Background: an optimization exercise with open tools, aiming at small area and a short achievable clock period. Do not read the settings as production practice. Where RTL was checked, it was by simulation tests only, not by an equivalence proof against the original. Not every run is shown, and edits may drop behaviour that the tests do not exercise. The RTL of runs 1 to 4 and 6 to 9 was laid out without a check of its function. In runs 3 to 9 the design's own scripts or RTL, not TritonCTS, make the clock network. The clock port is modelled as an ideal driver, which makes a skipped or thinned clock tree look cheaper than it is; a real chip needs a root buffer or a tree. Power and IR drop assume default switching activity.

--- flow/design.v: outline only ---
// module mult_unsigned: 1512 lines
// module mult_pg: 4 lines
// module mult_fa: 4 lines
// module mult_ha: 4 lines
module mult_unsigned (
	input clk, rst,
	input [15:0] A,
	input [23:0] B,
	output [39:0] result
);
  // ...
==> flow/flow/run.sh <==
#!/bin/bash
# Layout flow: the standard synthesis unchanged, then the standard ORFS
# steps with plain buffers on the ports and the setup-repair target below.
set -euo pipefail
bash standard.sh synth > synth.log 2>&1
sed -e 's/SETUP_SLACK_MARGIN=[-0-9.]*/SETUP_SLACK_MARGIN=5.3/' standard.sh > layout.sh
export BUFFER_PORTS_ARGS="-buffer_cell sky130_fd_sc_hd__buf_1"

bash layout.sh finish > layout.log 2>&1
==> flow/standard.sh <==
#!/bin/bash
# synth_recipe.tcl (not shown) runs the flow's synth.tcl, then flattens the netlist and writes it again
# the make line also repeats each setting of config.mk as NAME=value (left out here)
make -C /OpenROAD-flow-scripts/flow DESIGN_CONFIG=/design/flow/config.mk WORK_HOME=/design/flow/orfs CLKGATE_MAP_FILE= SYNTH_SCRIPT=/design/flow/synth_recipe.tcl "${@:-finish}"
==> flow/config.mk <==
export PLATFORM = sky130hd
export DESIGN_NAME = mult_unsigned
export DESIGN_NICKNAME = mult_unsigned
export VERILOG_FILES = /design/flow/design.v
export SDC_FILE = /design/flow/constraint.sdc
export NUM_CORES = 4
export LEC_CHECK = 0
export CAP_MARGIN = 20
export CORE_MARGIN = 2
export CORE_UTILIZATION = 40
export CTS_CLUSTER_DIAMETER = 100
export CTS_CLUSTER_SIZE = 30
export SETUP_SLACK_MARGIN = 5
export SLEW_MARGIN = 20
export SYNTH_HIERARCHICAL = 1
export SYNTH_MINIMUM_KEEP_SIZE = 0
==> flow/constraint.sdc <==
create_clock -name core_clock -period 8.0 [get_ports {clk}]
set_input_delay 1.6000 -clock core_clock [delete_from_list [all_inputs] [get_ports {clk}]]
set_output_delay 1.6000 -clock core_clock [all_outputs]
set_load 0.01 [all_outputs]
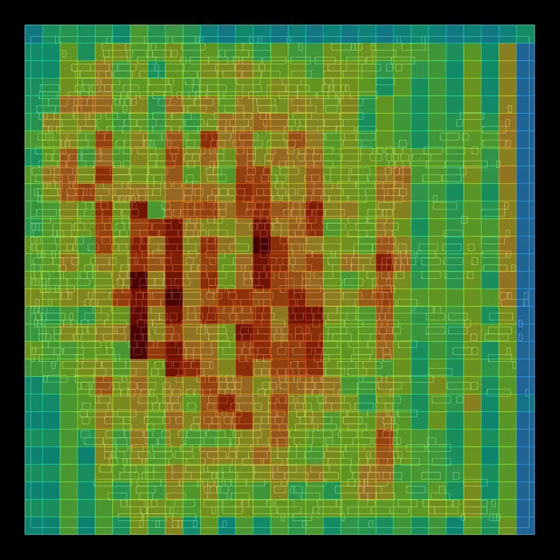
Run 1: congestion heat map
met1 usage: 25.4%
GRT met3 Usage: 4.10%
met2 Usage GRT: 29.6%
WL/cell: 19.9 µm

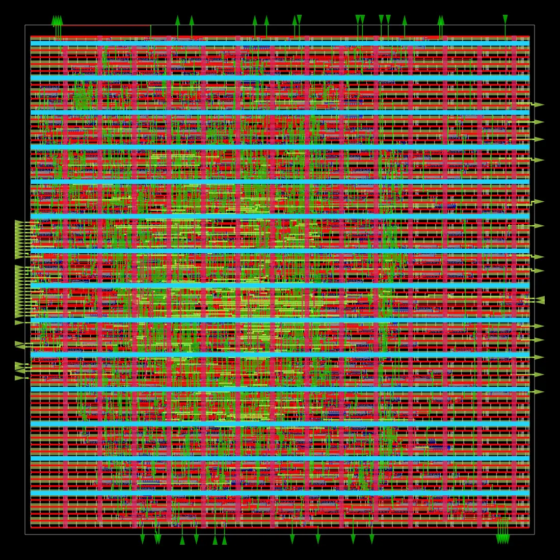
Run 1: finished layout with every layer on
Die H: 200 µm
Routed WL: 36.6 mm
Die X: 200 µm
post-route cell area: 17,100 µm²

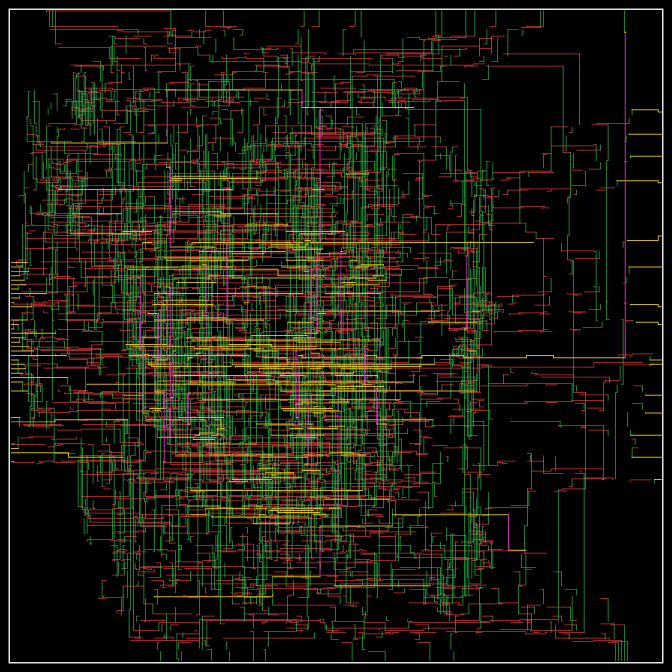
Run 1: wiring by layer
| layer | colour | wire length |
|---|---|---|
| M1 | red | 16,200 µm |
| M3 | yellow | 3,090 µm |
| M2 | green | 16,600 µm |
| M4 | magenta | 708 µm |

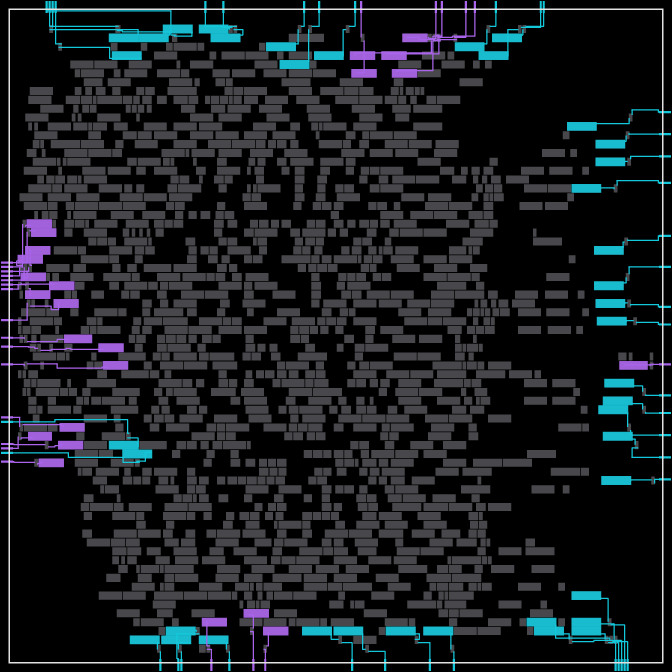
Run 1: I/O nets highlighted
| port | colour | direction | end cells | buffers | wire |
|---|---|---|---|---|---|
| result | cyan | output | 40 | 40 | 760 µm |
| B | purple | input | 24 | 24 | 455 µm |
IO Count: 82
port bufs: 81

==> reports/results.ini, run 1 <==
[sta]
worst_slack_ps = 5020
tns_ps = 0
post-route-period-util_pct = 37.3
hold_violations = 0
slew_headroom_pct = 58.6
whs_ps = 335
worstMarginPinSlew_ps = 621
slew_viol_final = 0
finalSetupViolations = 0
skew_ps = 26.0
max_freq_ghz = 0.335
rsz0062_at_grt = true

[final_layout]
largest_reg_flops = 116
seq_area_um2 = 6060
n_all_inverters = 22
fillCellCount = 3534
multi_input_area_share_pct = 53.8
num-multi-input-gates = 869
nFlopsAndLatches = 288
area_delta_synth_final_pct = 11.0
clkCellAreaFrac_pct = 2.96
antenna_cells = 1
seq_share_pct = 35.4
n_all_buffers = 119
largestClassByArea = multi-input combinational cells
nNetsFinal = 1585
nClkBuffers = 19
drive_gt1_share_pct = 11.7
multi_input_area_um2 = 9210

[logic_synthesis]
synth_top_area_share_pct = 31.7
synth_top_family_by_area = adder cells
yosys-mux-area-fraction_pct = 0
synth_edf_count = 0
synth_ff_type = dfxtp_1
ys_seq_area_share_pct = 38.8
yosysWarnings = 7
ys_async_sr_fraction_pct = 15.3
postSynthAreaPerCell_um2 = 12.0
synth-seq-cells = 288
synthSimpleGateAreaFrac_pct = 5.53
synth_compound_gate_area_share_pct = 12.3
synthXorXnorAreaFrac_pct = 13.3
synth_area_leaders = dfxtp_1 32%, fa_1 22%, xnor2_1 13%, a22oi_1 9.0%, dfrtp_1 7.1%
synth.distinct_cells = 49
yosysMostFrequentCell = dfxtp_1
synthTopCellsByCount = 244 x dfxtp_1, 222 x xnor2_1, 184 x a22oi_1, 168 x fa_1, 97 x clkbuf_1
synth_cells = 1290
synth_top_area_cell = dfxtp_1
syn_area_um2 = 15400

[cts]
hold_buffers = 0
cts_buffers = 15
clock_sinks = 288
htree_num_levels = 1
path_clk_slew_ps = 100
clkLatencyLatePin_ps = 510
cts_buffer_depth = 3
tritoncts = yes
cts-root-buf = clkbuf_16

[global_routing]
grt_antenna_before_repair = 1
grt_pass1_vias = 10400
globalRouteOverflowTotal = 0
grtUsageTotal_pct = 18.5
grt_max_degree = 52
grt_pass1_wl_mm = 59.0

[setup_path]
startpoint_type = flip-flop
crit_fanout = 4
crit_path_end_kind = flip-flop
slowest_stage = fa_1
path_buf_inv = 0
crit_path_frequent_cell = a21o_1
ff2ff_setup_slack_ps = 5020
crit_cells = 11
r2r_cells = 11
path_cells = fa_1 > ha_4 > a21o_1 > a21o_1 > a21oi_2 > o211ai_4 > a31o_4 > a21oi_4 > o211ai_2 > and3_1 > a311o_1
path_class = flip-flop to flip-flop
cp.arrival_ps = 3390
crit_family = compound AO/OA/AOI/OAI gates

[drt]
drtIter0Drc = 833
drc = 0
drtAntennaViolNets = 0
via_per_inst = 5.31

[min_path]
holdPathStages = 0
hp-class = flip-flop to flip-flop

[placed_design]
dp_slack_ps = 4840
gp_congestion = 0.856
hpwl_mm = 23.3

[floorplanning]
core.rowCount = 71
coreArea_um2 = 37800
die_area_um2 = 40100
initial_utilization_pct = 40.7
taps = 511

[run_status]
outcome = complete, no violations

[power]
power_mw = 7.66
peakVddDrop_mv = 0.256
cellPowerDensity_nw_per_um2 = 448
power.leakage_nw = 6.52

[flow_run]
max_cap_violations = 0

## run 1: worst register-to-register path, stage by stage (launching register included)
cell and delay [ps]:
dfxtp_2 330, fa_1 590, ha_4 220, a21o_1 170, a21o_1 180, a21oi_2 180
o211ai_4 150, a31o_4 270, a21oi_4 210, o211ai_2 150, and3_1 170, a311o_1 260
## run 1: placed cells by master (no fill, tap or decap), types with 6 or more instances in the layout
cell type | synthesis | layout
xnor2_1 | 222 | 221
dfxtp_1 | 244 | 206
a22oi_1 | 184 | 184
fa_1 | 168 | 168
buf_1 | 14 | 77
and2_1 | 58 | 58
ha_1 | 60 | 45
dfrtp_1 | 44 | 44
buf_4 | 0 | 33
nand2_1 | 31 | 31
dfxtp_2 | 0 | 28
inv_1 | 22 | 21
nor2_1 | 19 | 16
clkbuf_16 | 0 | 16
xor2_1 | 13 | 13
ha_4 | 0 | 13
o21ai_0 | 10 | 10
nand2b_1 | 10 | 10
a21oi_1 | 13 | 10
dfxtp_4 | 0 | 10
a21o_1 | 7 | 7
nand3b_1 | 7 | 7
nor3_1 | 6 | 6
## run 1: logic make-up (layout without fill, tap and decap cells)
| group | Yosys count | after routing |
|---|---|---|
| AOI/OAI and AO/OA | 249 | 249 |
| xor gates and xnor gates | 235 | 235 |
| adders and majority gates | 228 | 228 |
| buffers and inverters | 133 | 166 |
| DFF | 288 | 288 |
| other | 2 | 3 |
| and+or+nand+nor | 155 | 155 |
## run 1: stage by stage
step,utilization (%),cells,area [µm²]
floorplan,-,1290,15500
global placement,42.6,1789,16100
detailed placement,42.6,1789,16100
CTS,44.5,1827,16800
global route,45.2,1834,17100
finish,45.2,1835,17100
## run 1: timing repair
action	CTS	global route
setup buffers	13	7
resized for setup	48	43
setup endpoints to repair	62	52
pin swaps	16	20
## run 1: metal layers
layer	global-route usage [%]	vias to the layer above	part of all wire, %
met5	0	-	0
met4	4.76	0	1.9
met3	4.10	68	8.4
met2	29.6	436	45
met1	25.4	4891	44
li1	-	4354	-
## run 1: where the power goes
group / total (mW) / switching (mW) / internal [mW]
registers: 2.31 / 0.269 / 2.04
clock network: 0.898 / 0.500 / 0.398
logic: 4.45 / 2.22 / 2.24
Run 1, wire density map:
Bar = 50 µm. 20 x 20 tiles, from dark blue (low) to red (high), scaled to the fullest tile. Values are wire area over tile area, all layers added.
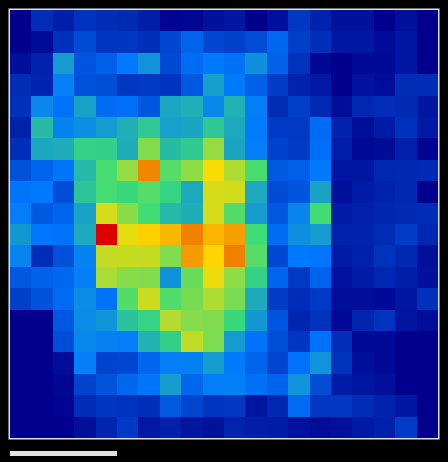

==> run 2: changes to the inputs <==
--- a/flow/flow/run.sh
+++ b/flow/flow/run.sh
@@ -5,3 +5,3 @@
 bash standard.sh synth > synth.log 2>&1
-sed -e 's/SETUP_SLACK_MARGIN=[-0-9.]*/SETUP_SLACK_MARGIN=5.3/' standard.sh > layout.sh
+sed -e 's/SETUP_SLACK_MARGIN=[-0-9.]*/SETUP_SLACK_MARGIN=5.2/' standard.sh > layout.sh
 export BUFFER_PORTS_ARGS="-buffer_cell sky130_fd_sc_hd__buf_1"
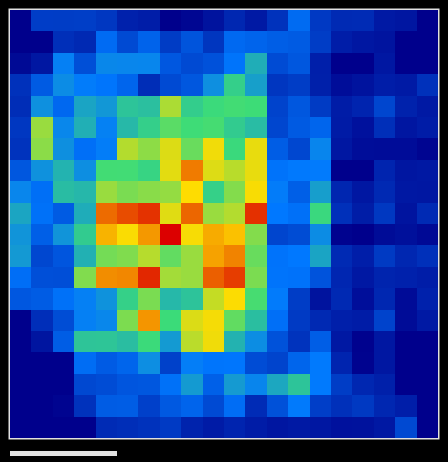
Run 2: wire density map
Bar = 50 µm. 20 x 20 tiles, from dark blue (low) to red (high), scaled to the fullest tile. Values are wire area over tile area, all layers added.
nearly empty tiles: 11%
mean over tiles: 0.15
tiles over half the peak: 18%
densest ninth of the die: centre
fullest tile: 0.58

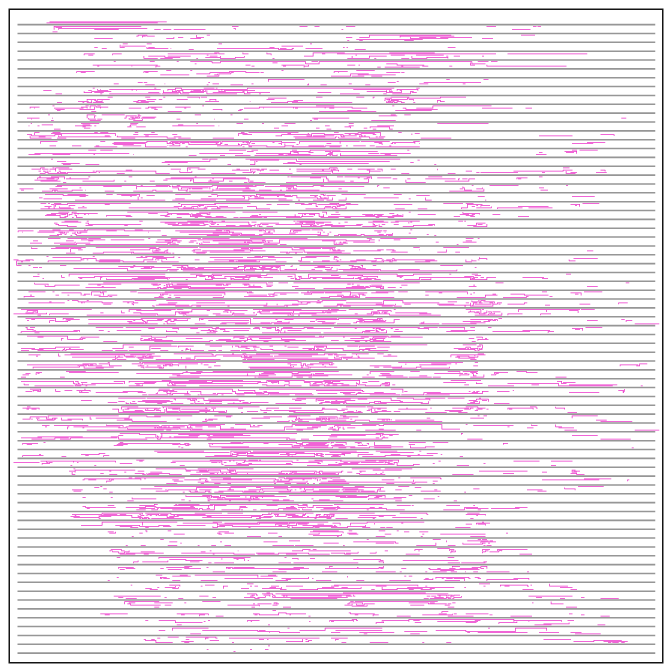
Run 2: signal wires on met1
Supply wires on this layer in grey.
nets with wire on the layer: 1,381
share of all routed wire: 44%
wire length on this layer: 16,400 µm

==> run 2 against run 1 <==
Against the previous run:
- still clean
- worst hold slack got worse by 8.9 ps
- sequential share of layout area rose by 0.41 points
- die area did not move
- design area fell by 1.5%
- fmax fell by 0.53%
- synthesized cell count did not move
- register-to-register slack got worse by 20 ps
- sequential power barely moved
- count of clock-buffer cells in the layout rose by 1
- first-iteration DRC count fell by 12%
- worst setup slack got worse by 16 ps
- clock power fell by 2.7%
- critical path type unchanged
- largest power group unchanged
==> reports/results.ini, run 2 <==
[run_status]
outcome = complete, no violations

[power]
peakVddDrop_mv = 0.191
power.leakage_nw = 6.43
power_mw = 7.29
cellPowerDensity_nw_per_um2 = 432

[setup_path]
startpoint_type = flip-flop
crit_fanout = 4
crit_path_end_kind = flip-flop
ff2ff_setup_slack_ps = 5000
crit_path_frequent_cell = a21o_1
r2r_cells = 11
slowest_stage = fa_1
path_cells = fa_1 > ha_4 > a21o_1 > a21o_1 > a21oi_2 > o211ai_4 > a31o_4 > a21oi_4 > o211ai_2 > and3_1 > a311o_1
cp.arrival_ps = 3400
path_class = flip-flop to flip-flop

[final_layout]
seq_area_um2 = 6040
drive_gt1_share_pct = 9.85
nNetsFinal = 1572
final_common_cell = xnor2_1
final_cell_mix = 222 x xnor2_1, 208 x dfxtp_1, 184 x a22oi_1, 168 x fa_1, 81 x buf_1
stdcell_area_um2 = 16900
area_delta_synth_final_pct = 9.31
multi_input_area_um2 = 9120
stdcell_count = 1821
fillCellCount = 3602
antenna_cells = 0
largest_reg_flops = 116

[drt]
drtAntennaViolNets = 0
dr.pass1.iters = 5
wl_per_cell_um = 20.2
routed_wl_mm = 36.8
drtIter0Drc = 737
drc = 0
via_per_inst = 5.35

[logic_synthesis]
synth_top_area_share_pct = 31.7
yosysMostFrequentCell = dfxtp_1
synth.distinct_cells = 49
ys_async_sr_fraction_pct = 15.3
synth_area_leaders = dfxtp_1 32%, fa_1 22%, xnor2_1 13%, a22oi_1 9.0%, dfrtp_1 7.1%
synth_top_area_cell = dfxtp_1
synthTopCellsByCount = 244 x dfxtp_1, 222 x xnor2_1, 184 x a22oi_1, 168 x fa_1, 97 x clkbuf_1
synth_ff_type = dfxtp_1
yosysWarnings = 7
synth_cells = 1290
synth-seq-cells = 288
synth_edf_count = 0
syn_area_um2 = 15400
postSynthAreaPerCell_um2 = 12.0
ys_seq_area_share_pct = 38.8

[floorplanning]
coreArea_um2 = 37800
fp.dieW_um = 200
die_area_um2 = 40100
core.rowCount = 71
io_pins = 82
chipHeight_um = 200
initial_utilization_pct = 40.7

[cts]
clock_sinks = 288
path_clk_slew_ps = 120
clkLatencyLatePin_ps = 530
cts_buffer_depth = 3
cts_buffers = 14
cts-root-buf = clkbuf_16
tritoncts = yes
htree_num_levels = 1
hold_buffers = 0

[sta]
hold_violations = 0
tns_ps = 0
worstMarginPinSlew_ps = 770
post-route-period-util_pct = 37.5
finalSetupViolations = 0
slew_viol_final = 0
skew_ps = 35.1
max_freq_ghz = 0.333
rsz0062_at_grt = true
slew_headroom_pct = 48.6

[global_routing]
grt_pass1_vias = 10500
grtUsageTotal_pct = 18.6
grt_max_degree = 52
grt_antenna_before_repair = 0
grt_pass1_wl_mm = 59.1
globalRouteOverflowTotal = 0

[min_path]
hp-class = flip-flop to flip-flop
holdPathStages = 0

[placed_design]
hpwl_mm = 23.5
gp_congestion = 0.866
io_buffers = 81
placed_cells = 1789
placed_cell_area_um2 = 16100

[flow_run]
max_cap_violations = 0

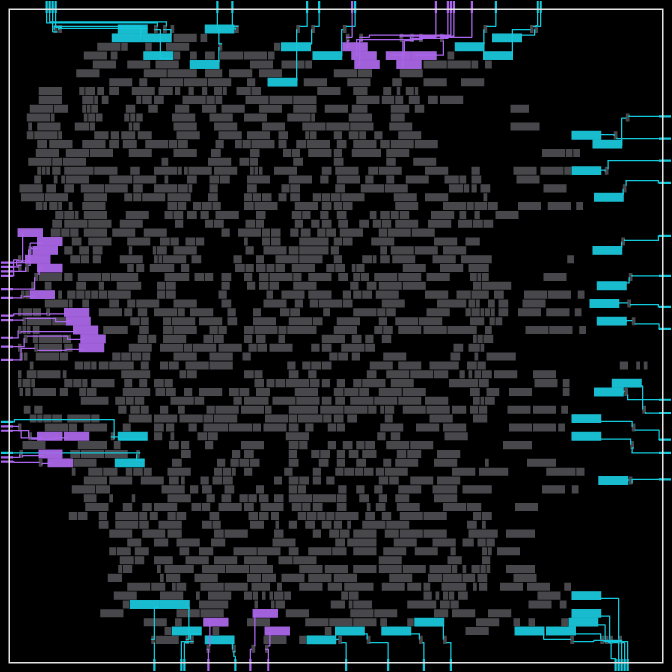
Run 2: I/O nets highlighted
| port | colour | direction | end cells | buffers | wire |
|---|---|---|---|---|---|
| result | cyan | output | 40 | 40 | 798 µm |
| B | purple | input | 24 | 24 | 463 µm |

run 2: cells by family (layout without fill, tap and decap cells):
group	count (synthesis)	in the layout	share of synthesized area, %
XOR/XNOR	235	235	13.3
other	2	2	0.0487
AO/OA/AOI/OAI	249	249	12.3
buffers and inverters	133	153	3.24
AND/OR/NAND/NOR	155	155	5.53
adder cells (fa/ha/maj)	228	228	26.7
flip-flops	288	288	38.8
run 2: worst max-delay path: cells and delay by family, from the launching register on:
family                     cells  cell delay, ps
AOI/OAI and AO/OA              8            1570
adders and majority gates      2             800
DFF                            1             340
and+or+nand+nor                1             170
run 2: what timing repair did:
item	in CTS	in global routing
setup endpoints to repair	51	44
hold endpoints to repair	0	0
pin swaps	11	6
resized for setup	36	29
buffers inserted	4	4
run 2: power breakdown:
| group | internal [mW] | switching, mW | total [mW] |
|---|---|---|---|
| combinational | 1.99 | 2.11 | 4.10 |
| clock | 0.389 | 0.486 | 0.874 |
| sequential | 2.04 | 0.270 | 2.31 |
run 2: final cells by class:
class / instances / area share [%]
Clock buffer: 20 / 2.52
Inverter: 22 / 0.490
Timing Repair Buffer: 107 / 2.98
Clock inverter: 4 / 0.267
Multi-Input combinational cell: 869 / 54.1
Tap cell: 511 / 3.79
Sequential cell: 288 / 35.8
run 2: metrics by stage:
step                      hold slack, ps  setup slack, ps  utilization [%]
after floorplan                      310             5190                -
after global placement               312             4860             42.5
after detailed placement             312             4870             42.5
after CTS                            323             4940             44.1
after global routing                 325             4900             44.5
final                                326             5000             44.5
run 2: per-layer routing:
layer  part of all wire [%]  global-route usage [%]  wire [µm]
met5                      0                       0          0
met4                    1.8                    4.97        674
met3                    8.1                    4.02       2970
met2                     46                    29.4      16800
met1                     44                    25.7      16400
Run 2, wiring by layer:
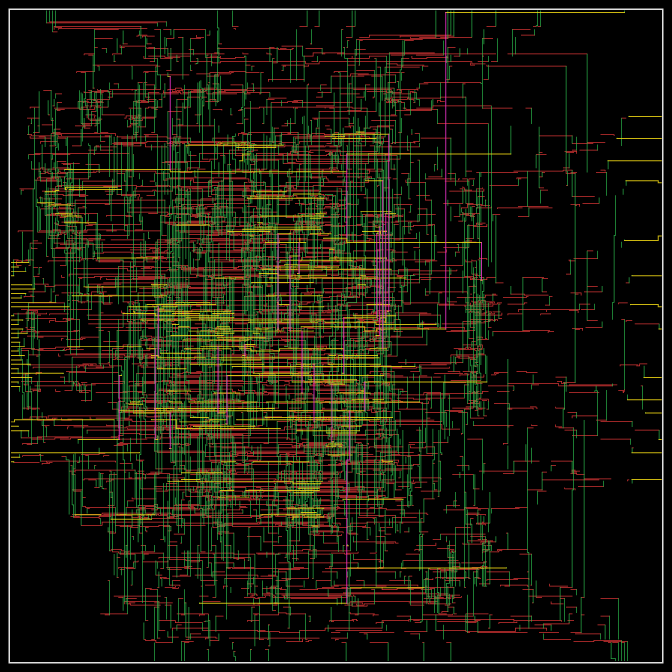

==> run 3: changes to the inputs <==
--- a/flow/design.v
+++ b/flow/design.v
@@ -10,3 +10,5 @@
 reg [115:0] r2;
-reg [39:0] r3, r4, r5;
+reg [20:0] r3lo;
+reg [39:20] r3x, r3y;
+reg [39:0] r4, r5;
 reg [3:0] v;
@@ -667,42 +669,42 @@
 wire g647;
-wire p648;
-wire g649;
-wire p650;
-wire g651;
-wire p652;
-wire g653;
-wire p654;
-wire g655;
-wire p656;
-wire g657;
-wire p658;
-wire g659;
-wire p660;
-wire g661;
-wire p662;
-wire g663;
-wire p664;
-wire g665;
-wire p666;
+wire g648;
+wire p649;
+wire g650;
+wire p651;
+wire g652;
+wire p653;
+wire g654;
+wire p655;
+wire g656;
+wire p657;
+wire g658;
+wire p659;
+wire g660;
+wire p661;
+wire g662;
+wire p663;
+wire g664;
+wire p665;
+wire g666;
 wire g667;
-wire p668;
-wire g669;
-wire p670;
-wire g671;
-wire p672;
-wire g673;
-wire p674;
-wire g675;
-wire p676;
-wire g677;
-wire p678;
-wire g679;
-wire p680;
-wire g681;
-wire p682;
-wire g683;
-wire p684;
+wire g668;
+wire p669;
+wire g670;
+wire p671;
+wire g672;
+wire p673;
+wire g674;
+wire p675;
+wire g676;
+wire p677;
+wire g678;
+wire p679;
+wire g680;
+wire p681;
+wire g682;
+wire p683;
+wire g684;
 wire g685;
 wire g686;
-wire p687;
+wire g687;
 wire g688;
@@ -718,57 +720,57 @@
 wire g698;
-wire p699;
+wire g699;
 wire g700;
-wire p701;
+wire g701;
 wire g702;
-wire p703;
+wire g703;
 wire g704;
-wire p705;
+wire g705;
 wire g706;
-wire p707;
+wire g707;
 wire g708;
-wire p709;
+wire g709;
 wire g710;
-wire p711;
-wire g712;
-wire p713;
-wire g714;
-wire p715;
-wire g716;
-wire p717;
-wire g718;
-wire p719;
-wire g720;
-wire p721;
-wire g722;
-wire p723;
-wire g724;
+wire g711;
+wire p712;
+wire g713;
+wire p714;
+wire g715;
+wire p716;
+wire g717;
+wire p718;
+wire g719;
+wire p720;
+wire g721;
+wire p722;
+wire g723;
+wire p724;
 wire g725;
-wire g726;
-wire p727;
-wire g728;
-wire p729;
-wire g730;
-wire p731;
-wire g732;
-wire p733;
-wire g734;
-wire p735;
-wire g736;
-wire p737;
-wire g738;
-wire p739;
-wire g740;
-wire p741;
-wire g742;
-wire p743;
-wire g744;
-wire p745;
-wire g746;
-wire p747;
-wire g748;
-wire p749;
-wire g750;
-wire p751;
-wire g752;
-wire p753;
+wire p726;
+wire g727;
+wire p728;
+wire g729;
+wire p730;
+wire g731;
+wire p732;
+wire g733;
+wire p734;
+wire g735;
+wire p736;
+wire g737;
+wire p738;
+wire g739;
+wire p740;
+wire g741;
+wire p742;
+wire g743;
+wire p744;
+wire g745;
+wire p746;
+wire g747;
+wire p748;
+wire g749;
+wire p750;
+wire g751;
+wire p752;
+wire g753;
 wire g754;
@@ -782,5 +784,5 @@
 wire g762;
-wire g763;
+wire p763;
 wire g764;
-wire g765;
+wire p765;
 wire g766;
@@ -792,3 +794,3 @@
 wire g772;
-wire p773;
+wire g773;
 wire g774;
@@ -810,5 +812,5 @@
 wire g790;
-wire p791;
+wire g791;
 wire g792;
-wire p793;
+wire g793;
 wire g794;
@@ -818,7 +820,7 @@
 wire g798;
-wire g799;
+wire p799;
 wire g800;
-wire g801;
+wire p801;
 wire g802;
-wire g803;
+wire p803;
 wire g804;
@@ -826,41 +828,12 @@
 wire g806;
-wire p807;
+wire g807;
 wire g808;
-wire p809;
+wire g809;
 wire g810;
-wire p811;
+wire g811;
 wire g812;
-wire p813;
+wire g813;
 wire g814;
-wire p815;
+wire g815;
 wire g816;
-wire p817;
-wire g818;
-wire p819;
-wire g820;
-wire p821;
-wire g822;
-wire g823;
-wire g824;
-wire g825;
-wire g826;
-wire g827;
-wire g828;
-wire g829;
-wire g830;
-wire g831;
-wire g832;
-wire g833;
-wire g834;
-wire g835;
-wire g836;
-wire g837;
-wire g838;
-wire g839;
-wire g840;
-wire g841;
-wire g842;
-wire g843;
-wire g844;
-wire g845;
 assign pp1 = ((r_one[0] & rb[0])) ^ r_neg[0];
@@ -1307,186 +1280,156 @@
 mult_pg u202 (.a(c562), .b(s563), .p(p644), .g(g643));
-mult_pg u203 (.a(c564), .b(s565), .p(p646), .g(g645));
-mult_pg u204 (.a(c566), .b(s567), .p(p648), .g(g647));
-mult_pg u205 (.a(c568), .b(s569), .p(p650), .g(g649));
-mult_pg u206 (.a(c570), .b(s571), .p(p652), .g(g651));
-mult_pg u207 (.a(c572), .b(s573), .p(p654), .g(g653));
-mult_pg u208 (.a(c574), .b(s575), .p(p656), .g(g655));
-mult_pg u209 (.a(c576), .b(s577), .p(p658), .g(g657));
-mult_pg u210 (.a(c578), .b(s579), .p(p660), .g(g659));
-mult_pg u211 (.a(c580), .b(s581), .p(p662), .g(g661));
-mult_pg u212 (.a(c582), .b(s583), .p(p664), .g(g663));
-mult_pg u213 (.a(c584), .b(s585), .p(p666), .g(g665));
-mult_pg u214 (.a(c586), .b(s587), .p(p668), .g(g667));
-mult_pg u215 (.a(c588), .b(s589), .p(p670), .g(g669));
-mult_pg u216 (.a(c590), .b(s591), .p(p672), .g(g671));
-mult_pg u217 (.a(c592), .b(s593), .p(p674), .g(g673));
-mult_pg u218 (.a(c594), .b(s595), .p(p676), .g(g675));
-mult_pg u219 (.a(c596), .b(s597), .p(p678), .g(g677));
-mult_pg u220 (.a(c598), .b(s599), .p(p680), .g(g679));
-mult_pg u221 (.a(c600), .b(s601), .p(p682), .g(g681));
-mult_pg u222 (.a(c602), .b(s603), .p(p684), .g(g683));
-assign g685 = g607 | (p608 & g605);
-assign g686 = g611 | (p612 & g609);
-assign p687 = p612 & p610;
-assign g688 = g615 | (p616 & g613);
-assign p689 = p616 & p614;
-assign g690 = g619 | (p620 & g617);
-assign p691 = p620 & p618;
-assign g692 = g623 | (p624 & g621);
-assign p693 = p624 & p622;
-assign g694 = g627 | (p628 & g625);
-assign p695 = p628 & p626;
-assign g696 = g631 | (p632 & g629);
-assign p697 = p632 & p630;
-assign g698 = g635 | (p636 & g633);
-assign p699 = p636 & p634;
-assign g700 = g639 | (p640 & g637);
-assign p701 = p640 & p638;
-assign g702 = g643 | (p644 & g641);
-assign p703 = p644 & p642;
-assign g704 = g647 | (p648 & g645);
-assign p705 = p648 & p646;
-assign g706 = g651 | (p652 & g649);
-assign p707 = p652 & p650;
-assign g708 = g655 | (p656 & g653);
-assign p709 = p656 & p654;
-assign g710 = g659 | (p660 & g657);
-assign p711 = p660 & p658;
-assign g712 = g663 | (p664 & g661);
-assign p713 = p664 & p662;
-assign g714 = g667 | (p668 & g665);
-assign p715 = p668 & p666;
-assign g716 = g671 | (p672 & g669);
-assign p717 = p672 & p670;
-assign g718 = g675 | (p676 & g673);
-assign p719 = p676 & p674;
-assign g720 = g679 | (p680 & g677);
-assign p721 = p680 & p678;
-assign g722 = g683 | (p684 & g681);
-assign p723 = p684 & p682;
-assign g724 = g609 | (p610 & g685);
-assign g725 = g686 | (p687 & g685);
-assign g726 = g617 | (p618 & g688);
-assign p727 = p618 & p689;
-assign g728 = g690 | (p691 & g688);
-assign p729 = p691 & p689;
-assign g730 = g625 | (p626 & g692);
-assign p731 = p626 & p693;
-assign g732 = g694 | (p695 & g692);
-assign p733 = p695 & p693;
-assign g734 = g633 | (p634 & g696);
-assign p735 = p634 & p697;
-assign g736 = g698 | (p699 & g696);
-assign p737 = p699 & p697;
-assign g738 = g641 | (p642 & g700);
-assign p739 = p642 & p701;
-assign g740 = g702 | (p703 & g700);
-assign p741 = p703 & p701;
-assign g742 = g649 | (p650 & g704);
-assign p743 = p650 & p705;
-assign g744 = g706 | (p707 & g704);
-assign p745 = p707 & p705;
-assign g746 = g657 | (p658 & g708);
-assign p747 = p658 & p709;
-assign g748 = g710 | (p711 & g708);
-assign p749 = p711 & p709;
-assign g750 = g665 | (p666 & g712);
-assign p751 = p666 & p713;
-assign g752 = g714 | (p715 & g712);
-assign p753 = p715 & p713;
-assign g754 = g673 | (p674 & g716);
-assign p755 = p674 & p717;
-assign g756 = g718 | (p719 & g716);
-assign p757 = p719 & p717;
-assign g758 = g681 | (p682 & g720);
-assign p759 = p682 & p721;
-assign g760 = g722 | (p723 & g720);
-assign p761 = p723 & p721;
-assign g762 = g613 | (p614 & g725);
-assign g763 = g688 | (p689 & g725);
-assign g764 = g726 | (p727 & g725);
-assign g765 = g728 | (p729 & g725);
-assign g766 = g629 | (p630 & g732);
-assign p767 = p630 & p733;
-assign g768 = g696 | (p697 & g732);
-assign p769 = p697 & p733;
-assign g770 = g734 | (p735 & g732);
-assign p771 = p735 & p733;
-assign g772 = g736 | (p737 & g732);
-assign p773 = p737 & p733;
-assign g774 = g645 | (p646 & g740);
-assign p775 = p646 & p741;
-assign g776 = g704 | (p705 & g740);
-assign p777 = p705 & p741;
-assign g778 = g742 | (p743 & g740);
-assign p779 = p743 & p741;
-assign g780 = g744 | (p745 & g740);
-assign p781 = p745 & p741;
-assign g782 = g661 | (p662 & g748);
-assign p783 = p662 & p749;
-assign g784 = g712 | (p713 & g748);
-assign p785 = p713 & p749;
-assign g786 = g750 | (p751 & g748);
-assign p787 = p751 & p749;
-assign g788 = g752 | (p753 & g748);
-assign p789 = p753 & p749;
-assign g790 = g677 | (p678 & g756);
-assign p791 = p678 & p757;
-assign g792 = g720 | (p721 & g756);
-assign p793 = p721 & p757;
-assign g794 = g758 | (p759 & g756);
-assign p795 = p759 & p757;
-assign g796 = g760 | (p761 & g756);
-assign p797 = p761 & p757;
-assign g798 = g621 | (p622 & g765);
-assign g799 = g692 | (p693 & g765);
-assign g800 = g730 | (p731 & g765);
-assign g801 = g732 | (p733 & g765);
-assign g802 = g766 | (p767 & g765);
-assign g803 = g768 | (p769 & g765);
-assign g804 = g770 | (p771 & g765);
-assign g805 = g772 | (p773 & g765);
-assign g806 = g653 | (p654 & g780);
-assign p807 = p654 & p781;
-assign g808 = g708 | (p709 & g780);
-assign p809 = p709 & p781;
-assign g810 = g746 | (p747 & g780);
-assign p811 = p747 & p781;
-assign g812 = g748 | (p749 & g780);
-assign p813 = p749 & p781;
-assign g814 = g782 | (p783 & g780);
-assign p815 = p783 & p781;
-assign g816 = g784 | (p785 & g780);
-assign p817 = p785 & p781;
-assign g818 = g786 | (p787 & g780);
-assign p819 = p787 & p781;
-assign g820 = g788 | (p789 & g780);
-assign p821 = p789 & p781;
-assign g822 = g637 | (p638 & g805);
-assign g823 = g700 | (p701 & g805);
-assign g824 = g738 | (p739 & g805);
-assign g825 = g740 | (p741 & g805);
-assign g826 = g774 | (p775 & g805);
-assign g827 = g776 | (p777 & g805);
-assign g828 = g778 | (p779 & g805);
-assign g829 = g780 | (p781 & g805);
-assign g830 = g806 | (p807 & g805);
-assign g831 = g808 | (p809 & g805);
-assign g832 = g810 | (p811 & g805);
-assign g833 = g812 | (p813 & g805);
-assign g834 = g814 | (p815 & g805);
-assign g835 = g816 | (p817 & g805);
-assign g836 = g818 | (p819 & g805);
-assign g837 = g820 | (p821 & g805);
-assign g838 = g669 | (p670 & g837);
-assign g839 = g716 | (p717 & g837);
-assign g840 = g754 | (p755 & g837);
-assign g841 = g756 | (p757 & g837);
-assign g842 = g790 | (p791 & g837);
-assign g843 = g792 | (p793 & g837);
-assign g844 = g794 | (p795 & g837);
-assign g845 = g796 | (p797 & g837);
+mult_pg u203 (.a(1'b0), .b(1'b0), .p(p646), .g(g645));
+assign g647 = g607 | (p608 & g605);
+assign g648 = g611 | (p612 & g609);
+assign p649 = p612 & p610;
+assign g650 = g615 | (p616 & g613);
+assign p651 = p616 & p614;
+assign g652 = g619 | (p620 & g617);
+assign p653 = p620 & p618;
+assign g654 = g623 | (p624 & g621);
+assign p655 = p624 & p622;
+assign g656 = g627 | (p628 & g625);
+assign p657 = p628 & p626;
+assign g658 = g631 | (p632 & g629);
+assign p659 = p632 & p630;
+assign g660 = g635 | (p636 & g633);
+assign p661 = p636 & p634;
+assign g662 = g639 | (p640 & g637);
+assign p663 = p640 & p638;
+assign g664 = g643 | (p644 & g641);
+assign p665 = p644 & p642;
+assign g666 = g609 | (p610 & g647);
+assign g667 = g648 | (p649 & g647);
+assign g668 = g617 | (p618 & g650);
+assign p669 = p618 & p651;
+assign g670 = g652 | (p653 & g650);
+assign p671 = p653 & p651;
+assign g672 = g625 | (p626 & g654);
+assign p673 = p626 & p655;
+assign g674 = g656 | (p657 & g654);
+assign p675 = p657 & p655;
+assign g676 = g633 | (p634 & g658);
+assign p677 = p634 & p659;
+assign g678 = g660 | (p661 & g658);
+assign p679 = p661 & p659;
+assign g680 = g641 | (p642 & g662);
+assign p681 = p642 & p663;
+assign g682 = g664 | (p665 & g662);
+assign p683 = p665 & p663;
+assign g684 = g613 | (p614 & g667);
+assign g685 = g650 | (p651 & g667);
+assign g686 = g668 | (p669 & g667);
+assign g687 = g670 | (p671 & g667);
+assign g688 = g629 | (p630 & g674);
+assign p689 = p630 & p675;
+assign g690 = g658 | (p659 & g674);
+assign p691 = p659 & p675;
+assign g692 = g676 | (p677 & g674);
+assign p693 = p677 & p675;
+assign g694 = g678 | (p679 & g674);
+assign p695 = p679 & p675;
+assign g696 = g645 | (p646 & g682);
+assign p697 = p646 & p683;
+assign g698 = g621 | (p622 & g687);
+assign g699 = g654 | (p655 & g687);
+assign g700 = g672 | (p673 & g687);
+assign g701 = g674 | (p675 & g687);
+assign g702 = g688 | (p689 & g687);
+assign g703 = g690 | (p691 & g687);
+assign g704 = g692 | (p693 & g687);
+assign g705 = g694 | (p695 & g687);
+assign g706 = g637 | (p638 & g705);
+assign g707 = g662 | (p663 & g705);
+assign g708 = g680 | (p681 & g705);
+assign g709 = g682 | (p683 & g705);
+assign g710 = g696 | (p697 & g705);
+mult_pg u204 (.a(r3lo[20]), .b(r3lo[20]), .p(p712), .g(g711));
+mult_pg u205 (.a(r3x[20]), .b(r3y[20]), .p(p714), .g(g713));
+mult_pg u206 (.a(r3x[21]), .b(r3y[21]), .p(p716), .g(g715));
+mult_pg u207 (.a(r3x[22]), .b(r3y[22]), .p(p718), .g(g717));
+mult_pg u208 (.a(r3x[23]), .b(r3y[23]), .p(p720), .g(g719));
+mult_pg u209 (.a(r3x[24]), .b(r3y[24]), .p(p722), .g(g721));
+mult_pg u210 (.a(r3x[25]), .b(r3y[25]), .p(p724), .g(g723));
+mult_pg u211 (.a(r3x[26]), .b(r3y[26]), .p(p726), .g(g725));
+mult_pg u212 (.a(r3x[27]), .b(r3y[27]), .p(p728), .g(g727));
+mult_pg u213 (.a(r3x[28]), .b(r3y[28]), .p(p730), .g(g729));
+mult_pg u214 (.a(r3x[29]), .b(r3y[29]), .p(p732), .g(g731));
+mult_pg u215 (.a(r3x[30]), .b(r3y[30]), .p(p734), .g(g733));
+mult_pg u216 (.a(r3x[31]), .b(r3y[31]), .p(p736), .g(g735));
+mult_pg u217 (.a(r3x[32]), .b(r3y[32]), .p(p738), .g(g737));
+mult_pg u218 (.a(r3x[33]), .b(r3y[33]), .p(p740), .g(g739));
+mult_pg u219 (.a(r3x[34]), .b(r3y[34]), .p(p742), .g(g741));
+mult_pg u220 (.a(r3x[35]), .b(r3y[35]), .p(p744), .g(g743));
+mult_pg u221 (.a(r3x[36]), .b(r3y[36]), .p(p746), .g(g745));
+mult_pg u222 (.a(r3x[37]), .b(r3y[37]), .p(p748), .g(g747));
+mult_pg u223 (.a(r3x[38]), .b(r3y[38]), .p(p750), .g(g749));
+mult_pg u224 (.a(r3x[39]), .b(r3y[39]), .p(p752), .g(g751));
+assign g753 = g713 | (p714 & g711);
+assign g754 = g717 | (p718 & g715);
+assign p755 = p718 & p716;
+assign g756 = g721 | (p722 & g719);
+assign p757 = p722 & p720;
+assign g758 = g725 | (p726 & g723);
+assign p759 = p726 & p724;
+assign g760 = g729 | (p730 & g727);
+assign p761 = p730 & p728;
+assign g762 = g733 | (p734 & g731);
+assign p763 = p734 & p732;
+assign g764 = g737 | (p738 & g735);
+assign p765 = p738 & p736;
+assign g766 = g741 | (p742 & g739);
+assign p767 = p742 & p740;
+assign g768 = g745 | (p746 & g743);
+assign p769 = p746 & p744;
+assign g770 = g749 | (p750 & g747);
+assign p771 = p750 & p748;
+assign g772 = g715 | (p716 & g753);
+assign g773 = g754 | (p755 & g753);
+assign g774 = g723 | (p724 & g756);
+assign p775 = p724 & p757;
+assign g776 = g758 | (p759 & g756);
+assign p777 = p759 & p757;
+assign g778 = g731 | (p732 & g760);
+assign p779 = p732 & p761;
+assign g780 = g762 | (p763 & g760);
+assign p781 = p763 & p761;
+assign g782 = g739 | (p740 & g764);
+assign p783 = p740 & p765;
+assign g784 = g766 | (p767 & g764);
+assign p785 = p767 & p765;
+assign g786 = g747 | (p748 & g768);
+assign p787 = p748 & p769;
+assign g788 = g770 | (p771 & g768);
+assign p789 = p771 & p769;
+assign g790 = g719 | (p720 & g773);
+assign g791 = g756 | (p757 & g773);
+assign g792 = g774 | (p775 & g773);
+assign g793 = g776 | (p777 & g773);
+assign g794 = g735 | (p736 & g780);
+assign p795 = p736 & p781;
+assign g796 = g764 | (p765 & g780);
+assign p797 = p765 & p781;
+assign g798 = g782 | (p783 & g780);
+assign p799 = p783 & p781;
+assign g800 = g784 | (p785 & g780);
+assign p801 = p785 & p781;
+assign g802 = g751 | (p752 & g788);
+assign p803 = p752 & p789;
+assign g804 = g727 | (p728 & g793);
+assign g805 = g760 | (p761 & g793);
+assign g806 = g778 | (p779 & g793);
+assign g807 = g780 | (p781 & g793);
+assign g808 = g794 | (p795 & g793);
+assign g809 = g796 | (p797 & g793);
+assign g810 = g798 | (p799 & g793);
+assign g811 = g800 | (p801 & g793);
+assign g812 = g743 | (p744 & g811);
+assign g813 = g768 | (p769 & g811);
+assign g814 = g786 | (p787 & g811);
+assign g815 = g788 | (p789 & g811);
+assign g816 = g802 | (p803 & g811);
 wire [39:0] sx = {c602, c600, c598, c596, c594, c592, c590, c588, c586, c584, c582, c580, c578, c576, c574, c572, c570, c568, c566, c564, c562, c560, c558, c556, c554, c552, c550, c548, c546, c544, c542, c540, c538, c536, c534, c532, c530, r2[5], r2[2], r2[0]};
 wire [39:0] sy = {s603, s601, s599, s597, s595, s593, s591, s589, s587, s585, s583, s581, s579, s577, s575, s573, s571, s569, s567, s565, s563, s561, s559, s557, s555, s553, s551, s549, s547, s545, s543, s541, s539, s537, s535, s533, s531, s529, 1'b0, r2[1]};
-wire [39:0] prod = {(p684 ^ g844), (p682 ^ g843), (p680 ^ g842), (p678 ^ g841), (p676 ^ g840), (p674 ^ g839), (p672 ^ g838), (p670 ^ g837), (p668 ^ g836), (p666 ^ g835), (p664 ^ g834), (p662 ^ g833), (p660 ^ g832), (p658 ^ g831), (p656 ^ g830), (p654 ^ g829), (p652 ^ g828), (p650 ^ g827), (p648 ^ g826), (p646 ^ g825), (p644 ^ g824), (p642 ^ g823), (p640 ^ g822), (p638 ^ g805), (p636 ^ g804), (p634 ^ g803), (p632 ^ g802), (p630 ^ g801), (p628 ^ g800), (p626 ^ g799), (p624 ^ g798), (p622 ^ g765), (p620 ^ g764), (p618 ^ g763), (p616 ^ g762), (p614 ^ g725), (p612 ^ g724), (p610 ^ g685), (p608 ^ g605), p606};
+wire [20:0] sum_lo = {(p646 ^ g709), (p644 ^ g708), (p642 ^ g707), (p640 ^ g706), (p638 ^ g705), (p636 ^ g704), (p634 ^ g703), (p632 ^ g702), (p630 ^ g701), (p628 ^ g700), (p626 ^ g699), (p624 ^ g698), (p622 ^ g687), (p620 ^ g686), (p618 ^ g685), (p616 ^ g684), (p614 ^ g667), (p612 ^ g666), (p610 ^ g647), (p608 ^ g605), p606};
+wire [39:20] sum_hi = {(p752 ^ g815), (p750 ^ g814), (p748 ^ g813), (p746 ^ g812), (p744 ^ g811), (p742 ^ g810), (p740 ^ g809), (p738 ^ g808), (p736 ^ g807), (p734 ^ g806), (p732 ^ g805), (p730 ^ g804), (p728 ^ g793), (p726 ^ g792), (p724 ^ g791), (p722 ^ g790), (p720 ^ g773), (p718 ^ g772), (p716 ^ g753), (p714 ^ g711)};
 always @(posedge clk) begin
@@ -1498,4 +1441,6 @@
 	r2 <= {pp231, pp232, ns208, pp207, i240, c528, s527, pp206, c526, s525, c460, c524, s523, c458, c522, s521, s457, c520, s519, c452, c518, s517, c448, c516, s515, c444, c514, s513, s443, c512, s511, s439, c510, s509, s435, c508, s507, s431, c506, s505, s427, c504, s503, s423, c502, s501, s419, c500, s499, s415, c498, s497, s411, c496, s495, s407, c494, s493, s403, c492, s491, s399, c490, s489, s395, c488, s487, s391, c486, s485, s387, c484, s483, s383, c482, s481, s379, c480, s479, s375, c478, s477, s371, c476, s475, s367, c474, s473, s363, c472, s471, s359, c470, s469, s355, c468, s467, s351, c466, s465, s349, c464, s463, pp54, c462, s461, pp53, pp29, pp28, pp4, pp27, pp3, r_neg[1], pp2, pp1, r_neg[0]};
-	r3 <= prod;
-	r4 <= r3;
+	r3lo <= sum_lo;
+	r3x <= sx[39:20];
+	r3y <= sy[39:20];
+	r4 <= {sum_hi, r3lo[19:0]};
 end
--- a/flow/flow/run.sh
+++ b/flow/flow/run.sh
@@ -5,5 +5,5 @@
 bash standard.sh synth > synth.log 2>&1
-sed -e 's/SETUP_SLACK_MARGIN=[-0-9.]*/SETUP_SLACK_MARGIN=5.2/' standard.sh > layout.sh
+sed -e 's/SETUP_SLACK_MARGIN=[-0-9.]*/SETUP_SLACK_MARGIN=5.3/' standard.sh > layout.sh
 export BUFFER_PORTS_ARGS="-buffer_cell sky130_fd_sc_hd__buf_1"
-
+export PRE_CTS_TCL=$(pwd)/flow/manual_cts.tcl MCTS_LEAVES=16 MCTS_ROOTS=4
 bash layout.sh finish > layout.log 2>&1
==> flow/flow/manual_cts.tcl (new file) <==
# Two-level clock tree built by hand, in place of the flow's clock tree
# synthesis: the clock port drives a few root buffers; each root buffer drives
# the leaf buffers of its region, and each leaf buffer drives one cluster of
# flip-flops (k-means on their positions). Every register gets the same two
# buffer stages; no register's clock is delayed on purpose.
proc mcts_kmeans {pts k} {
  # pts: list of {x y}; returns {assign cx cy counts}
  set n [llength $pts]
  set sorted [lsort -real -index 0 $pts]
  set cx {}; set cy {}
  for {set i 0} {$i < $k} {incr i} {
    set s [lindex $sorted [expr {int(($i + 0.5) * $n / $k)}]]
    lappend cx [lindex $s 0]; lappend cy [lindex $s 1]
  }
  for {set iter 0} {$iter < 40} {incr iter} {
    set sx [lrepeat $k 0.0]; set sy [lrepeat $k 0.0]; set sc [lrepeat $k 0]
    set assign {}
    foreach s $pts {
      set best 0; set bd 1e30
      for {set i 0} {$i < $k} {incr i} {
        set d [expr {abs([lindex $s 0] - [lindex $cx $i]) + abs([lindex $s 1] - [lindex $cy $i])}]
        if {$d < $bd} { set bd $d; set best $i }
      }
      lappend assign $best
      lset sx $best [expr {[lindex $sx $best] + [lindex $s 0]}]
      lset sy $best [expr {[lindex $sy $best] + [lindex $s 1]}]
      lset sc $best [expr {[lindex $sc $best] + 1}]
    }
    for {set i 0} {$i < $k} {incr i} {
      if {[lindex $sc $i] > 0} {
        lset cx $i [expr {[lindex $sx $i] / [lindex $sc $i]}]
        lset cy $i [expr {[lindex $sy $i] / [lindex $sc $i]}]
      }
    }
  }
  return [list $assign $cx $cy $sc]
}

# capacity-limited assignment of points to centres (nearest first), with the
# centres moved to their points' mean, repeated
proc mcts_balance {pts cx cy cap} {
  set n [llength $pts]
  set k [llength $cx]
  for {set iter 0} {$iter < 10} {incr iter} {
    set pairs {}
    for {set l 0} {$l < $n} {incr l} {
      set p [lindex $pts $l]
      for {set r 0} {$r < $k} {incr r} {
        lappend pairs [list [expr {abs([lindex $p 0] - [lindex $cx $r]) + abs([lindex $p 1] - [lindex $cy $r])}] $l $r]
      }
    }
    set assign [lrepeat $n -1]
    set sc [lrepeat $k 0]
    foreach pr [lsort -real -index 0 $pairs] {
      lassign $pr d l r
      if {[lindex $assign $l] >= 0 || [lindex $sc $r] >= $cap} { continue }
      lset assign $l $r
      lset sc $r [expr {[lindex $sc $r] + 1}]
    }
    set sx [lrepeat $k 0.0]; set sy [lrepeat $k 0.0]
    for {set l 0} {$l < $n} {incr l} {
      set r [lindex $assign $l]
      lset sx $r [expr {[lindex $sx $r] + [lindex $pts $l 0]}]
      lset sy $r [expr {[lindex $sy $r] + [lindex $pts $l 1]}]
    }
    for {set r 0} {$r < $k} {incr r} {
      if {[lindex $sc $r] > 0} { lset cx $r [expr {[lindex $sx $r] / [lindex $sc $r]}]; lset cy $r [expr {[lindex $sy $r] / [lindex $sc $r]}] }
    }
  }
  return [list $assign $cx $cy $sc]
}

proc mcts_build {nleaf nroot} {
  set block [ord::get_db_block]
  set db [ord::get_db]
  set clknet [[$block findBTerm clk] getNet]
  set master [$db findMaster sky130_fd_sc_hd__clkbuf_16]
  set sinks {}; set pts {}
  foreach it [$clknet getITerms] {
    set inst [$it getInst]
    set loc [$inst getLocation]
    set m [$inst getMaster]
    lappend sinks $it
    lappend pts [list [expr {[lindex $loc 0] + [$m getWidth] / 2}] [expr {[lindex $loc 1] + [$m getHeight] / 2}]]
  }
  lassign [mcts_kmeans $pts $nleaf] assign cx cy sc
  lassign [mcts_balance $pts $cx $cy [expr {int(ceil(double([llength $pts]) / $nleaf))}]] assign cx cy sc
  set lpts {}; set lidx {}
  for {set i 0} {$i < $nleaf} {incr i} {
    if {[lindex $sc $i] > 0} { lappend lpts [list [lindex $cx $i] [lindex $cy $i]]; lappend lidx $i }
  }
  lassign [mcts_kmeans $lpts $nroot] rassign rcx rcy rsc
  # balance: every root buffer drives the same number of leaf buffers (+-1)
  set nl [llength $lpts]
  set cap [expr {int(ceil(double($nl) / $nroot))}]
  for {set iter 0} {$iter < 10} {incr iter} {
    set pairs {}
    for {set l 0} {$l < $nl} {incr l} {
      for {set r 0} {$r < $nroot} {incr r} {
        set p [lindex $lpts $l]
        lappend pairs [list [expr {abs([lindex $p 0] - [lindex $rcx $r]) + abs([lindex $p 1] - [lindex $rcy $r])}] $l $r]
      }
    }
    set rassign [lrepeat $nl -1]
    set rsc [lrepeat $nroot 0]
    foreach pr [lsort -real -index 0 $pairs] {
      lassign $pr d l r
      if {[lindex $rassign $l] >= 0 || [lindex $rsc $r] >= $cap} { continue }
      lset rassign $l $r
      lset rsc $r [expr {[lindex $rsc $r] + 1}]
    }
    for {set r 0} {$r < $nroot} {incr r} {
      set sx 0.0; set sy 0.0; set c 0
      for {set l 0} {$l < $nl} {incr l} {
        if {[lindex $rassign $l] == $r} {
          set sx [expr {$sx + [lindex $lpts $l 0]}]; set sy [expr {$sy + [lindex $lpts $l 1]}]; incr c
        }
      }
      if {$c > 0} { lset rcx $r [expr {$sx / $c}]; lset rcy $r [expr {$sy / $c}] }
    }
  }
  set rootnets {}
  for {set r 0} {$r < $nroot} {incr r} {
    if {[lindex $rsc $r] == 0} { lappend rootnets {}; continue }
    set root [odb::dbInst_create $block $master mcts_root_$r]
    $root setLocation [expr {int([lindex $rcx $r])}] [expr {int([lindex $rcy $r])}]
    $root setPlacementStatus PLACED
    [$root findITerm A] connect $clknet
    set rnet [odb::dbNet_create $block mcts_root_net_$r]
    $rnet setSigType CLOCK
    [$root findITerm X] connect $rnet
    lappend rootnets $rnet
  }
  set leafnets [lrepeat $nleaf {}]
  set j 0
  foreach i $lidx {
    set leaf [odb::dbInst_create $block $master mcts_leaf_$i]
    $leaf setLocation [expr {int([lindex $cx $i])}] [expr {int([lindex $cy $i])}]
    $leaf setPlacementStatus PLACED
    [$leaf findITerm A] connect [lindex $rootnets [lindex $rassign $j]]
    set lnet [odb::dbNet_create $block mcts_leaf_net_$i]
    $lnet setSigType CLOCK
    [$leaf findITerm X] connect $lnet
    lset leafnets $i $lnet
    incr j
  }
  set j 0
  foreach it $sinks {
    $it disconnect
    $it connect [lindex $leafnets [lindex $assign $j]]
    incr j
  }
  puts "manual clock tree: [llength $sinks] sinks, [llength $lidx] leaf buffers $sc, $nroot root buffers $rsc"
}

set mcts_leaves 10
set mcts_roots 3
if {[info exists ::env(MCTS_LEAVES)]} { set mcts_leaves $::env(MCTS_LEAVES) }
if {[info exists ::env(MCTS_ROOTS)]} { set mcts_roots $::env(MCTS_ROOTS) }
mcts_build $mcts_leaves $mcts_roots
set_propagated_clock [all_clocks]
# the tree is built: the flow's clock_tree_synthesis call becomes a no-op
rename clock_tree_synthesis mcts_orig_clock_tree_synthesis
proc clock_tree_synthesis {args} { puts "clock_tree_synthesis skipped: manual clock tree" }
--- a/flow/config.mk
+++ b/flow/config.mk
@@ -10,4 +10,2 @@
 export CORE_UTILIZATION = 40
-export CTS_CLUSTER_DIAMETER = 100
-export CTS_CLUSTER_SIZE = 30
 export SETUP_SLACK_MARGIN = 5
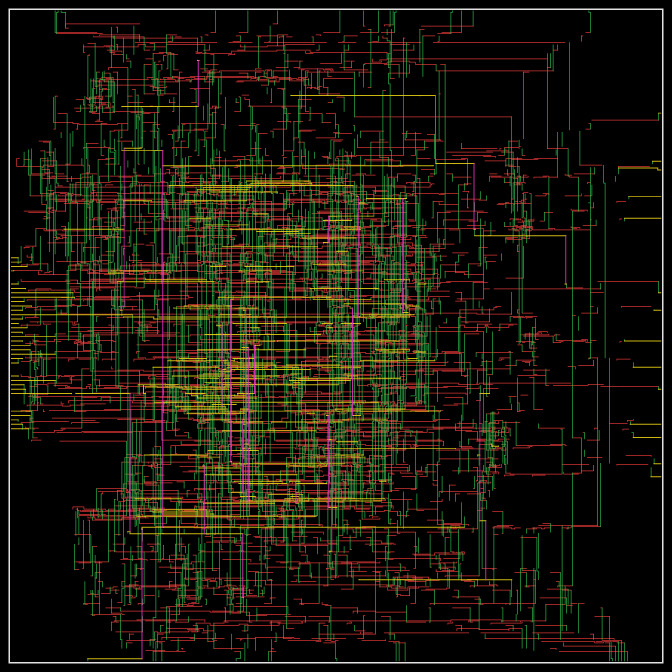
Run 3: wiring by layer
| layer | colour | wire length |
|---|---|---|
| M3 | yellow | 2,970 µm |
| M2 | green | 16,000 µm |
| M4 | magenta | 852 µm |
| M1 | red | 15,400 µm |

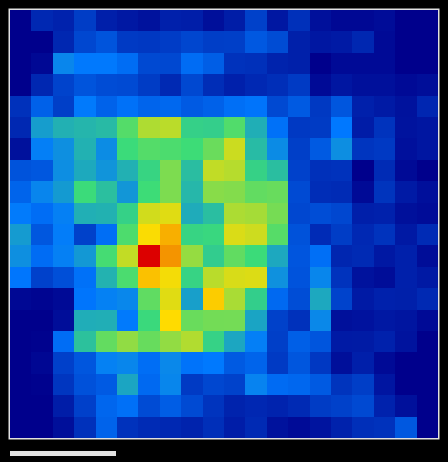
Run 3: wire density map
Bar = 50 µm. 20 x 20 tiles, from dark blue (low) to red (high), scaled to the fullest tile. Values are wire area over tile area, all layers added.
emptiest ninth of the die: upper right
tiles over half the peak: 14%
fullest tile: 0.64
densest ninth of the die: centre
nearly empty tiles: 9.5%
Routed WL: 35.3 mm
Global Route Usage Sum: 17.4%
WL/cell: 19.3 µm

==> run 3 against run 2 <==
Against the previous run:
- still clean on timing, DRC and antenna
- synthesized cell count grew 0.78%
- fmax increased by 11%
- combinational power shrank 29%
- die area grew 2.0%
- via count down 2.7%
- wire length fell by 4.0%
- first-iteration DRC count grew 4.7%
- global-route usage decreased by 1.2 points
- critical endpoint is now r3lo[19]
- largest cell class unchanged
==> reports/results.ini, run 3 <==
[run_status]
outcome = complete, no violations

[sta]
hold_violations = 0
slew_viol_final = 0
worstMarginPinSlew_ps = 813
worst_slack_ps = 5300
slew_headroom_pct = 45.7
skew_ps = 11.5
post-route-period-util_pct = 33.7
max_freq_ghz = 0.370
rsz0062_at_grt = true

[final_layout]
largest_reg_flops = 116
nNetsFinal = 1589
post-route-util_pct = 44.3
drive_gt1_share_pct = 7.63
antenna_cells = 0

[power]
cellPowerDensity_nw_per_um2 = 367
peakVddDrop_mv = 0.186

[setup_path]
r2r_cells = 10
crit_path_frequent_cell = a211oi_4
crit_fanout = 4
startpoint_type = flip-flop
cp.arrival_ps = 2920
path_cells = fa_1 > ha_4 > nand3_4 > a211oi_4 > nor3_2 > buf_4 > a211oi_4 > o2111ai_2 > a311o_1 > o311ai_2

[cts]
hold_buffers = 0
path_clk_slew_ps = 80
clkLatencyLatePin_ps = 310

[floorplanning]
fp.dieW_um = 202
die_area_um2 = 40900
initial_utilization_pct = 40.6

[placed_design]
hpwl_mm = 23.2
dp_slack_ps = 4810
gp_congestion = 0.826

[drt]
wl_met1_mm = 15.4
drtAntennaViolNets = 0
dr_wl_met2_mm = 16.0
highest_layer = met4

[logic_synthesis]
ys_seq_area_share_pct = 40.7
syn_area_um2 = 15700
synth_ff_type = dfxtp_1
ys_async_sr_fraction_pct = 14.2
synth_top_area_share_pct = 33.7
yosysMostFrequentCell = dfxtp_1
synth_top_area_cell = dfxtp_1
synth_area_leaders = dfxtp_1 34%, fa_1 21%, xnor2_1 12%, a22oi_1 8.8%, dfrtp_1 7.0%

[flow_run]
max_cap_violations = 0

[global_routing]
globalRouteOverflowTotal = 0
grt_pass1_wl_mm = 57.0

[min_path]
holdPathStages = 0

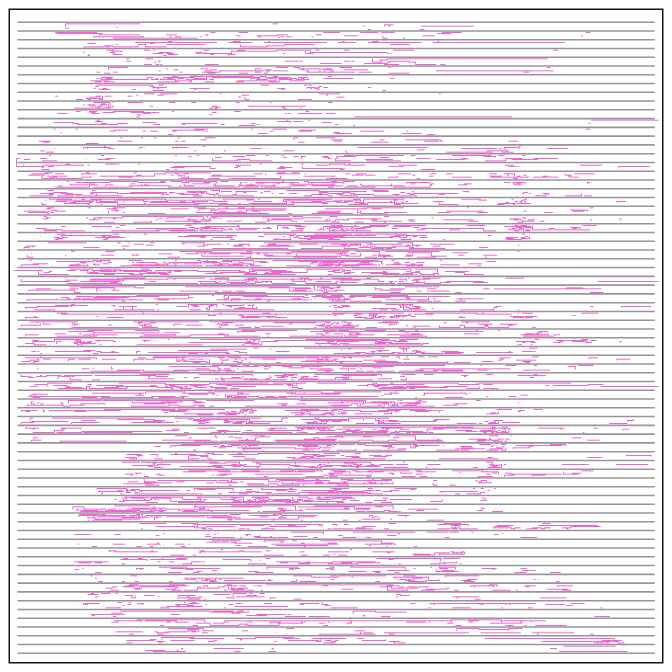
Run 3: signal wires on met1
Supply wires on this layer in grey.
nets with wire on the layer: 1,399
longest straight run: 59.3 µm
share of all routed wire: 44%
vias: 9,481
met1 usage: 24.7%

## run 3: cell types whose count changed after synthesis, moves of 4 or more
cell      change
a21oi_4       -4
nand2_1       -5
ha_1          +6
buf_1         -5
dfxtp_1      +21
clkbuf_1      +5
nor3_1        -4
## run 3: timing repair
item,4_1_cts,5_1_grt
buffers inserted,2,0
cloned,0,0
gates resized for setup,45,33
pin swaps,10,12
setup endpoints to repair,57,31
## run 3: power by group
group | leakage, nW | total [mW] | switching (mW) | internal (mW)
Clock | 0.246 | 0.909 | 0.461 | 0.448
Sequential | 2.80 | 2.47 | 0.285 | 2.18
Combinational | 3.54 | 2.92 | 1.52 | 1.40
## run 3: cell type report
type | count | area (µm²)
fill | 3632 | 21600
multi-input combinational | 857 | 8950
sequential | 309 | 6500
tap | 518 | 648
buffer | 20 | 500
timing repair buffer | 100 | 473
inverter | 25 | 95.1
## run 3: layer usage
| metal | GRT usage [%] | vias up |
|---|---|---|
| met2 | 28.1 | 388 |
| met1 | 24.7 | 4687 |
| met4 | 3.91 | 0 |
| met5 | 0 | - |
| met3 | 2.63 | 69 |
| li1 | - | 4337 |
## run 3: per-stage QoR
step,hold slack (ps),instance area (µm²)
after floorplan,310,15800
after global placement,315,16400
after detailed placement,316,16400
after CTS,334,17100
after global routing,340,17200
final,332,17200
## run 3: cell families (layout without fill, tap and decap cells)
kind of cell | Yosys count | after routing | synth area share, %
AO/OA/AOI/OAI | 241 | 241 | 11.3
XOR/XNOR | 235 | 235 | 13.1
other | 2 | 4 | 0.0477
AND/OR/NAND/NOR | 143 | 143 | 4.99
adder cells (fa/ha/maj) | 234 | 234 | 26.6
flip-flops | 309 | 309 | 40.7
buffers and inverters | 136 | 145 | 3.24
Run 3, congestion heat map:
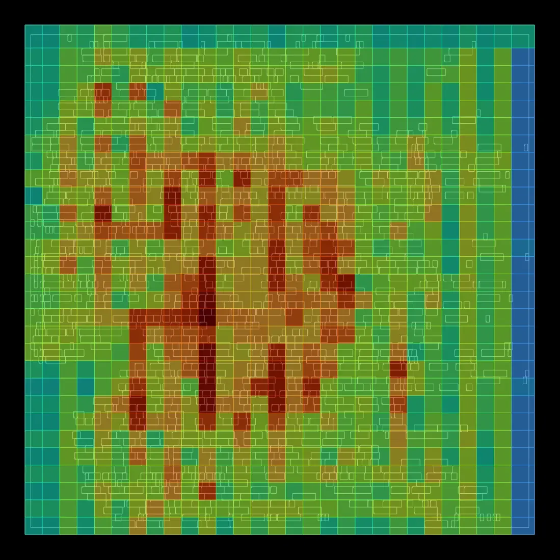

## Run 4: large edit since run 3, in outline
flow/design.v: 1469 -> 1589 lines; modules unchanged: 3
  mult_unsigned: edited, 1457 -> 1571 lines
  mult_xor2: new, 3 lines
  mult_maj3: new, 3 lines
==> module mult_maj3 as of run 4 <==
module mult_maj3 (input a, b, c, output co);
assign co = (a & b) | (a & c) | (b & c);
endmodule
==> module mult_xor2 as of run 4 <==
module mult_xor2 (input a, b, output s);
assign s = a ^ b;
endmodule
--- a/flow/flow/run.sh
+++ b/flow/flow/run.sh
@@ -4,5 +4,5 @@
 set -euo pipefail
 bash standard.sh synth > synth.log 2>&1
-sed -e 's/SETUP_SLACK_MARGIN=[-0-9.]*/SETUP_SLACK_MARGIN=5.3/' standard.sh > layout.sh
+sed -e 's/SETUP_SLACK_MARGIN=[-0-9.]*/SETUP_SLACK_MARGIN=5.4/' standard.sh > layout.sh
 export BUFFER_PORTS_ARGS="-buffer_cell sky130_fd_sc_hd__buf_1"
 export PRE_CTS_TCL=$(pwd)/flow/manual_cts.tcl MCTS_LEAVES=16 MCTS_ROOTS=4
--- a/flow/flow/manual_cts.tcl
+++ b/flow/flow/manual_cts.tcl
@@ -76,4 +76,6 @@
   set clknet [[$block findBTerm clk] getNet]
   set master [$db findMaster sky130_fd_sc_hd__clkbuf_16]
+  set lmaster $master
+  if {[info exists ::env(MCTS_LEAF_CELL)]} { set lmaster [$db findMaster $::env(MCTS_LEAF_CELL)] }
   set sinks {}; set pts {}
   foreach it [$clknet getITerms] {
@@ -135,5 +137,5 @@
   set j 0
   foreach i $lidx {
-    set leaf [odb::dbInst_create $block $master mcts_leaf_$i]
+    set leaf [odb::dbInst_create $block $lmaster mcts_leaf_$i]
     $leaf setLocation [expr {int([lindex $cx $i])}] [expr {int([lindex $cy $i])}]
     $leaf setPlacementStatus PLACED
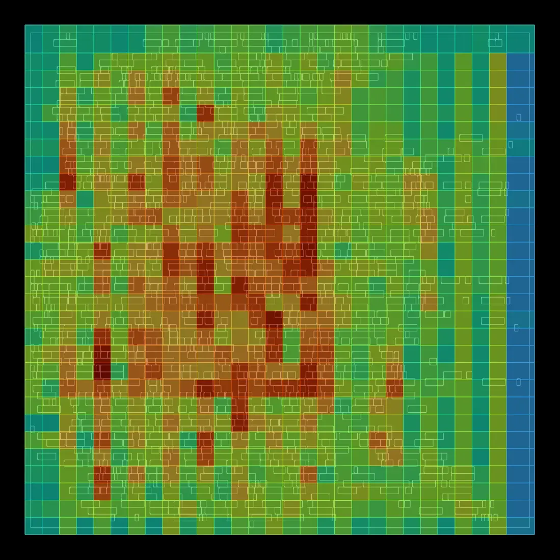
Run 4: congestion heat map
GRT met3 Usage: 2.41%
met1 usage: 24.8%

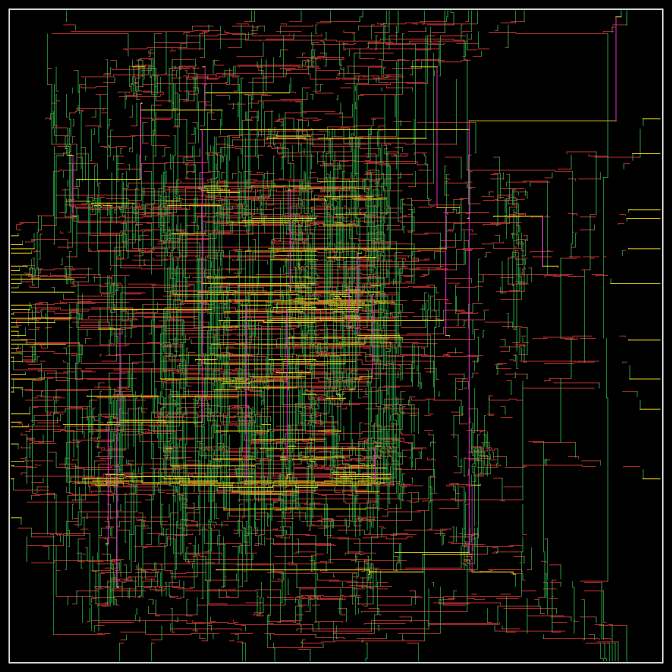
Run 4: wiring by layer
| layer | colour | wire length |
|---|---|---|
| M1 | red | 16,100 µm |
| M2 | green | 17,200 µm |
| M4 | magenta | 771 µm |
| M3 | yellow | 2,750 µm |

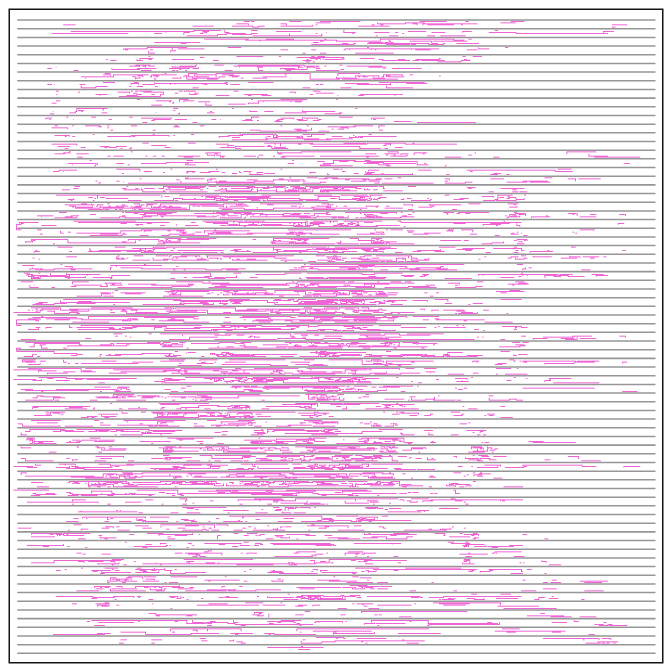
Run 4: signal wires on met1
Supply wires on this layer in grey.
share of all routed wire: 44%
wire length on this layer: 16,100 µm
nets with wire on the layer: 1,465
main direction: horizontal

==> run 4 against run 3 <==
Against the previous run:
- power is 4.0% higher
- final cell count is 5.1% higher
- synthesized cell count is 5.8% higher
- largest power group unchanged
==> reports/results.ini, run 4 <==
[sta]
rsz0062_at_grt = true
worstMarginPinSlew_ps = 656
skew_ps = 30.2
max_freq_ghz = 0.387
slew_headroom_pct = 56.3
finalSetupViolations = 0
post-route-period-util_pct = 32.3
hold_violations = 0

[logic_synthesis]
ys_async_sr_fraction_pct = 14.2
synth_ff_type = dfxtp_1
synth_cells = 1376
synth.distinct_cells = 36
ys_seq_area_share_pct = 39.9
synth_edf_count = 0
synth-seq-cells = 309
synth_area_leaders = dfxtp_1 33%, fa_1 16%, xnor2_1 12%, a22oi_1 8.6%, dfrtp_1 6.9%
synth_top_area_cell = dfxtp_1
synthTopCellsByCount = 265 x dfxtp_1, 220 x xnor2_1, 184 x a22oi_1, 130 x fa_1, 95 x clkbuf_1
yosysMostFrequentCell = dfxtp_1
syn_area_um2 = 16100
synth_top_area_share_pct = 33.0

[drt]
drtAntennaViolNets = 0
via_per_inst = 5.22
num_vias = 10000
drc = 0
dr.pass1.iters = 6
routed_wl_mm = 36.7
wl_per_cell_um = 19.1
drtIter0Drc = 862

[setup_path]
ff2ff_setup_slack_ps = 5420
cp.arrival_ps = 2770
startpoint_type = flip-flop
path_cells = a22oi_1 > xnor2_1 > fa_1 > fa_1 > maj3_2
slowest_stage = dfxtp_2
crit_fanout = 17
crit_required_ps = 8190

[final_layout]
largest_reg_flops = 116
final_cell_mix = 229 x dfxtp_1, 220 x xnor2_1, 184 x a22oi_1, 130 x fa_1, 89 x xor2_1
stdcell_count = 1923
area_delta_synth_final_pct = 9.28
final_common_cell = dfxtp_1
drive_gt1_share_pct = 10.8

[global_routing]
globalRouteOverflowTotal = 0
grt_pass1_wl_mm = 58.3
grt_max_degree = 52
grt_antenna_before_repair = 0
grt_pass1_vias = 10400
grtUsageTotal_pct = 17.6

[floorplanning]
core.rowCount = 73
io_pins = 82
fp.dieW_um = 204
chipHeight_um = 204
die_area_um2 = 41800

[min_path]
holdPathStages = 0
hp-class = flip-flop to flip-flop

[run_status]
outcome = complete, no violations

[cts]
path_clk_slew_ps = 80
hold_buffers = 0
clkLatencyLatePin_ps = 320

[placed_design]
hpwl_mm = 23.8
placed_cell_area_um2 = 16800
io_buffers = 81
gp_congestion = 0.848

[power]
power_mw = 6.55
peakVddDrop_mv = 0.201
cellPowerDensity_nw_per_um2 = 373

==> run 4: cell types whose count changed in the layout (fill, tap and decap cells not counted), moves of 7 or more <==
cell | previous run | this run
buf_4 | 13 | 24
dfxtp_4 | 18 | 11
maj3_2 | 0 | 38
dfxtp_2 | 18 | 25
fa_1 | 166 | 130
xor2_1 | 15 | 89
==> run 4: cell families after synthesis <==
kind of cell	count (synthesis)	synth area share (%)
other cells	2	0.0467
flops	309	39.9
simple gates	143	4.89
compound gates	241	11.1
fa+ha+maj	234	24.0
buf+inv	136	3.18
xor+xnor	311	17.0
==> run 4: routing by layer <==
metal | up-vias | track usage, % | share of wire (%)
li1 | 4629 | - | -
met2 | 395 | 29.0 | 47
met4 | 0 | 3.49 | 2.1
met3 | 49 | 2.41 | 7.5
met5 | - | 0 | 0
met1 | 4968 | 24.8 | 44
==> run 4: layout make-up <==
| cell class | count | area (µm²) |
|---|---|---|
| Tap cell | 525 | 657 |
| Buffer | 20 | 500 |
| Fill cell | 3671 | 22200 |
| Inverter | 25 | 97.6 |
| Multi-Input combinational cell | 933 | 9280 |
| Sequential cell | 309 | 6480 |
| Timing Repair Buffer | 111 | 552 |
==> run 4: where the power goes <==
group | leakage (nW) | internal, mW | total [mW] | switching (mW)
sequential | 2.80 | 2.18 | 2.49 | 0.305
combinational | 3.78 | 1.54 | 3.15 | 1.61
clock | 0.246 | 0.448 | 0.913 | 0.465
total | 6.82 | 4.17 | 6.55 | 2.38
==> run 4: through the flow <==
stage / worst slack, ps / hold slack [ps]
floorplan: 5410 / 310
global placement: 5040 / 311
detailed placement: 4950 / 314
CTS: 5320 / 331
global route: 5290 / 337
finish: 5420 / 330
==> run 4: what timing repair did <==
item                       CTS  global route
pin swaps                   12            16
gates cloned                 0             0
setup endpoints to repair   64            33
gates resized for setup     37            33
setup buffers                6             3
==> run 4: critical path: cells and delay by family, from the launching register on <==
| kind | cells | cell delay (ps) |
|---|---|---|
| xor+xnor | 1 | 290 |
| compound gates | 1 | 200 |
| fa+ha+maj | 3 | 1270 |
| flops | 1 | 680 |
Run 4, I/O nets highlighted:
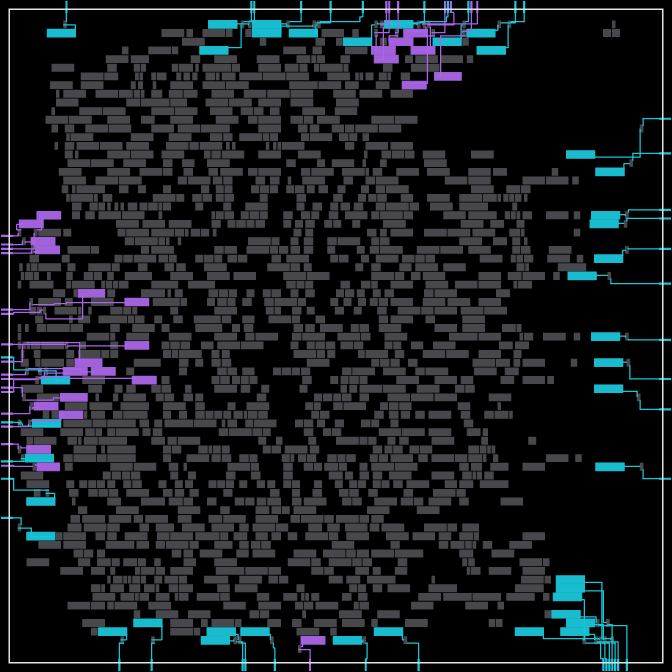

==> run 5: too many edits to list; what changed since run 4 <==
flow/design.v: 1589 -> 1571 lines; modules unchanged: 5
  mult_unsigned: edited, 1571 -> 1553 lines
--- a/flow/flow/manual_cts.tcl
+++ b/flow/flow/manual_cts.tcl
@@ -76,6 +76,4 @@
   set clknet [[$block findBTerm clk] getNet]
   set master [$db findMaster sky130_fd_sc_hd__clkbuf_16]
-  set lmaster $master
-  if {[info exists ::env(MCTS_LEAF_CELL)]} { set lmaster [$db findMaster $::env(MCTS_LEAF_CELL)] }
   set sinks {}; set pts {}
   foreach it [$clknet getITerms] {
@@ -137,5 +135,5 @@
   set j 0
   foreach i $lidx {
-    set leaf [odb::dbInst_create $block $lmaster mcts_leaf_$i]
+    set leaf [odb::dbInst_create $block $master mcts_leaf_$i]
     $leaf setLocation [expr {int([lindex $cx $i])}] [expr {int([lindex $cy $i])}]
     $leaf setPlacementStatus PLACED
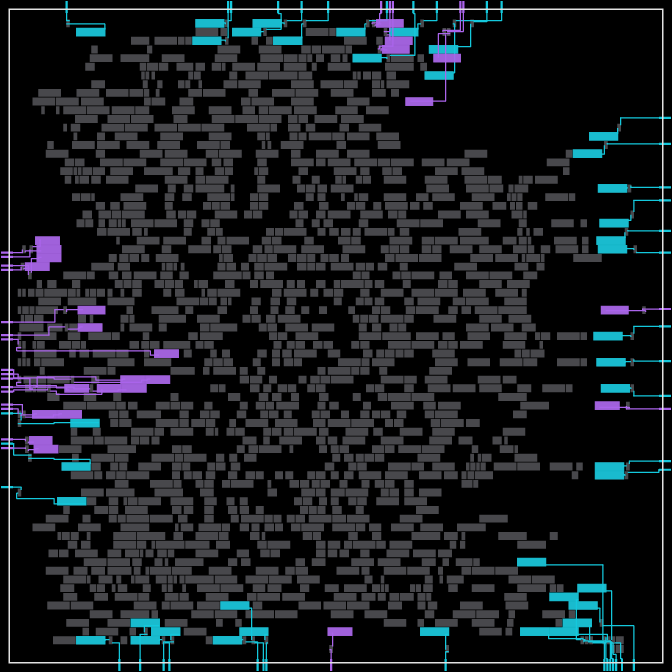
Run 5: I/O nets highlighted
| port | colour | direction | end cells | buffers | wire |
|---|---|---|---|---|---|
| result | cyan | output | 40 | 40 | 687 µm |
| B | purple | input | 24 | 24 | 522 µm |

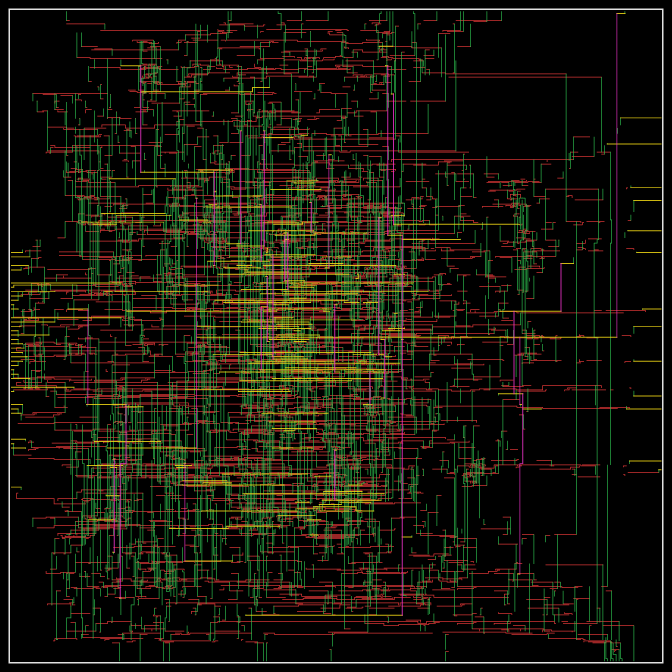
Run 5: wiring by layer
| layer | colour | wire length |
|---|---|---|
| M3 | yellow | 2,610 µm |
| M2 | green | 16,600 µm |
| M4 | magenta | 1,070 µm |
| M1 | red | 16,200 µm |

==> run 5 against run 4 <==
Against the previous run:
- highest routed layer unchanged
- area after synthesis shrank 0.33%
- die area shrank 0.32%
- critical path depth grew 5
- sequential share of layout area is essentially flat
- first-iteration DRC count shrank 6.3%
- combinational power grew 2%
- register-to-register slack lost 20 ps
- global-route usage is essentially flat
- worst hold slack lost 36 ps
- via count shrank 1.2%
- sequential power shrank 2%
- still clean
==> reports/results.ini, run 5 <==
[drt]
drtAntennaViolNets = 0
via_per_inst = 5.19
drc = 0
drtIter0Drc = 808

[logic_synthesis]
yosysMostFrequentCell = dfxtp_1
synth_area_leaders = dfxtp_1 33%, fa_1 17%, xnor2_1 12%, a22oi_1 8.6%, dfrtp_1 6.9%
postSynthAreaPerCell_um2 = 11.7
ys_async_sr_fraction_pct = 14.2
synth_cells = 1364
yosysWarnings = 7
synth_top_area_share_pct = 33.1
ys_seq_area_share_pct = 40.0
synth_top_area_cell = dfxtp_1
syn_area_um2 = 16000
synth_edf_count = 0
synth_ff_type = dfxtp_1

[setup_path]
crit_required_ps = 8230
crit_path_end_kind = flip-flop
path_class = flip-flop to flip-flop
startpoint_type = flip-flop
cp.arrival_ps = 2830
ff2ff_setup_slack_ps = 5390

[power]
power_mw = 6.57
power.leakage_nw = 6.81

[placed_design]
hpwl_mm = 24.1
dp_slack_ps = 5090
gp_congestion = 0.841
io_buffers = 81

[sta]
rsz0062_at_grt = true
slew_headroom_pct = 54.3
post-route-period-util_pct = 32.6
skew_ps = 41.1
hold_violations = 0

[final_layout]
largest_reg_flops = 116
stdcell_count = 1912
final_common_cell = dfxtp_1
post-route-util_pct = 44.3
final_cell_mix = 230 x dfxtp_1, 220 x xnor2_1, 184 x a22oi_1, 136 x fa_1, 81 x buf_1
drive_gt1_share_pct = 10.4
nNetsFinal = 1633
antenna_cells = 0

[floorplanning]
initial_utilization_pct = 40.4
core.rowCount = 73
fp.dieW_um = 204
chipHeight_um = 204
coreArea_um2 = 39600
die_area_um2 = 41700

[min_path]
holdPathStages = 0

[global_routing]
grt_pass1_wl_mm = 58.6
grt_antenna_before_repair = 0
grt_pass1_vias = 10500
globalRouteOverflowTotal = 0
grt_max_degree = 52

[flow_run]
max_cap_violations = 0

[cts]
path_clk_slew_ps = 90
hold_buffers = 0
clkLatencyLatePin_ps = 340

[run_status]
outcome = complete, no violations

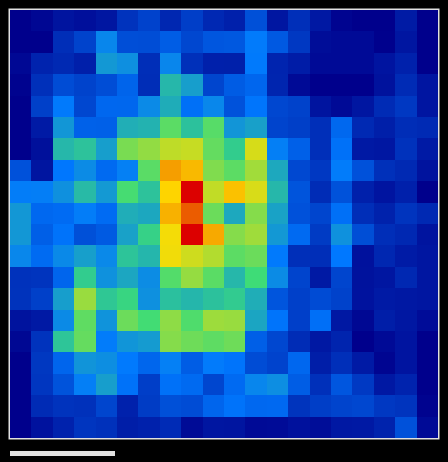
Run 5: wire density map
Bar = 50 µm. 20 x 20 tiles, from dark blue (low) to red (high), scaled to the fullest tile. Values are wire area over tile area, all layers added.
WL/cell: 19.1 µm
Global Route Usage Sum: 17.7%
vias: 9,922
Routed WL: 36.5 mm

[run 5: changes by cell type after synthesis]
cell,before,now
maj3_2,38,32
xor2_1,91,79
clkbuf_1,95,98
buf_1,16,13
fa_1,130,136
[run 5: cells by family (layout without fill, tap and decap cells)]
logic type	count (synthesis)	after routing	synth area share (%)
AOI/OAI and AO/OA	241	241	11.1
xor gates and xnor gates	299	299	16.4
adders and majority gates	234	234	24.4
buffers and inverters	136	157	3.19
DFF	309	309	40.0
other	2	4	0.0469
and+or+nand+nor	143	143	4.91
[run 5: repair_timing]
item	in CTS	in global routing
setup endpoints to repair	57	31
setup buffers	6	1
gates resized for setup	47	30
pin swaps	12	3
[run 5: per-layer routing]
layer  vias to the layer above  share of wire, %  track usage, %
met2                       375                45            28.6
met3                        71               7.2            2.36
met5                         -                 0               0
li1                       4576                 -               -
met1                      4900                44            25.0
met4                         0               2.9            4.50
[run 5: power breakdown]
group / internal [mW] / switching [mW]
clock: 0.448 / 0.477
sequential: 2.18 / 0.264
combinational: 1.56 / 1.65
[run 5: cell type report]
| cell class | count | area [µm²] |
|---|---|---|
| tap | 525 | 657 |
| timing repair buffer | 112 | 573 |
| sequential | 309 | 6480 |
| multi-input combinational | 921 | 9240 |
| inverter | 25 | 97.6 |
| buffer | 20 | 500 |
| fill | 3737 | 22100 |
[run 5: worst max-delay path, stage by stage, from the launching register on]
cell and delay [ps]:
dfxtp_2 330, fa_1 520, ha_4 320, a21o_1 130
nor3b_4 180, nor3_2 50, buf_4 160, a211oi_4 280
o2111ai_2 170, a311o_1 320, o311ai_2 80
Run 5, finished layout with every layer on:
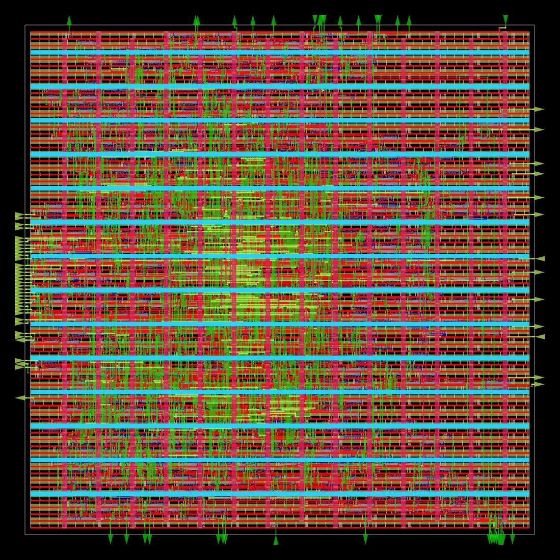

==> run 6: too many edits to list; what changed since run 5 <==
flow/design.v: 1571 -> 1679 lines; modules unchanged: 5
  mult_unsigned: edited, 1553 -> 1661 lines
==> flow/flow/run.sh (replaced) <==
#!/bin/bash
# Layout flow: the standard synthesis unchanged, then the standard ORFS
# steps with plain buffers on the ports and the setup-repair target below.
set -euo pipefail
bash standard.sh synth > synth.log 2>&1
sed -e 's/SETUP_SLACK_MARGIN=[-0-9.]*/SETUP_SLACK_MARGIN=5.5/' standard.sh > layout.sh
export BUFFER_PORTS_ARGS="-buffer_cell sky130_fd_sc_hd__buf_1"
export PRE_CTS_TCL=$(pwd)/flow/manual_cts.tcl MCTS_LEAVES=12 MCTS_ROOTS=4
bash layout.sh finish > layout.log 2>&1
--- a/flow/flow/manual_cts.tcl
+++ b/flow/flow/manual_cts.tcl
@@ -37,38 +37,4 @@
 }
 
-# capacity-limited assignment of points to centres (nearest first), with the
-# centres moved to their points' mean, repeated
-proc mcts_balance {pts cx cy cap} {
-  set n [llength $pts]
-  set k [llength $cx]
-  for {set iter 0} {$iter < 10} {incr iter} {
-    set pairs {}
-    for {set l 0} {$l < $n} {incr l} {
-      set p [lindex $pts $l]
-      for {set r 0} {$r < $k} {incr r} {
-        lappend pairs [list [expr {abs([lindex $p 0] - [lindex $cx $r]) + abs([lindex $p 1] - [lindex $cy $r])}] $l $r]
-      }
-    }
-    set assign [lrepeat $n -1]
-    set sc [lrepeat $k 0]
-    foreach pr [lsort -real -index 0 $pairs] {
-      lassign $pr d l r
-      if {[lindex $assign $l] >= 0 || [lindex $sc $r] >= $cap} { continue }
-      lset assign $l $r
-      lset sc $r [expr {[lindex $sc $r] + 1}]
-    }
-    set sx [lrepeat $k 0.0]; set sy [lrepeat $k 0.0]
-    for {set l 0} {$l < $n} {incr l} {
-      set r [lindex $assign $l]
-      lset sx $r [expr {[lindex $sx $r] + [lindex $pts $l 0]}]
-      lset sy $r [expr {[lindex $sy $r] + [lindex $pts $l 1]}]
-    }
-    for {set r 0} {$r < $k} {incr r} {
-      if {[lindex $sc $r] > 0} { lset cx $r [expr {[lindex $sx $r] / [lindex $sc $r]}]; lset cy $r [expr {[lindex $sy $r] / [lindex $sc $r]}] }
-    }
-  }
-  return [list $assign $cx $cy $sc]
-}
-
 proc mcts_build {nleaf nroot} {
   set block [ord::get_db_block]
@@ -85,5 +51,4 @@
   }
   lassign [mcts_kmeans $pts $nleaf] assign cx cy sc
-  lassign [mcts_balance $pts $cx $cy [expr {int(ceil(double([llength $pts]) / $nleaf))}]] assign cx cy sc
   set lpts {}; set lidx {}
   for {set i 0} {$i < $nleaf} {incr i} {
--- a/flow/config.mk
+++ b/flow/config.mk
@@ -9,4 +9,6 @@
 export CORE_MARGIN = 2
 export CORE_UTILIZATION = 40
+export CTS_CLUSTER_DIAMETER = 100
+export CTS_CLUSTER_SIZE = 30
 export SETUP_SLACK_MARGIN = 5
 export SLEW_MARGIN = 20
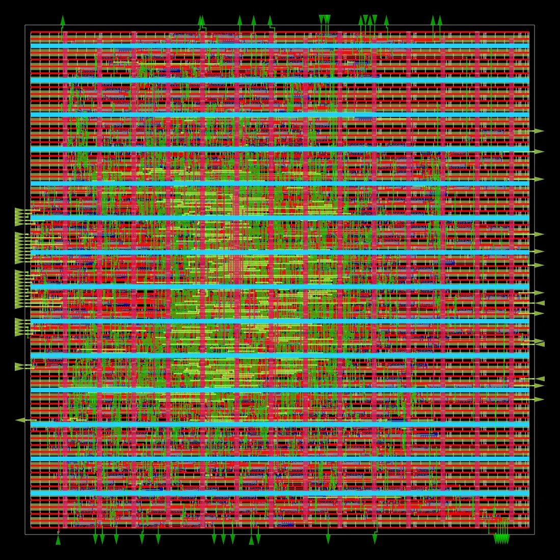
Run 6: finished layout with every layer on
Die H: 201 µm
Post-Layout Cell Count: 2,054
Final Util: 51.5%
post-route cell area: 19,900 µm²
die area: 40,500 µm²

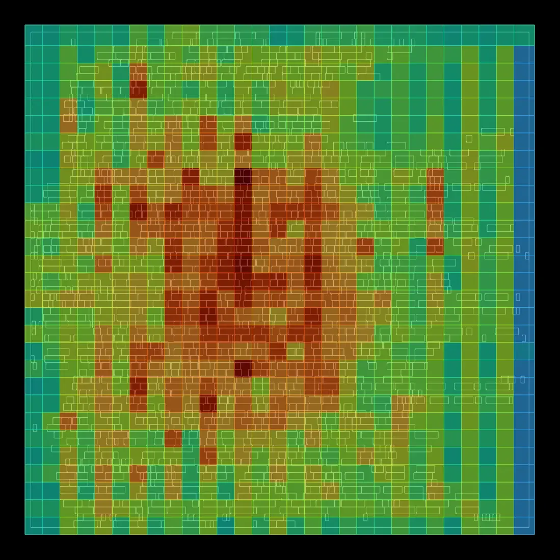
Run 6: congestion heat map
WL/cell: 19.3 µm
met2 Usage GRT: 30.1%

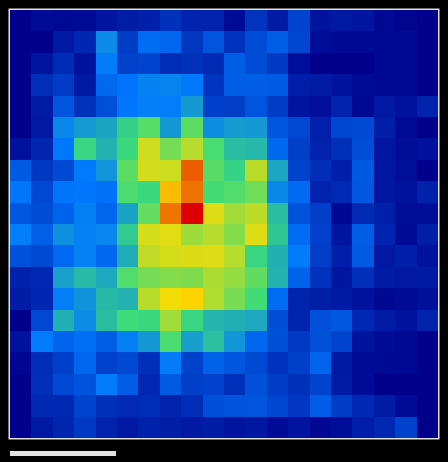
Run 6: wire density map
Bar = 50 µm. 20 x 20 tiles, from dark blue (low) to red (high), scaled to the fullest tile. Values are wire area over tile area, all layers added.
fullest tile: 0.78
emptiest ninth of the die: upper right
nearly empty tiles: 12%
mean over tiles: 0.16

==> run 6 against run 5 <==
Against the previous run:
- wire length is 8.3% higher
- fmax fell by 6.3%
- combinational power rose by 21%
- worst setup slack got worse by 180 ps
- clock skew up 15 ps
- utilization grew 7.2 points
- worst hold slack worse by 8.6 ps
- first-iteration DRC count up 12%
- power grew 2.3%
- sequential power down 13%
- global-route usage rose by 0.81 points
==> reports/results.ini, run 6 <==
[global_routing]
grt_max_degree = 45
globalRouteOverflowTotal = 0
grt_pass1_wl_mm = 60.5
grtUsageTotal_pct = 18.5
grt_pass1_vias = 11000
grt_antenna_before_repair = 0

[final_layout]
antenna_cells = 0
final_common_cell = dfxtp_1
drive_gt1_share_pct = 34.7
nNetsFinal = 1746
final_cell_mix = 182 x dfxtp_1, 169 x xnor2_1, 140 x xor2_1, 103 x a22oi_2, 87 x buf_4
largest_reg_flops = 79
area_delta_synth_final_pct = 27.5

[power]
peakVddDrop_mv = 0.137
power.leakage_nw = 7.82
power_mw = 6.73
cellPowerDensity_nw_per_um2 = 339

[cts]
path_clk_slew_ps = 110
clkLatencyLatePin_ps = 330
hold_buffers = 0

[setup_path]
ff2ff_setup_slack_ps = 5220
crit_family = adder cells
r2r_cells = 8
crit_path_end_kind = flip-flop
crit_required_ps = 8170
path_class = flip-flop to flip-flop
startpoint_type = flip-flop
cp.arrival_ps = 2950
crit_fanout = 8
path_buf_inv = 2
path_cells = buf_12 > buf_4 > a22oi_2 > xnor2_1 > fa_2 > fa_2 > maj3_2 > maj3_2
crit_cells = 8
slowest_stage = fa_2
cp_slowest_stage_delay_ps = 490

[sta]
tns_ps = 0
worstMarginPinSlew_ps = 621
post-route-period-util_pct = 34.8
skew_ps = 55.6
slew_viol_final = 0
hold_violations = 0
rsz0062_at_grt = true
finalSetupViolations = 0
finalCriticalPeriod_ps = 2780
slew_headroom_pct = 58.6
max_freq_ghz = 0.360

[drt]
drtAntennaViolNets = 0
dr.pass1.iters = 5
via_per_inst = 5.28
routed_wl_mm = 39.6
drc = 0
num_vias = 10900
drtIter0Drc = 902

[logic_synthesis]
synth.distinct_cells = 36
synth_edf_count = 0
yosysWarnings = 7
postSynthAreaPerCell_um2 = 11.1
ys_seq_area_share_pct = 36.4
synth_cells = 1398
synth_top_area_cell = dfxtp_1
synth-seq-cells = 272
synthTopCellsByCount = 228 x dfxtp_1, 220 x xnor2_1, 184 x a22oi_1, 151 x xor2_1, 100 x fa_1
yosysMostFrequentCell = dfxtp_1
synth_ff_type = dfxtp_1
syn_area_um2 = 15600
ys_async_sr_fraction_pct = 16.2
synth_area_leaders = dfxtp_1 29%, fa_1 13%, xnor2_1 12%, a22oi_1 8.9%, xor2_1 8.5%
synth_top_area_share_pct = 29.3

[min_path]
holdPathStages = 0
hp-class = flip-flop to flip-flop

[floorplanning]
initial_utilization_pct = 40.4
core.rowCount = 72
coreArea_um2 = 38600
io_pins = 82
fp.dieW_um = 201

[flow_run]
max_cap_violations = 0

[run_status]
outcome = complete, no violations

[placed_design]
gp_congestion = 0.837
hpwl_mm = 23.5
io_buffers = 81

## run 6: changes by cell type after synthesis
cell	change
buf_1	+1
clkbuf_1	-1
dfxtp_1	-37
fa_1	-36
maj3_2	+35
xor2_1	+72
## run 6: cell type report
class | count | area (µm²)
Buffer | 16 | 400
Fill cell | 3409 | 18700
Inverter | 25 | 97.6
Multi-Input combinational cell | 992 | 10600
Sequential cell | 272 | 5820
Tap cell | 518 | 648
Timing Repair Buffer | 231 | 2260
## run 6: cell families after synthesis
family | Yosys count | share of synthesized area [%]
and+or+nand+nor | 143 | 5.04
adders and majority gates | 233 | 23.0
other | 2 | 0.0482
DFF | 272 | 36.4
xor gates and xnor gates | 371 | 20.9
buffers and inverters | 136 | 3.28
AOI/OAI and AO/OA | 241 | 11.4
## run 6: timing repair
item,CTS,global route
hold endpoints to repair,0,0
resized for setup,226,130
endpoints found under the setup margin,65,54
gates cloned,12,7
pin swaps,132,176
setup buffers,49,58
## run 6: metal layers
metal	GRT usage, %	vias to the layer above	wire length (µm)
met1	25.6	5331	17000
li1	-	4965	-
met3	2.88	85	3330
met4	4.88	0	1190
met5	0	-	0
met2	30.1	472	18100
## run 6: through the flow
| stage | setup slack, ps | hold WS [ps] | instances | instance area [µm²] |
|---|---|---|---|---|
| after floorplan | 5350 | 310 | 1400 | 16200 |
| after global placement | 4630 | 312 | 1912 | 16500 |
| after detailed placement | 4560 | 312 | 1912 | 16500 |
| after CTS | 5300 | 287 | 1989 | 18600 |
| after global routing | 5130 | 289 | 2054 | 19900 |
| final | 5220 | 286 | 2054 | 19900 |
## run 6: where the power goes
| part | leakage [nW] | switching, mW | internal [mW] | total, mW |
|---|---|---|---|---|
| Combinational | 5.12 | 1.86 | 1.99 | 3.86 |
| Clock | 0.197 | 0.385 | 0.359 | 0.744 |
| Sequential | 2.50 | 0.182 | 1.94 | 2.12 |
| Total | 7.82 | 2.43 | 4.30 | 6.73 |
Run 6, I/O nets highlighted:
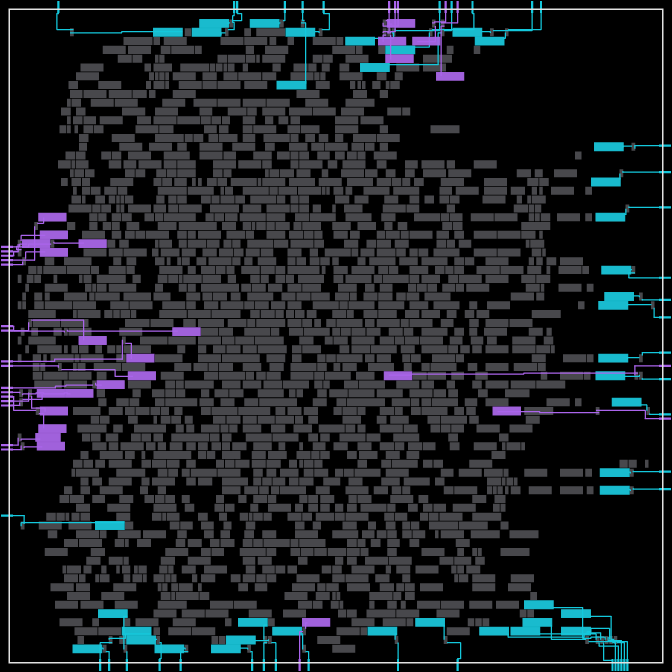

## Run 7: large edit since run 6, in outline
flow/design.v: 1679 -> 1679 lines; modules unchanged: 5
  mult_unsigned: edited, 1661 -> 1661 lines
--- a/flow/flow/run.sh
+++ b/flow/flow/run.sh
@@ -6,4 +6,4 @@
 sed -e 's/SETUP_SLACK_MARGIN=[-0-9.]*/SETUP_SLACK_MARGIN=5.5/' standard.sh > layout.sh
 export BUFFER_PORTS_ARGS="-buffer_cell sky130_fd_sc_hd__buf_1"
-export PRE_CTS_TCL=$(pwd)/flow/manual_cts.tcl MCTS_LEAVES=12 MCTS_ROOTS=4
+export PRE_CTS_TCL=$(pwd)/flow/manual_cts.tcl MCTS_LEAVES=16 MCTS_ROOTS=4
 bash layout.sh finish > layout.log 2>&1
--- a/flow/flow/manual_cts.tcl
+++ b/flow/flow/manual_cts.tcl
@@ -37,4 +37,38 @@
 }
 
+# capacity-limited assignment of points to centres (nearest first), with the
+# centres moved to their points' mean, repeated
+proc mcts_balance {pts cx cy cap} {
+  set n [llength $pts]
+  set k [llength $cx]
+  for {set iter 0} {$iter < 10} {incr iter} {
+    set pairs {}
+    for {set l 0} {$l < $n} {incr l} {
+      set p [lindex $pts $l]
+      for {set r 0} {$r < $k} {incr r} {
+        lappend pairs [list [expr {abs([lindex $p 0] - [lindex $cx $r]) + abs([lindex $p 1] - [lindex $cy $r])}] $l $r]
+      }
+    }
+    set assign [lrepeat $n -1]
+    set sc [lrepeat $k 0]
+    foreach pr [lsort -real -index 0 $pairs] {
+      lassign $pr d l r
+      if {[lindex $assign $l] >= 0 || [lindex $sc $r] >= $cap} { continue }
+      lset assign $l $r
+      lset sc $r [expr {[lindex $sc $r] + 1}]
+    }
+    set sx [lrepeat $k 0.0]; set sy [lrepeat $k 0.0]
+    for {set l 0} {$l < $n} {incr l} {
+      set r [lindex $assign $l]
+      lset sx $r [expr {[lindex $sx $r] + [lindex $pts $l 0]}]
+      lset sy $r [expr {[lindex $sy $r] + [lindex $pts $l 1]}]
+    }
+    for {set r 0} {$r < $k} {incr r} {
+      if {[lindex $sc $r] > 0} { lset cx $r [expr {[lindex $sx $r] / [lindex $sc $r]}]; lset cy $r [expr {[lindex $sy $r] / [lindex $sc $r]}] }
+    }
+  }
+  return [list $assign $cx $cy $sc]
+}
+
 proc mcts_build {nleaf nroot} {
   set block [ord::get_db_block]
@@ -51,4 +85,5 @@
   }
   lassign [mcts_kmeans $pts $nleaf] assign cx cy sc
+  lassign [mcts_balance $pts $cx $cy [expr {int(ceil(double([llength $pts]) / $nleaf))}]] assign cx cy sc
   set lpts {}; set lidx {}
   for {set i 0} {$i < $nleaf} {incr i} {
--- a/flow/config.mk
+++ b/flow/config.mk
@@ -9,6 +9,4 @@
 export CORE_MARGIN = 2
 export CORE_UTILIZATION = 40
-export CTS_CLUSTER_DIAMETER = 100
-export CTS_CLUSTER_SIZE = 30
 export SETUP_SLACK_MARGIN = 5
 export SLEW_MARGIN = 20
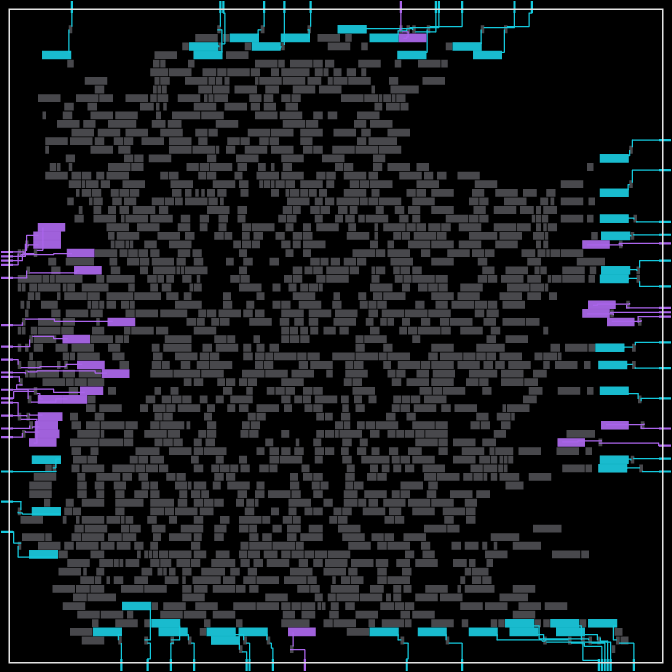
Run 7: I/O nets highlighted
| port | colour | direction | end cells | buffers | wire |
|---|---|---|---|---|---|
| B | purple | input | 24 | 24 | 475 µm |
| result | cyan | output | 40 | 40 | 608 µm |

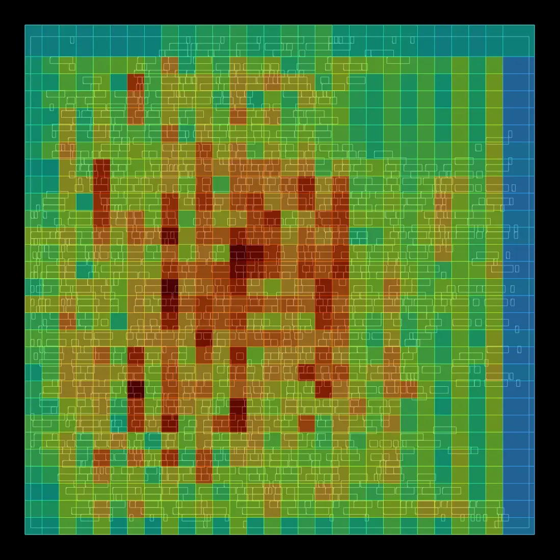
Run 7: congestion heat map
met1 usage: 25.3%
Final Util: 44.7%
met2 Usage GRT: 28.2%
Global Route Usage Sum: 17.8%
WL/cell: 19.0 µm

==> run 7 against run 6 <==
Against the previous run:
- sequential power increased by 18%
- sequential share of layout area increased by 7.1 points
- global-route usage decreased by 0.73 points
- worst setup slack improved by 260 ps
- largest cell class unchanged
==> reports/results.ini, run 7 <==
[drt]
drtAntennaViolNets = 0
drtIter0Drc = 807
dr.pass1.iters = 6
via_per_inst = 5.27
drc = 0

[logic_synthesis]
yosysMostFrequentCell = dfxtp_1
synth_top_family_by_area = adder cells
synth_cells = 1435
syn_area_um2 = 16300
yosysWarnings = 7
postSynthAreaPerCell_um2 = 11.4
synth_ff_type = dfxtp_1
synth_adder_area_share_pct = 21.9
synth_top_area_cell = dfxtp_1
synth_edf_count = 0
synth_top_area_share_pct = 32.5
synth.distinct_cells = 36
synthSimpleGateAreaFrac_pct = 4.81
synthXorXnorAreaFrac_pct = 19.9
ys_async_sr_fraction_pct = 14.2
synth_area_leaders = dfxtp_1 33%, fa_1 12%, xnor2_1 12%, a22oi_1 8.5%, xor2_1 8.1%
yosys-mux-area-fraction_pct = 0
synthTopCellsByCount = 265 x dfxtp_1, 220 x xnor2_1, 184 x a22oi_1, 151 x xor2_1, 100 x fa_1
ys_seq_area_share_pct = 39.3
synth_compound_gate_area_share_pct = 10.9
synth-seq-cells = 309

[floorplanning]
die_area_um2 = 42400
io_pins = 82
initial_utilization_pct = 40.8
core.rowCount = 73
chipHeight_um = 206
fp.dieW_um = 206
coreArea_um2 = 40000

[sta]
skew_ps = 19.8
finalCriticalPeriod_ps = 2530
worst_slack_ps = 5470
worstMarginPinSlew_ps = 701
slew_viol_final = 0
finalSetupViolations = 0
slew_headroom_pct = 53.2
tns_ps = 0
hold_violations = 0
max_freq_ghz = 0.396
post-route-period-util_pct = 31.6
rsz0062_at_grt = true

[final_layout]
area_delta_synth_final_pct = 9.66
multi_input_area_um2 = 9520
final_common_cell = dfxtp_1
final_cell_mix = 226 x dfxtp_1, 219 x xnor2_1, 184 x a22oi_1, 151 x xor2_1, 100 x fa_1
drive_gt1_share_pct = 12.6
fillCellCount = 3781
nNetsFinal = 1667
antenna_cells = 0
seq_area_um2 = 6520
largest_reg_flops = 116

[cts]
path_clk_slew_ps = 90
clkLatencyLatePin_ps = 320

[placed_design]
gp_congestion = 0.840
dp_slack_ps = 4950
io_buffers = 81
hpwl_mm = 24.1

[setup_path]
crit_required_ps = 8230
startpoint_type = flip-flop
ff2ff_setup_slack_ps = 5470
crit_path_end_kind = flip-flop
cp.arrival_ps = 2750
r2r_cells = 11
path_class = flip-flop to flip-flop
crit_fanout = 3

[global_routing]
grt_max_degree = 52
globalRouteOverflowTotal = 0
grt_pass1_wl_mm = 59.6
grt_antenna_before_repair = 0
grt_pass1_vias = 10800

[min_path]
holdPathStages = 0
hp-class = flip-flop to flip-flop

[power]
power_mw = 6.82
peakVddDrop_mv = 0.193
cellPowerDensity_nw_per_um2 = 381
power.leakage_nw = 6.98

[run_status]
outcome = complete, no violations

[flow_run]
max_cap_violations = 0

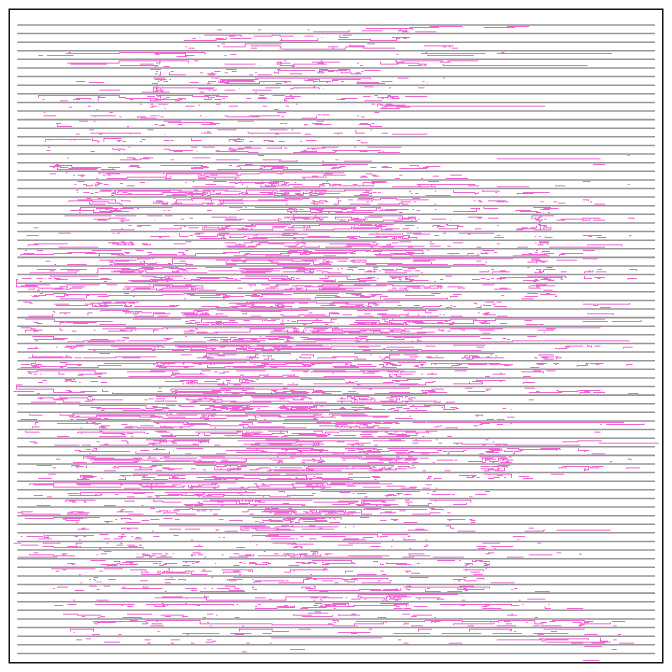
Run 7: signal wires on met1
Supply wires on this layer in grey.
Routed WL: 37.7 mm
vias: 10,400

-- run 7: cell types whose count changed after synthesis, sizes merged --
cell and change:
buf +1, dfxtp +37, clkbuf -1
-- run 7: critical path, cell delays in order (launching register included) --
cell and delay (ps):
dfxtp_2 340, xor2_1 160, xor2_1 150, ha_1 360, nand3_2 80, a211oi_2 220, nor3_2 70, buf_4 150
a211oi_4 320, o2111ai_4 170, a311o_1 320, o311ai_2 80
-- run 7: metal layers --
layer	vias up	GRT usage [%]	wire length [µm]
met5	-	0	0
met4	0	4.06	887
met3	76	2.92	3320
met2	382	28.2	16900
met1	5155	25.3	16600
li1	4835	-	-
-- run 7: cells by family (layout without fill, tap and decap cells) --
family          count (synthesis)  after routing
buf+inv                       136            156
other cells                     2              4
xor+xnor                      371            371
fa+ha+maj                     233            233
flops                         309            309
simple gates                  143            143
compound gates                241            241
-- run 7: stage by stage --
stage | util [%] | hold WS [ps] | instances | area (µm²)
6_report | 44.7 | 324 | 1982 | 17900
5_1_grt | 44.7 | 335 | 1982 | 17900
4_1_cts | 44.3 | 331 | 1979 | 17700
3_5_place_dp | 42.5 | 312 | 1951 | 17000
3_3_place_gp | 42.5 | 312 | 1951 | 17000
2_1_floorplan | - | 310 | 1437 | 16400
-- run 7: layout make-up --
class | count | area share, %
Tap cell | 525 | 3.67
Sequential cell | 309 | 36.4
Multi-Input combinational cell | 992 | 53.2
Inverter | 25 | 0.545
Timing Repair Buffer | 111 | 3.36
Buffer | 20 | 2.80
-- run 7: what timing repair did --
| item | CTS | global route |
|---|---|---|
| pin swaps | 18 | 15 |
| hold buffers | 0 | 0 |
| buffers inserted | 8 | 3 |
| endpoints found under the setup margin | 75 | 44 |
| resized for setup | 58 | 46 |
-- run 7: power breakdown --
part	switching, mW	total, mW	internal [mW]	leakage [nW]
combinational	1.71	3.39	1.68	3.93
clock	0.474	0.922	0.448	0.246
sequential	0.330	2.51	2.18	2.81
Run 7, finished layout with every layer on:
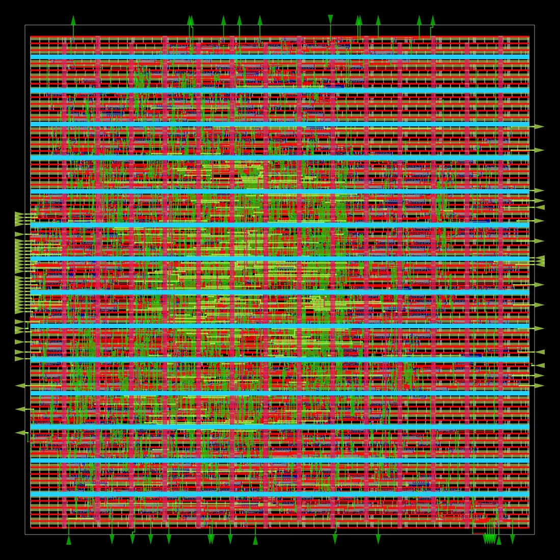

==> run 8: changes to the inputs <==
--- a/flow/config.mk
+++ b/flow/config.mk
@@ -9,3 +9,3 @@
 export CORE_MARGIN = 2
-export CORE_UTILIZATION = 40
+export CORE_UTILIZATION = 30
 export SETUP_SLACK_MARGIN = 5
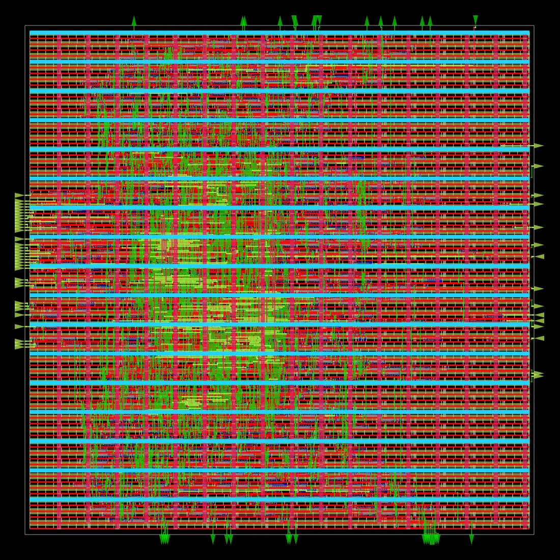
Run 8: finished layout with every layer on
Routed WL: 38.7 mm
Final Util: 34.0%

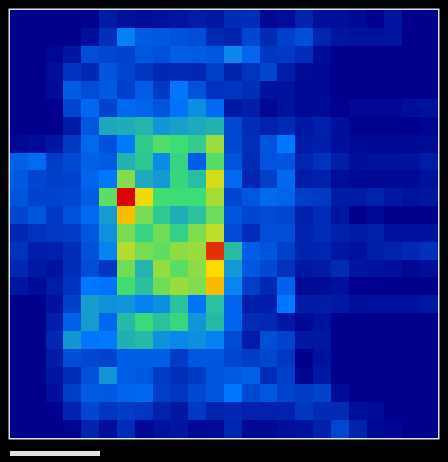
Run 8: wire density map
Bar = 50 µm. 24 x 24 tiles, from dark blue (low) to red (high), scaled to the fullest tile. Values are wire area over tile area, all layers added.
tiles over half the peak: 6.1%
mean over tiles: 0.11
emptiest ninth of the die: upper right
nearly empty tiles: 25%
fullest tile: 0.79
WL/cell: 17.9 µm
vias: 10,500

==> run 8 against run 7 <==
Against the previous run:
- combinational power down 1%
- critical endpoint unchanged
- sequential share of layout area decreased by 0.71 points
- still clean
- power fell by 0.84%
- first-iteration DRC count is 6.8% lower
- sequential cell count stayed put
- synthesized cell count unchanged
- largest cell class unchanged
- highest routed layer unchanged
- wire length rose by 2.7%
- sequential power barely moved
- design area grew 2.1%
- die area grew 33%
- utilization fell by 11 points
==> reports/results.ini, run 8 <==
[run_status]
outcome = complete, no violations

[setup_path]
crit_fanout = 4
cp.arrival_ps = 2770
crit_required_ps = 8230
path_cells = xor2_1 > xor2_1 > ha_1 > nand3_2 > a211oi_2 > nor3_2 > buf_4 > a211oi_4 > o2111ai_4 > a311o_1 > o311ai_2
crit_path_end_kind = flip-flop
slowest_stage = ha_1
startpoint_type = flip-flop
ff2ff_setup_slack_ps = 5460
crit_family = compound AO/OA/AOI/OAI gates
path_buf_inv = 1
path_class = flip-flop to flip-flop
crit_cells = 11
cp_slowest_stage_delay_ps = 350
r2r_cells = 11
crit_path_frequent_cell = xor2_1

[logic_synthesis]
synth_ff_type = dfxtp_1
yosysWarnings = 7
ys_seq_area_share_pct = 39.3
yosysMostFrequentCell = dfxtp_1
syn_area_um2 = 16300
synth_cells = 1435
synth_edf_count = 0
synth.distinct_cells = 36
postSynthAreaPerCell_um2 = 11.4
synth_area_leaders = dfxtp_1 33%, fa_1 12%, xnor2_1 12%, a22oi_1 8.5%, xor2_1 8.1%
synthTopCellsByCount = 265 x dfxtp_1, 220 x xnor2_1, 184 x a22oi_1, 151 x xor2_1, 100 x fa_1
synth_top_area_cell = dfxtp_1
synth-seq-cells = 309
ys_async_sr_fraction_pct = 14.2
synth_top_area_share_pct = 32.5

[global_routing]
grt_pass1_vias = 11000
grt_antenna_before_repair = 0
grt_max_degree = 52
grt_pass1_wl_mm = 60.3
globalRouteOverflowTotal = 0

[power]
peakVddDrop_mv = 0.185
power_mw = 6.77
cellPowerDensity_nw_per_um2 = 370
power.leakage_nw = 7.06

[flow_run]
max_cap_violations = 0

[placed_design]
placed_cells = 2121
placed_cell_area_um2 = 17200
gp_congestion = 0.821
hpwl_mm = 25.6
io_buffers = 81
dp_slack_ps = 5020

[final_layout]
drive_gt1_share_pct = 13.1
stdcell_count = 2164
final_common_cell = dfxtp_1
final_cell_mix = 224 x dfxtp_1, 220 x xnor2_1, 184 x a22oi_1, 150 x xor2_1, 100 x fa_1
nNetsFinal = 1678
stdcell_area_um2 = 18300
antenna_cells = 0
largest_reg_flops = 116
area_delta_synth_final_pct = 12.0

[cts]
path_clk_slew_ps = 80
hold_buffers = 0
clkLatencyLatePin_ps = 320

[floorplanning]
chipHeight_um = 237
io_pins = 82
die_area_um2 = 56300
coreArea_um2 = 53800
initial_utilization_pct = 30.3
fp.dieW_um = 237
core.rowCount = 85

[min_path]
hp-class = flip-flop to flip-flop
holdPathStages = 0

[sta]
tns_ps = 0
max_freq_ghz = 0.394
slew_headroom_pct = 49.7
post-route-period-util_pct = 31.7
worst_slack_ps = 5460
slew_viol_final = 0
skew_ps = 21.3
rsz0062_at_grt = true
hold_violations = 0
finalSetupViolations = 0
worstMarginPinSlew_ps = 753
finalCriticalPeriod_ps = 2540

[drt]
dr.pass1.iters = 6
drtAntennaViolNets = 0
drtIter0Drc = 752
drc = 0
via_per_inst = 4.85

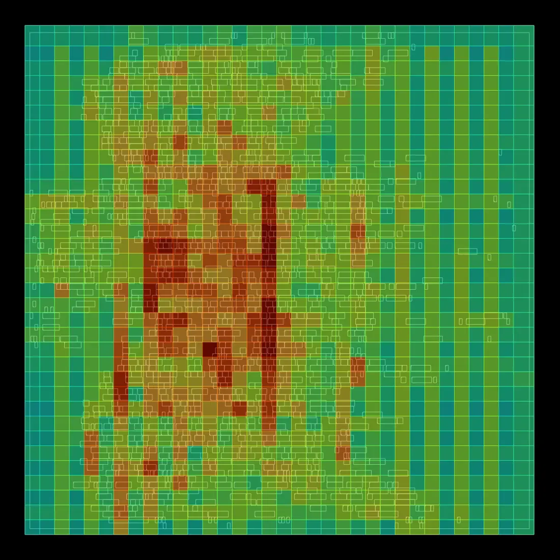
Run 8: congestion heat map
met2 Usage GRT: 21.8%
Global Route Usage Sum: 13.2%

==> run 8: cell types whose count changed in the layout (fill, tap and decap cells not counted), moves of 2 or more <==
cell and change:
buf_12 +7, buf_4 +7, buf_6 -7, a21oi_1 +4, a21oi_2 -4, buf_8 +2
clkbuf_8 +2, dfxtp_1 -2, dfxtp_4 +2
==> run 8: kinds of logic after synthesis <==
family | share of synthesized area [%]
compound gates | 10.9
xor+xnor | 19.9
fa+ha+maj | 21.9
buf+inv | 3.13
flops | 39.3
other cells | 0.0460
simple gates | 4.81
==> run 8: where the power goes <==
| part | internal (mW) | total, mW | switching [mW] |
|---|---|---|---|
| Clock | 0.448 | 0.913 | 0.466 |
| Combinational | 1.66 | 3.34 | 1.68 |
| Sequential | 2.18 | 2.51 | 0.330 |
| Total | 4.29 | 6.77 | 2.48 |
==> run 8: per-stage QoR <==
stage | hold WS [ps] | util [%]
after detailed placement | 312 | 32.0
after global placement | 314 | 32.0
after CTS | 329 | 33.3
after global routing | 337 | 34.0
final | 326 | 34.0
after floorplan | 310 | -
==> run 8: cell type report <==
type	count	area [µm²]
Multi-Input combinational cell	992	9510
Tap cell	696	871
Buffer	20	500
Fill cell	5396	35500
Inverter	25	97.6
Timing Repair Buffer	122	772
Sequential cell	309	6530
==> run 8: metal layers <==
metal  part of all wire (%)  vias up  routed length [µm]  GRT usage [%]
met5                      0        -                   0              0
met4                    2.5        0                 953           3.24
met3                    7.5       76                2890           1.75
met2                     46      433               17700           21.8
met1                     44     5124               17100           18.3
li1                       -     4855                   -              -
==> run 8: timing repair <==
action / CTS / global route
buffers inserted: 8 / 15
setup endpoints to repair: 72 / 47
pin swaps: 15 / 7
resized for setup: 60 / 57
Run 8, I/O nets highlighted:
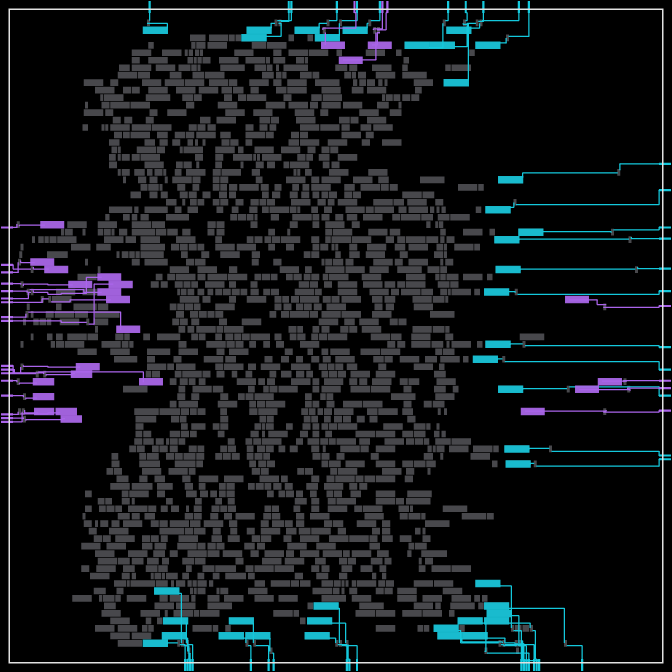

==> run 9: changes to the inputs <==
--- a/flow/config.mk
+++ b/flow/config.mk
@@ -9,3 +9,4 @@
 export CORE_MARGIN = 2
-export CORE_UTILIZATION = 30
+export CORE_UTILIZATION = 55
+export PLACE_DENSITY = 0.65
 export SETUP_SLACK_MARGIN = 5
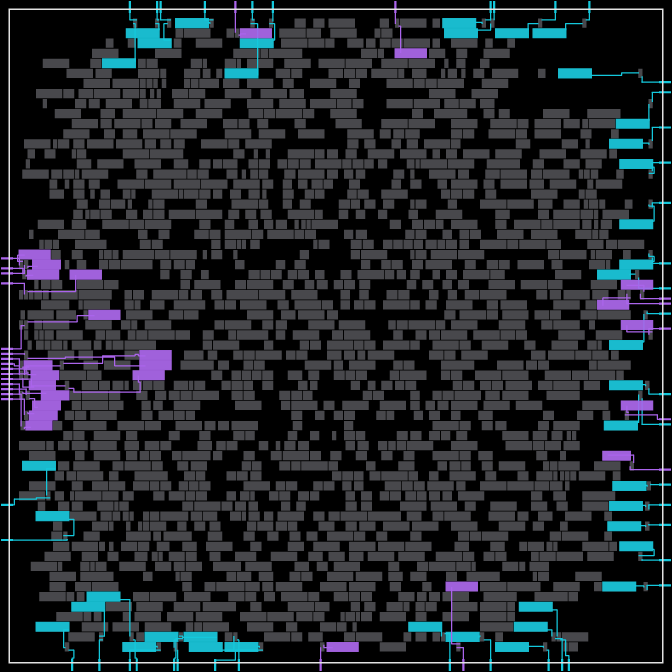
Run 9: I/O nets highlighted
| port | colour | direction | end cells | buffers | wire |
|---|---|---|---|---|---|
| result | cyan | output | 40 | 40 | 453 µm |
| B | purple | input | 24 | 24 | 392 µm |

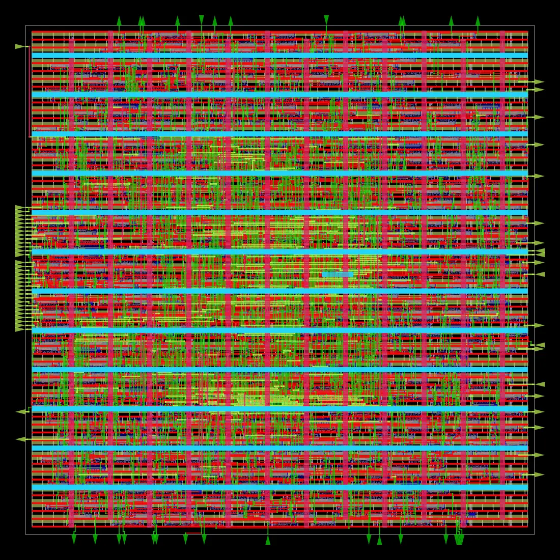
Run 9: finished layout with every layer on
Routed WL: 34.7 mm
post-route cell area: 17,700 µm²
row count: 63
Post-Layout Cell Count: 1,848

==> run 9 against run 8 <==
Against the previous run:
- first-iteration DRC count increased by 0.93%
- worst hold slack better by 4.0 ps
- still clean
- critical path depth is the same
- fmax decreased by 2.2%
- combinational power down 2%
- critical path type unchanged
- global-route usage grew 9.3 points
- design area fell by 3.1%
- power fell by 1.3%
- worst setup slack got worse by 57 ps
- sequential power barely moved
- utilization up 26 points
==> reports/results.ini, run 9 <==
[run_status]
outcome = complete, no violations

[setup_path]
cp_slowest_stage_delay_ps = 370
path_class = flip-flop to flip-flop
r2r_cells = 11
crit_family = compound AO/OA/AOI/OAI gates
crit_path_frequent_cell = xor2_1
ff2ff_setup_slack_ps = 5400
path_buf_inv = 1
startpoint_type = flip-flop
slowest_stage = a311o_1
path_cells = xor2_1 > xor2_1 > ha_1 > nand3_2 > a211oi_2 > nor3_2 > buf_4 > a211oi_4 > o2111ai_2 > a311o_1 > o311ai_2

[logic_synthesis]
yosysWarnings = 7
yosysMostFrequentCell = dfxtp_1
ys_seq_area_share_pct = 39.3
synth_area_leaders = dfxtp_1 33%, fa_1 12%, xnor2_1 12%, a22oi_1 8.5%, xor2_1 8.1%
synth_ff_type = dfxtp_1
postSynthAreaPerCell_um2 = 11.4
synth_cells = 1435

[floorplanning]
fp.dieW_um = 176
coreArea_um2 = 29400
chipHeight_um = 176
die_area_um2 = 31100

[drt]
drc = 0
dr.pass1.iters = 6
drtAntennaViolNets = 0
via_per_inst = 5.61

[sta]
hold_violations = 0
worstMarginPinSlew_ps = 752
max_freq_ghz = 0.385
slew_headroom_pct = 49.8
slew_viol_final = 0
rsz0062_at_grt = true
worst_slack_ps = 5400
skew_ps = 22.7

[power]
p_sw_mw = 2.42
p_sw_share_pct = 36.2
peakVddDrop_mv = 0.197
clockPowerShare_pct = 13.6
power.leakage_nw = 7.00

[cts]
clkLatencyLatePin_ps = 320

[placed_design]
io_buffers = 81
gp_congestion = 0.859
placed_cell_area_um2 = 16900
dp_slack_ps = 5040
hpwl_mm = 22.7

[min_path]
hp-class = flip-flop to flip-flop

[final_layout]
final_cell_mix = 230 x dfxtp_1, 220 x xnor2_1, 183 x a22oi_1, 150 x xor2_1, 100 x fa_1
drive_gt1_share_pct = 12.1
nNetsFinal = 1668
final_common_cell = dfxtp_1
largest_reg_flops = 116
area_delta_synth_final_pct = 8.55

[global_routing]
grt_antenna_before_repair = 1
grt_max_degree = 52

[flow_run]
max_cap_violations = 0

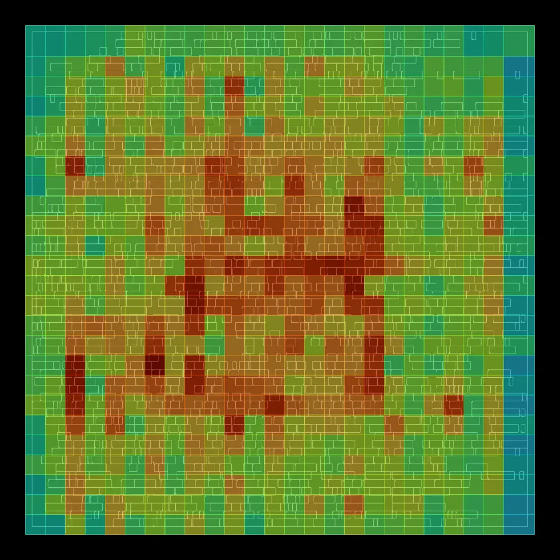
Run 9: congestion heat map
met2 Usage GRT: 36.5%
GRT met3 Usage: 3.34%
Top Usage Layer GRT: met2
WL/cell: 18.8 µm
Global Route Usage Sum: 22.5%

run 9: power by group through the flow:
| stage | clock, mW | combinational [mW] | sequential (mW) |
|---|---|---|---|
| floorplan | 0 | 2.52 | 2.45 |
| global placement | 0 | 3.04 | 2.52 |
| detailed placement | 0 | 3.10 | 2.54 |
| CTS | 0.942 | 3.24 | 2.51 |
| global route | 0.993 | 3.69 | 2.57 |
| finish | 0.911 | 3.27 | 2.50 |
run 9: area by class of cell:
| class | instances | area, µm² |
|---|---|---|
| flip-flops and latches | 309 | 6500 |
| multi-input cells | 992 | 9490 |
| well taps | 390 | 488 |
| plain buffers | 20 | 500 |
| inverters | 25 | 97.6 |
| fillers | 2463 | 11700 |
| repair buffers | 112 | 637 |
run 9: cell families after synthesis:
logic type                 Yosys count  synth area share, %
AOI/OAI and AO/OA                  241                 10.9
xor gates and xnor gates           371                 19.9
other                                2               0.0460
buffers and inverters              136                 3.13
DFF                                309                 39.3
and+or+nand+nor                    143                 4.81
adders and majority gates          233                 21.9
run 9: repair_timing:
item,4_1_cts,5_1_grt
setup buffers,7,2
hold endpoints to repair,0,0
cloned,0,0
resized for setup,48,49
setup endpoints to repair,70,45
pin swaps,17,16
run 9: metrics by stage:
| stage | instances | hold slack [ps] | power, mW | util, % |
|---|---|---|---|---|
| final | 1848 | 330 | 6.68 | 60.3 |
| after global routing | 1848 | 337 | 7.25 | 60.3 |
| after CTS | 1845 | 331 | 6.69 | 59.6 |
| after detailed placement | 1818 | 313 | 5.64 | 57.4 |
| after global placement | 1818 | 310 | 5.57 | 57.4 |
| after floorplan | 1437 | 310 | 4.97 | - |
run 9: worst register-to-register path, stage by stage (launching register included):
cell and delay (ps):
dfxtp_1 340, xor2_1 170, xor2_1 190, ha_1 340
nand3_2 110, a211oi_2 190, nor3_2 70, buf_4 160
a211oi_4 300, o2111ai_2 200, a311o_1 370, o311ai_2 80
run 9: metal layers:
metal / vias to the layer above / GRT usage [%] / share of wire (%)
li1: 4844 / - / -
met4: 2 / 5.92 / 2.3
met5: - / 0 / 0.026
met1: 5090 / 31.7 / 44
met3: 57 / 3.34 / 7.8
met2: 377 / 36.5 / 46

==> afterwards: timing with drivers on the ports <==
Ports are ideal in the flow. The routed layouts listed here were re-timed in OpenROAD.
Step 1, drivers: a clkbuf_16 drives clk and a buf_2 each remaining input, both assumed.
Step 2 adds t to the input delays and takes it off the output delays; t is the mean of the earliest and latest rising clock arrival at the registers after step 1. Input paths then give back, and output paths get back, about the clock's delay inside the block.
Three values: ideal, step 1, step 2; two values: the first two.
run	shift t [ns]	slack for setup (ns)	latest minus earliest clock arrival (ns)
run 1	0.553	5.016 / 5.016 / 5.016	0.026 / 0.026
run 2	0.565	5.000 / 5.000 / 5.000	0.036 / 0.036
run 3	0.415	5.300 / 5.300 / 5.300	0.013 / 0.013
run 4	0.432	5.418 / 5.418 / 5.418	0.031 / 0.031
run 5	0.426	5.395 / 5.395 / 5.395	0.042 / 0.043
run 6	0.420	5.219 / 5.219 / 5.219	0.057 / 0.057
run 7	0.435	5.475 / 5.461 / 5.475	0.020 / 0.020
run 8	0.430	5.462 / 5.435 / 5.462	0.021 / 0.021
run 9	0.406	5.404 / 5.404 / 5.404	0.025 / 0.025
After both steps every run listed still meets setup and hold.
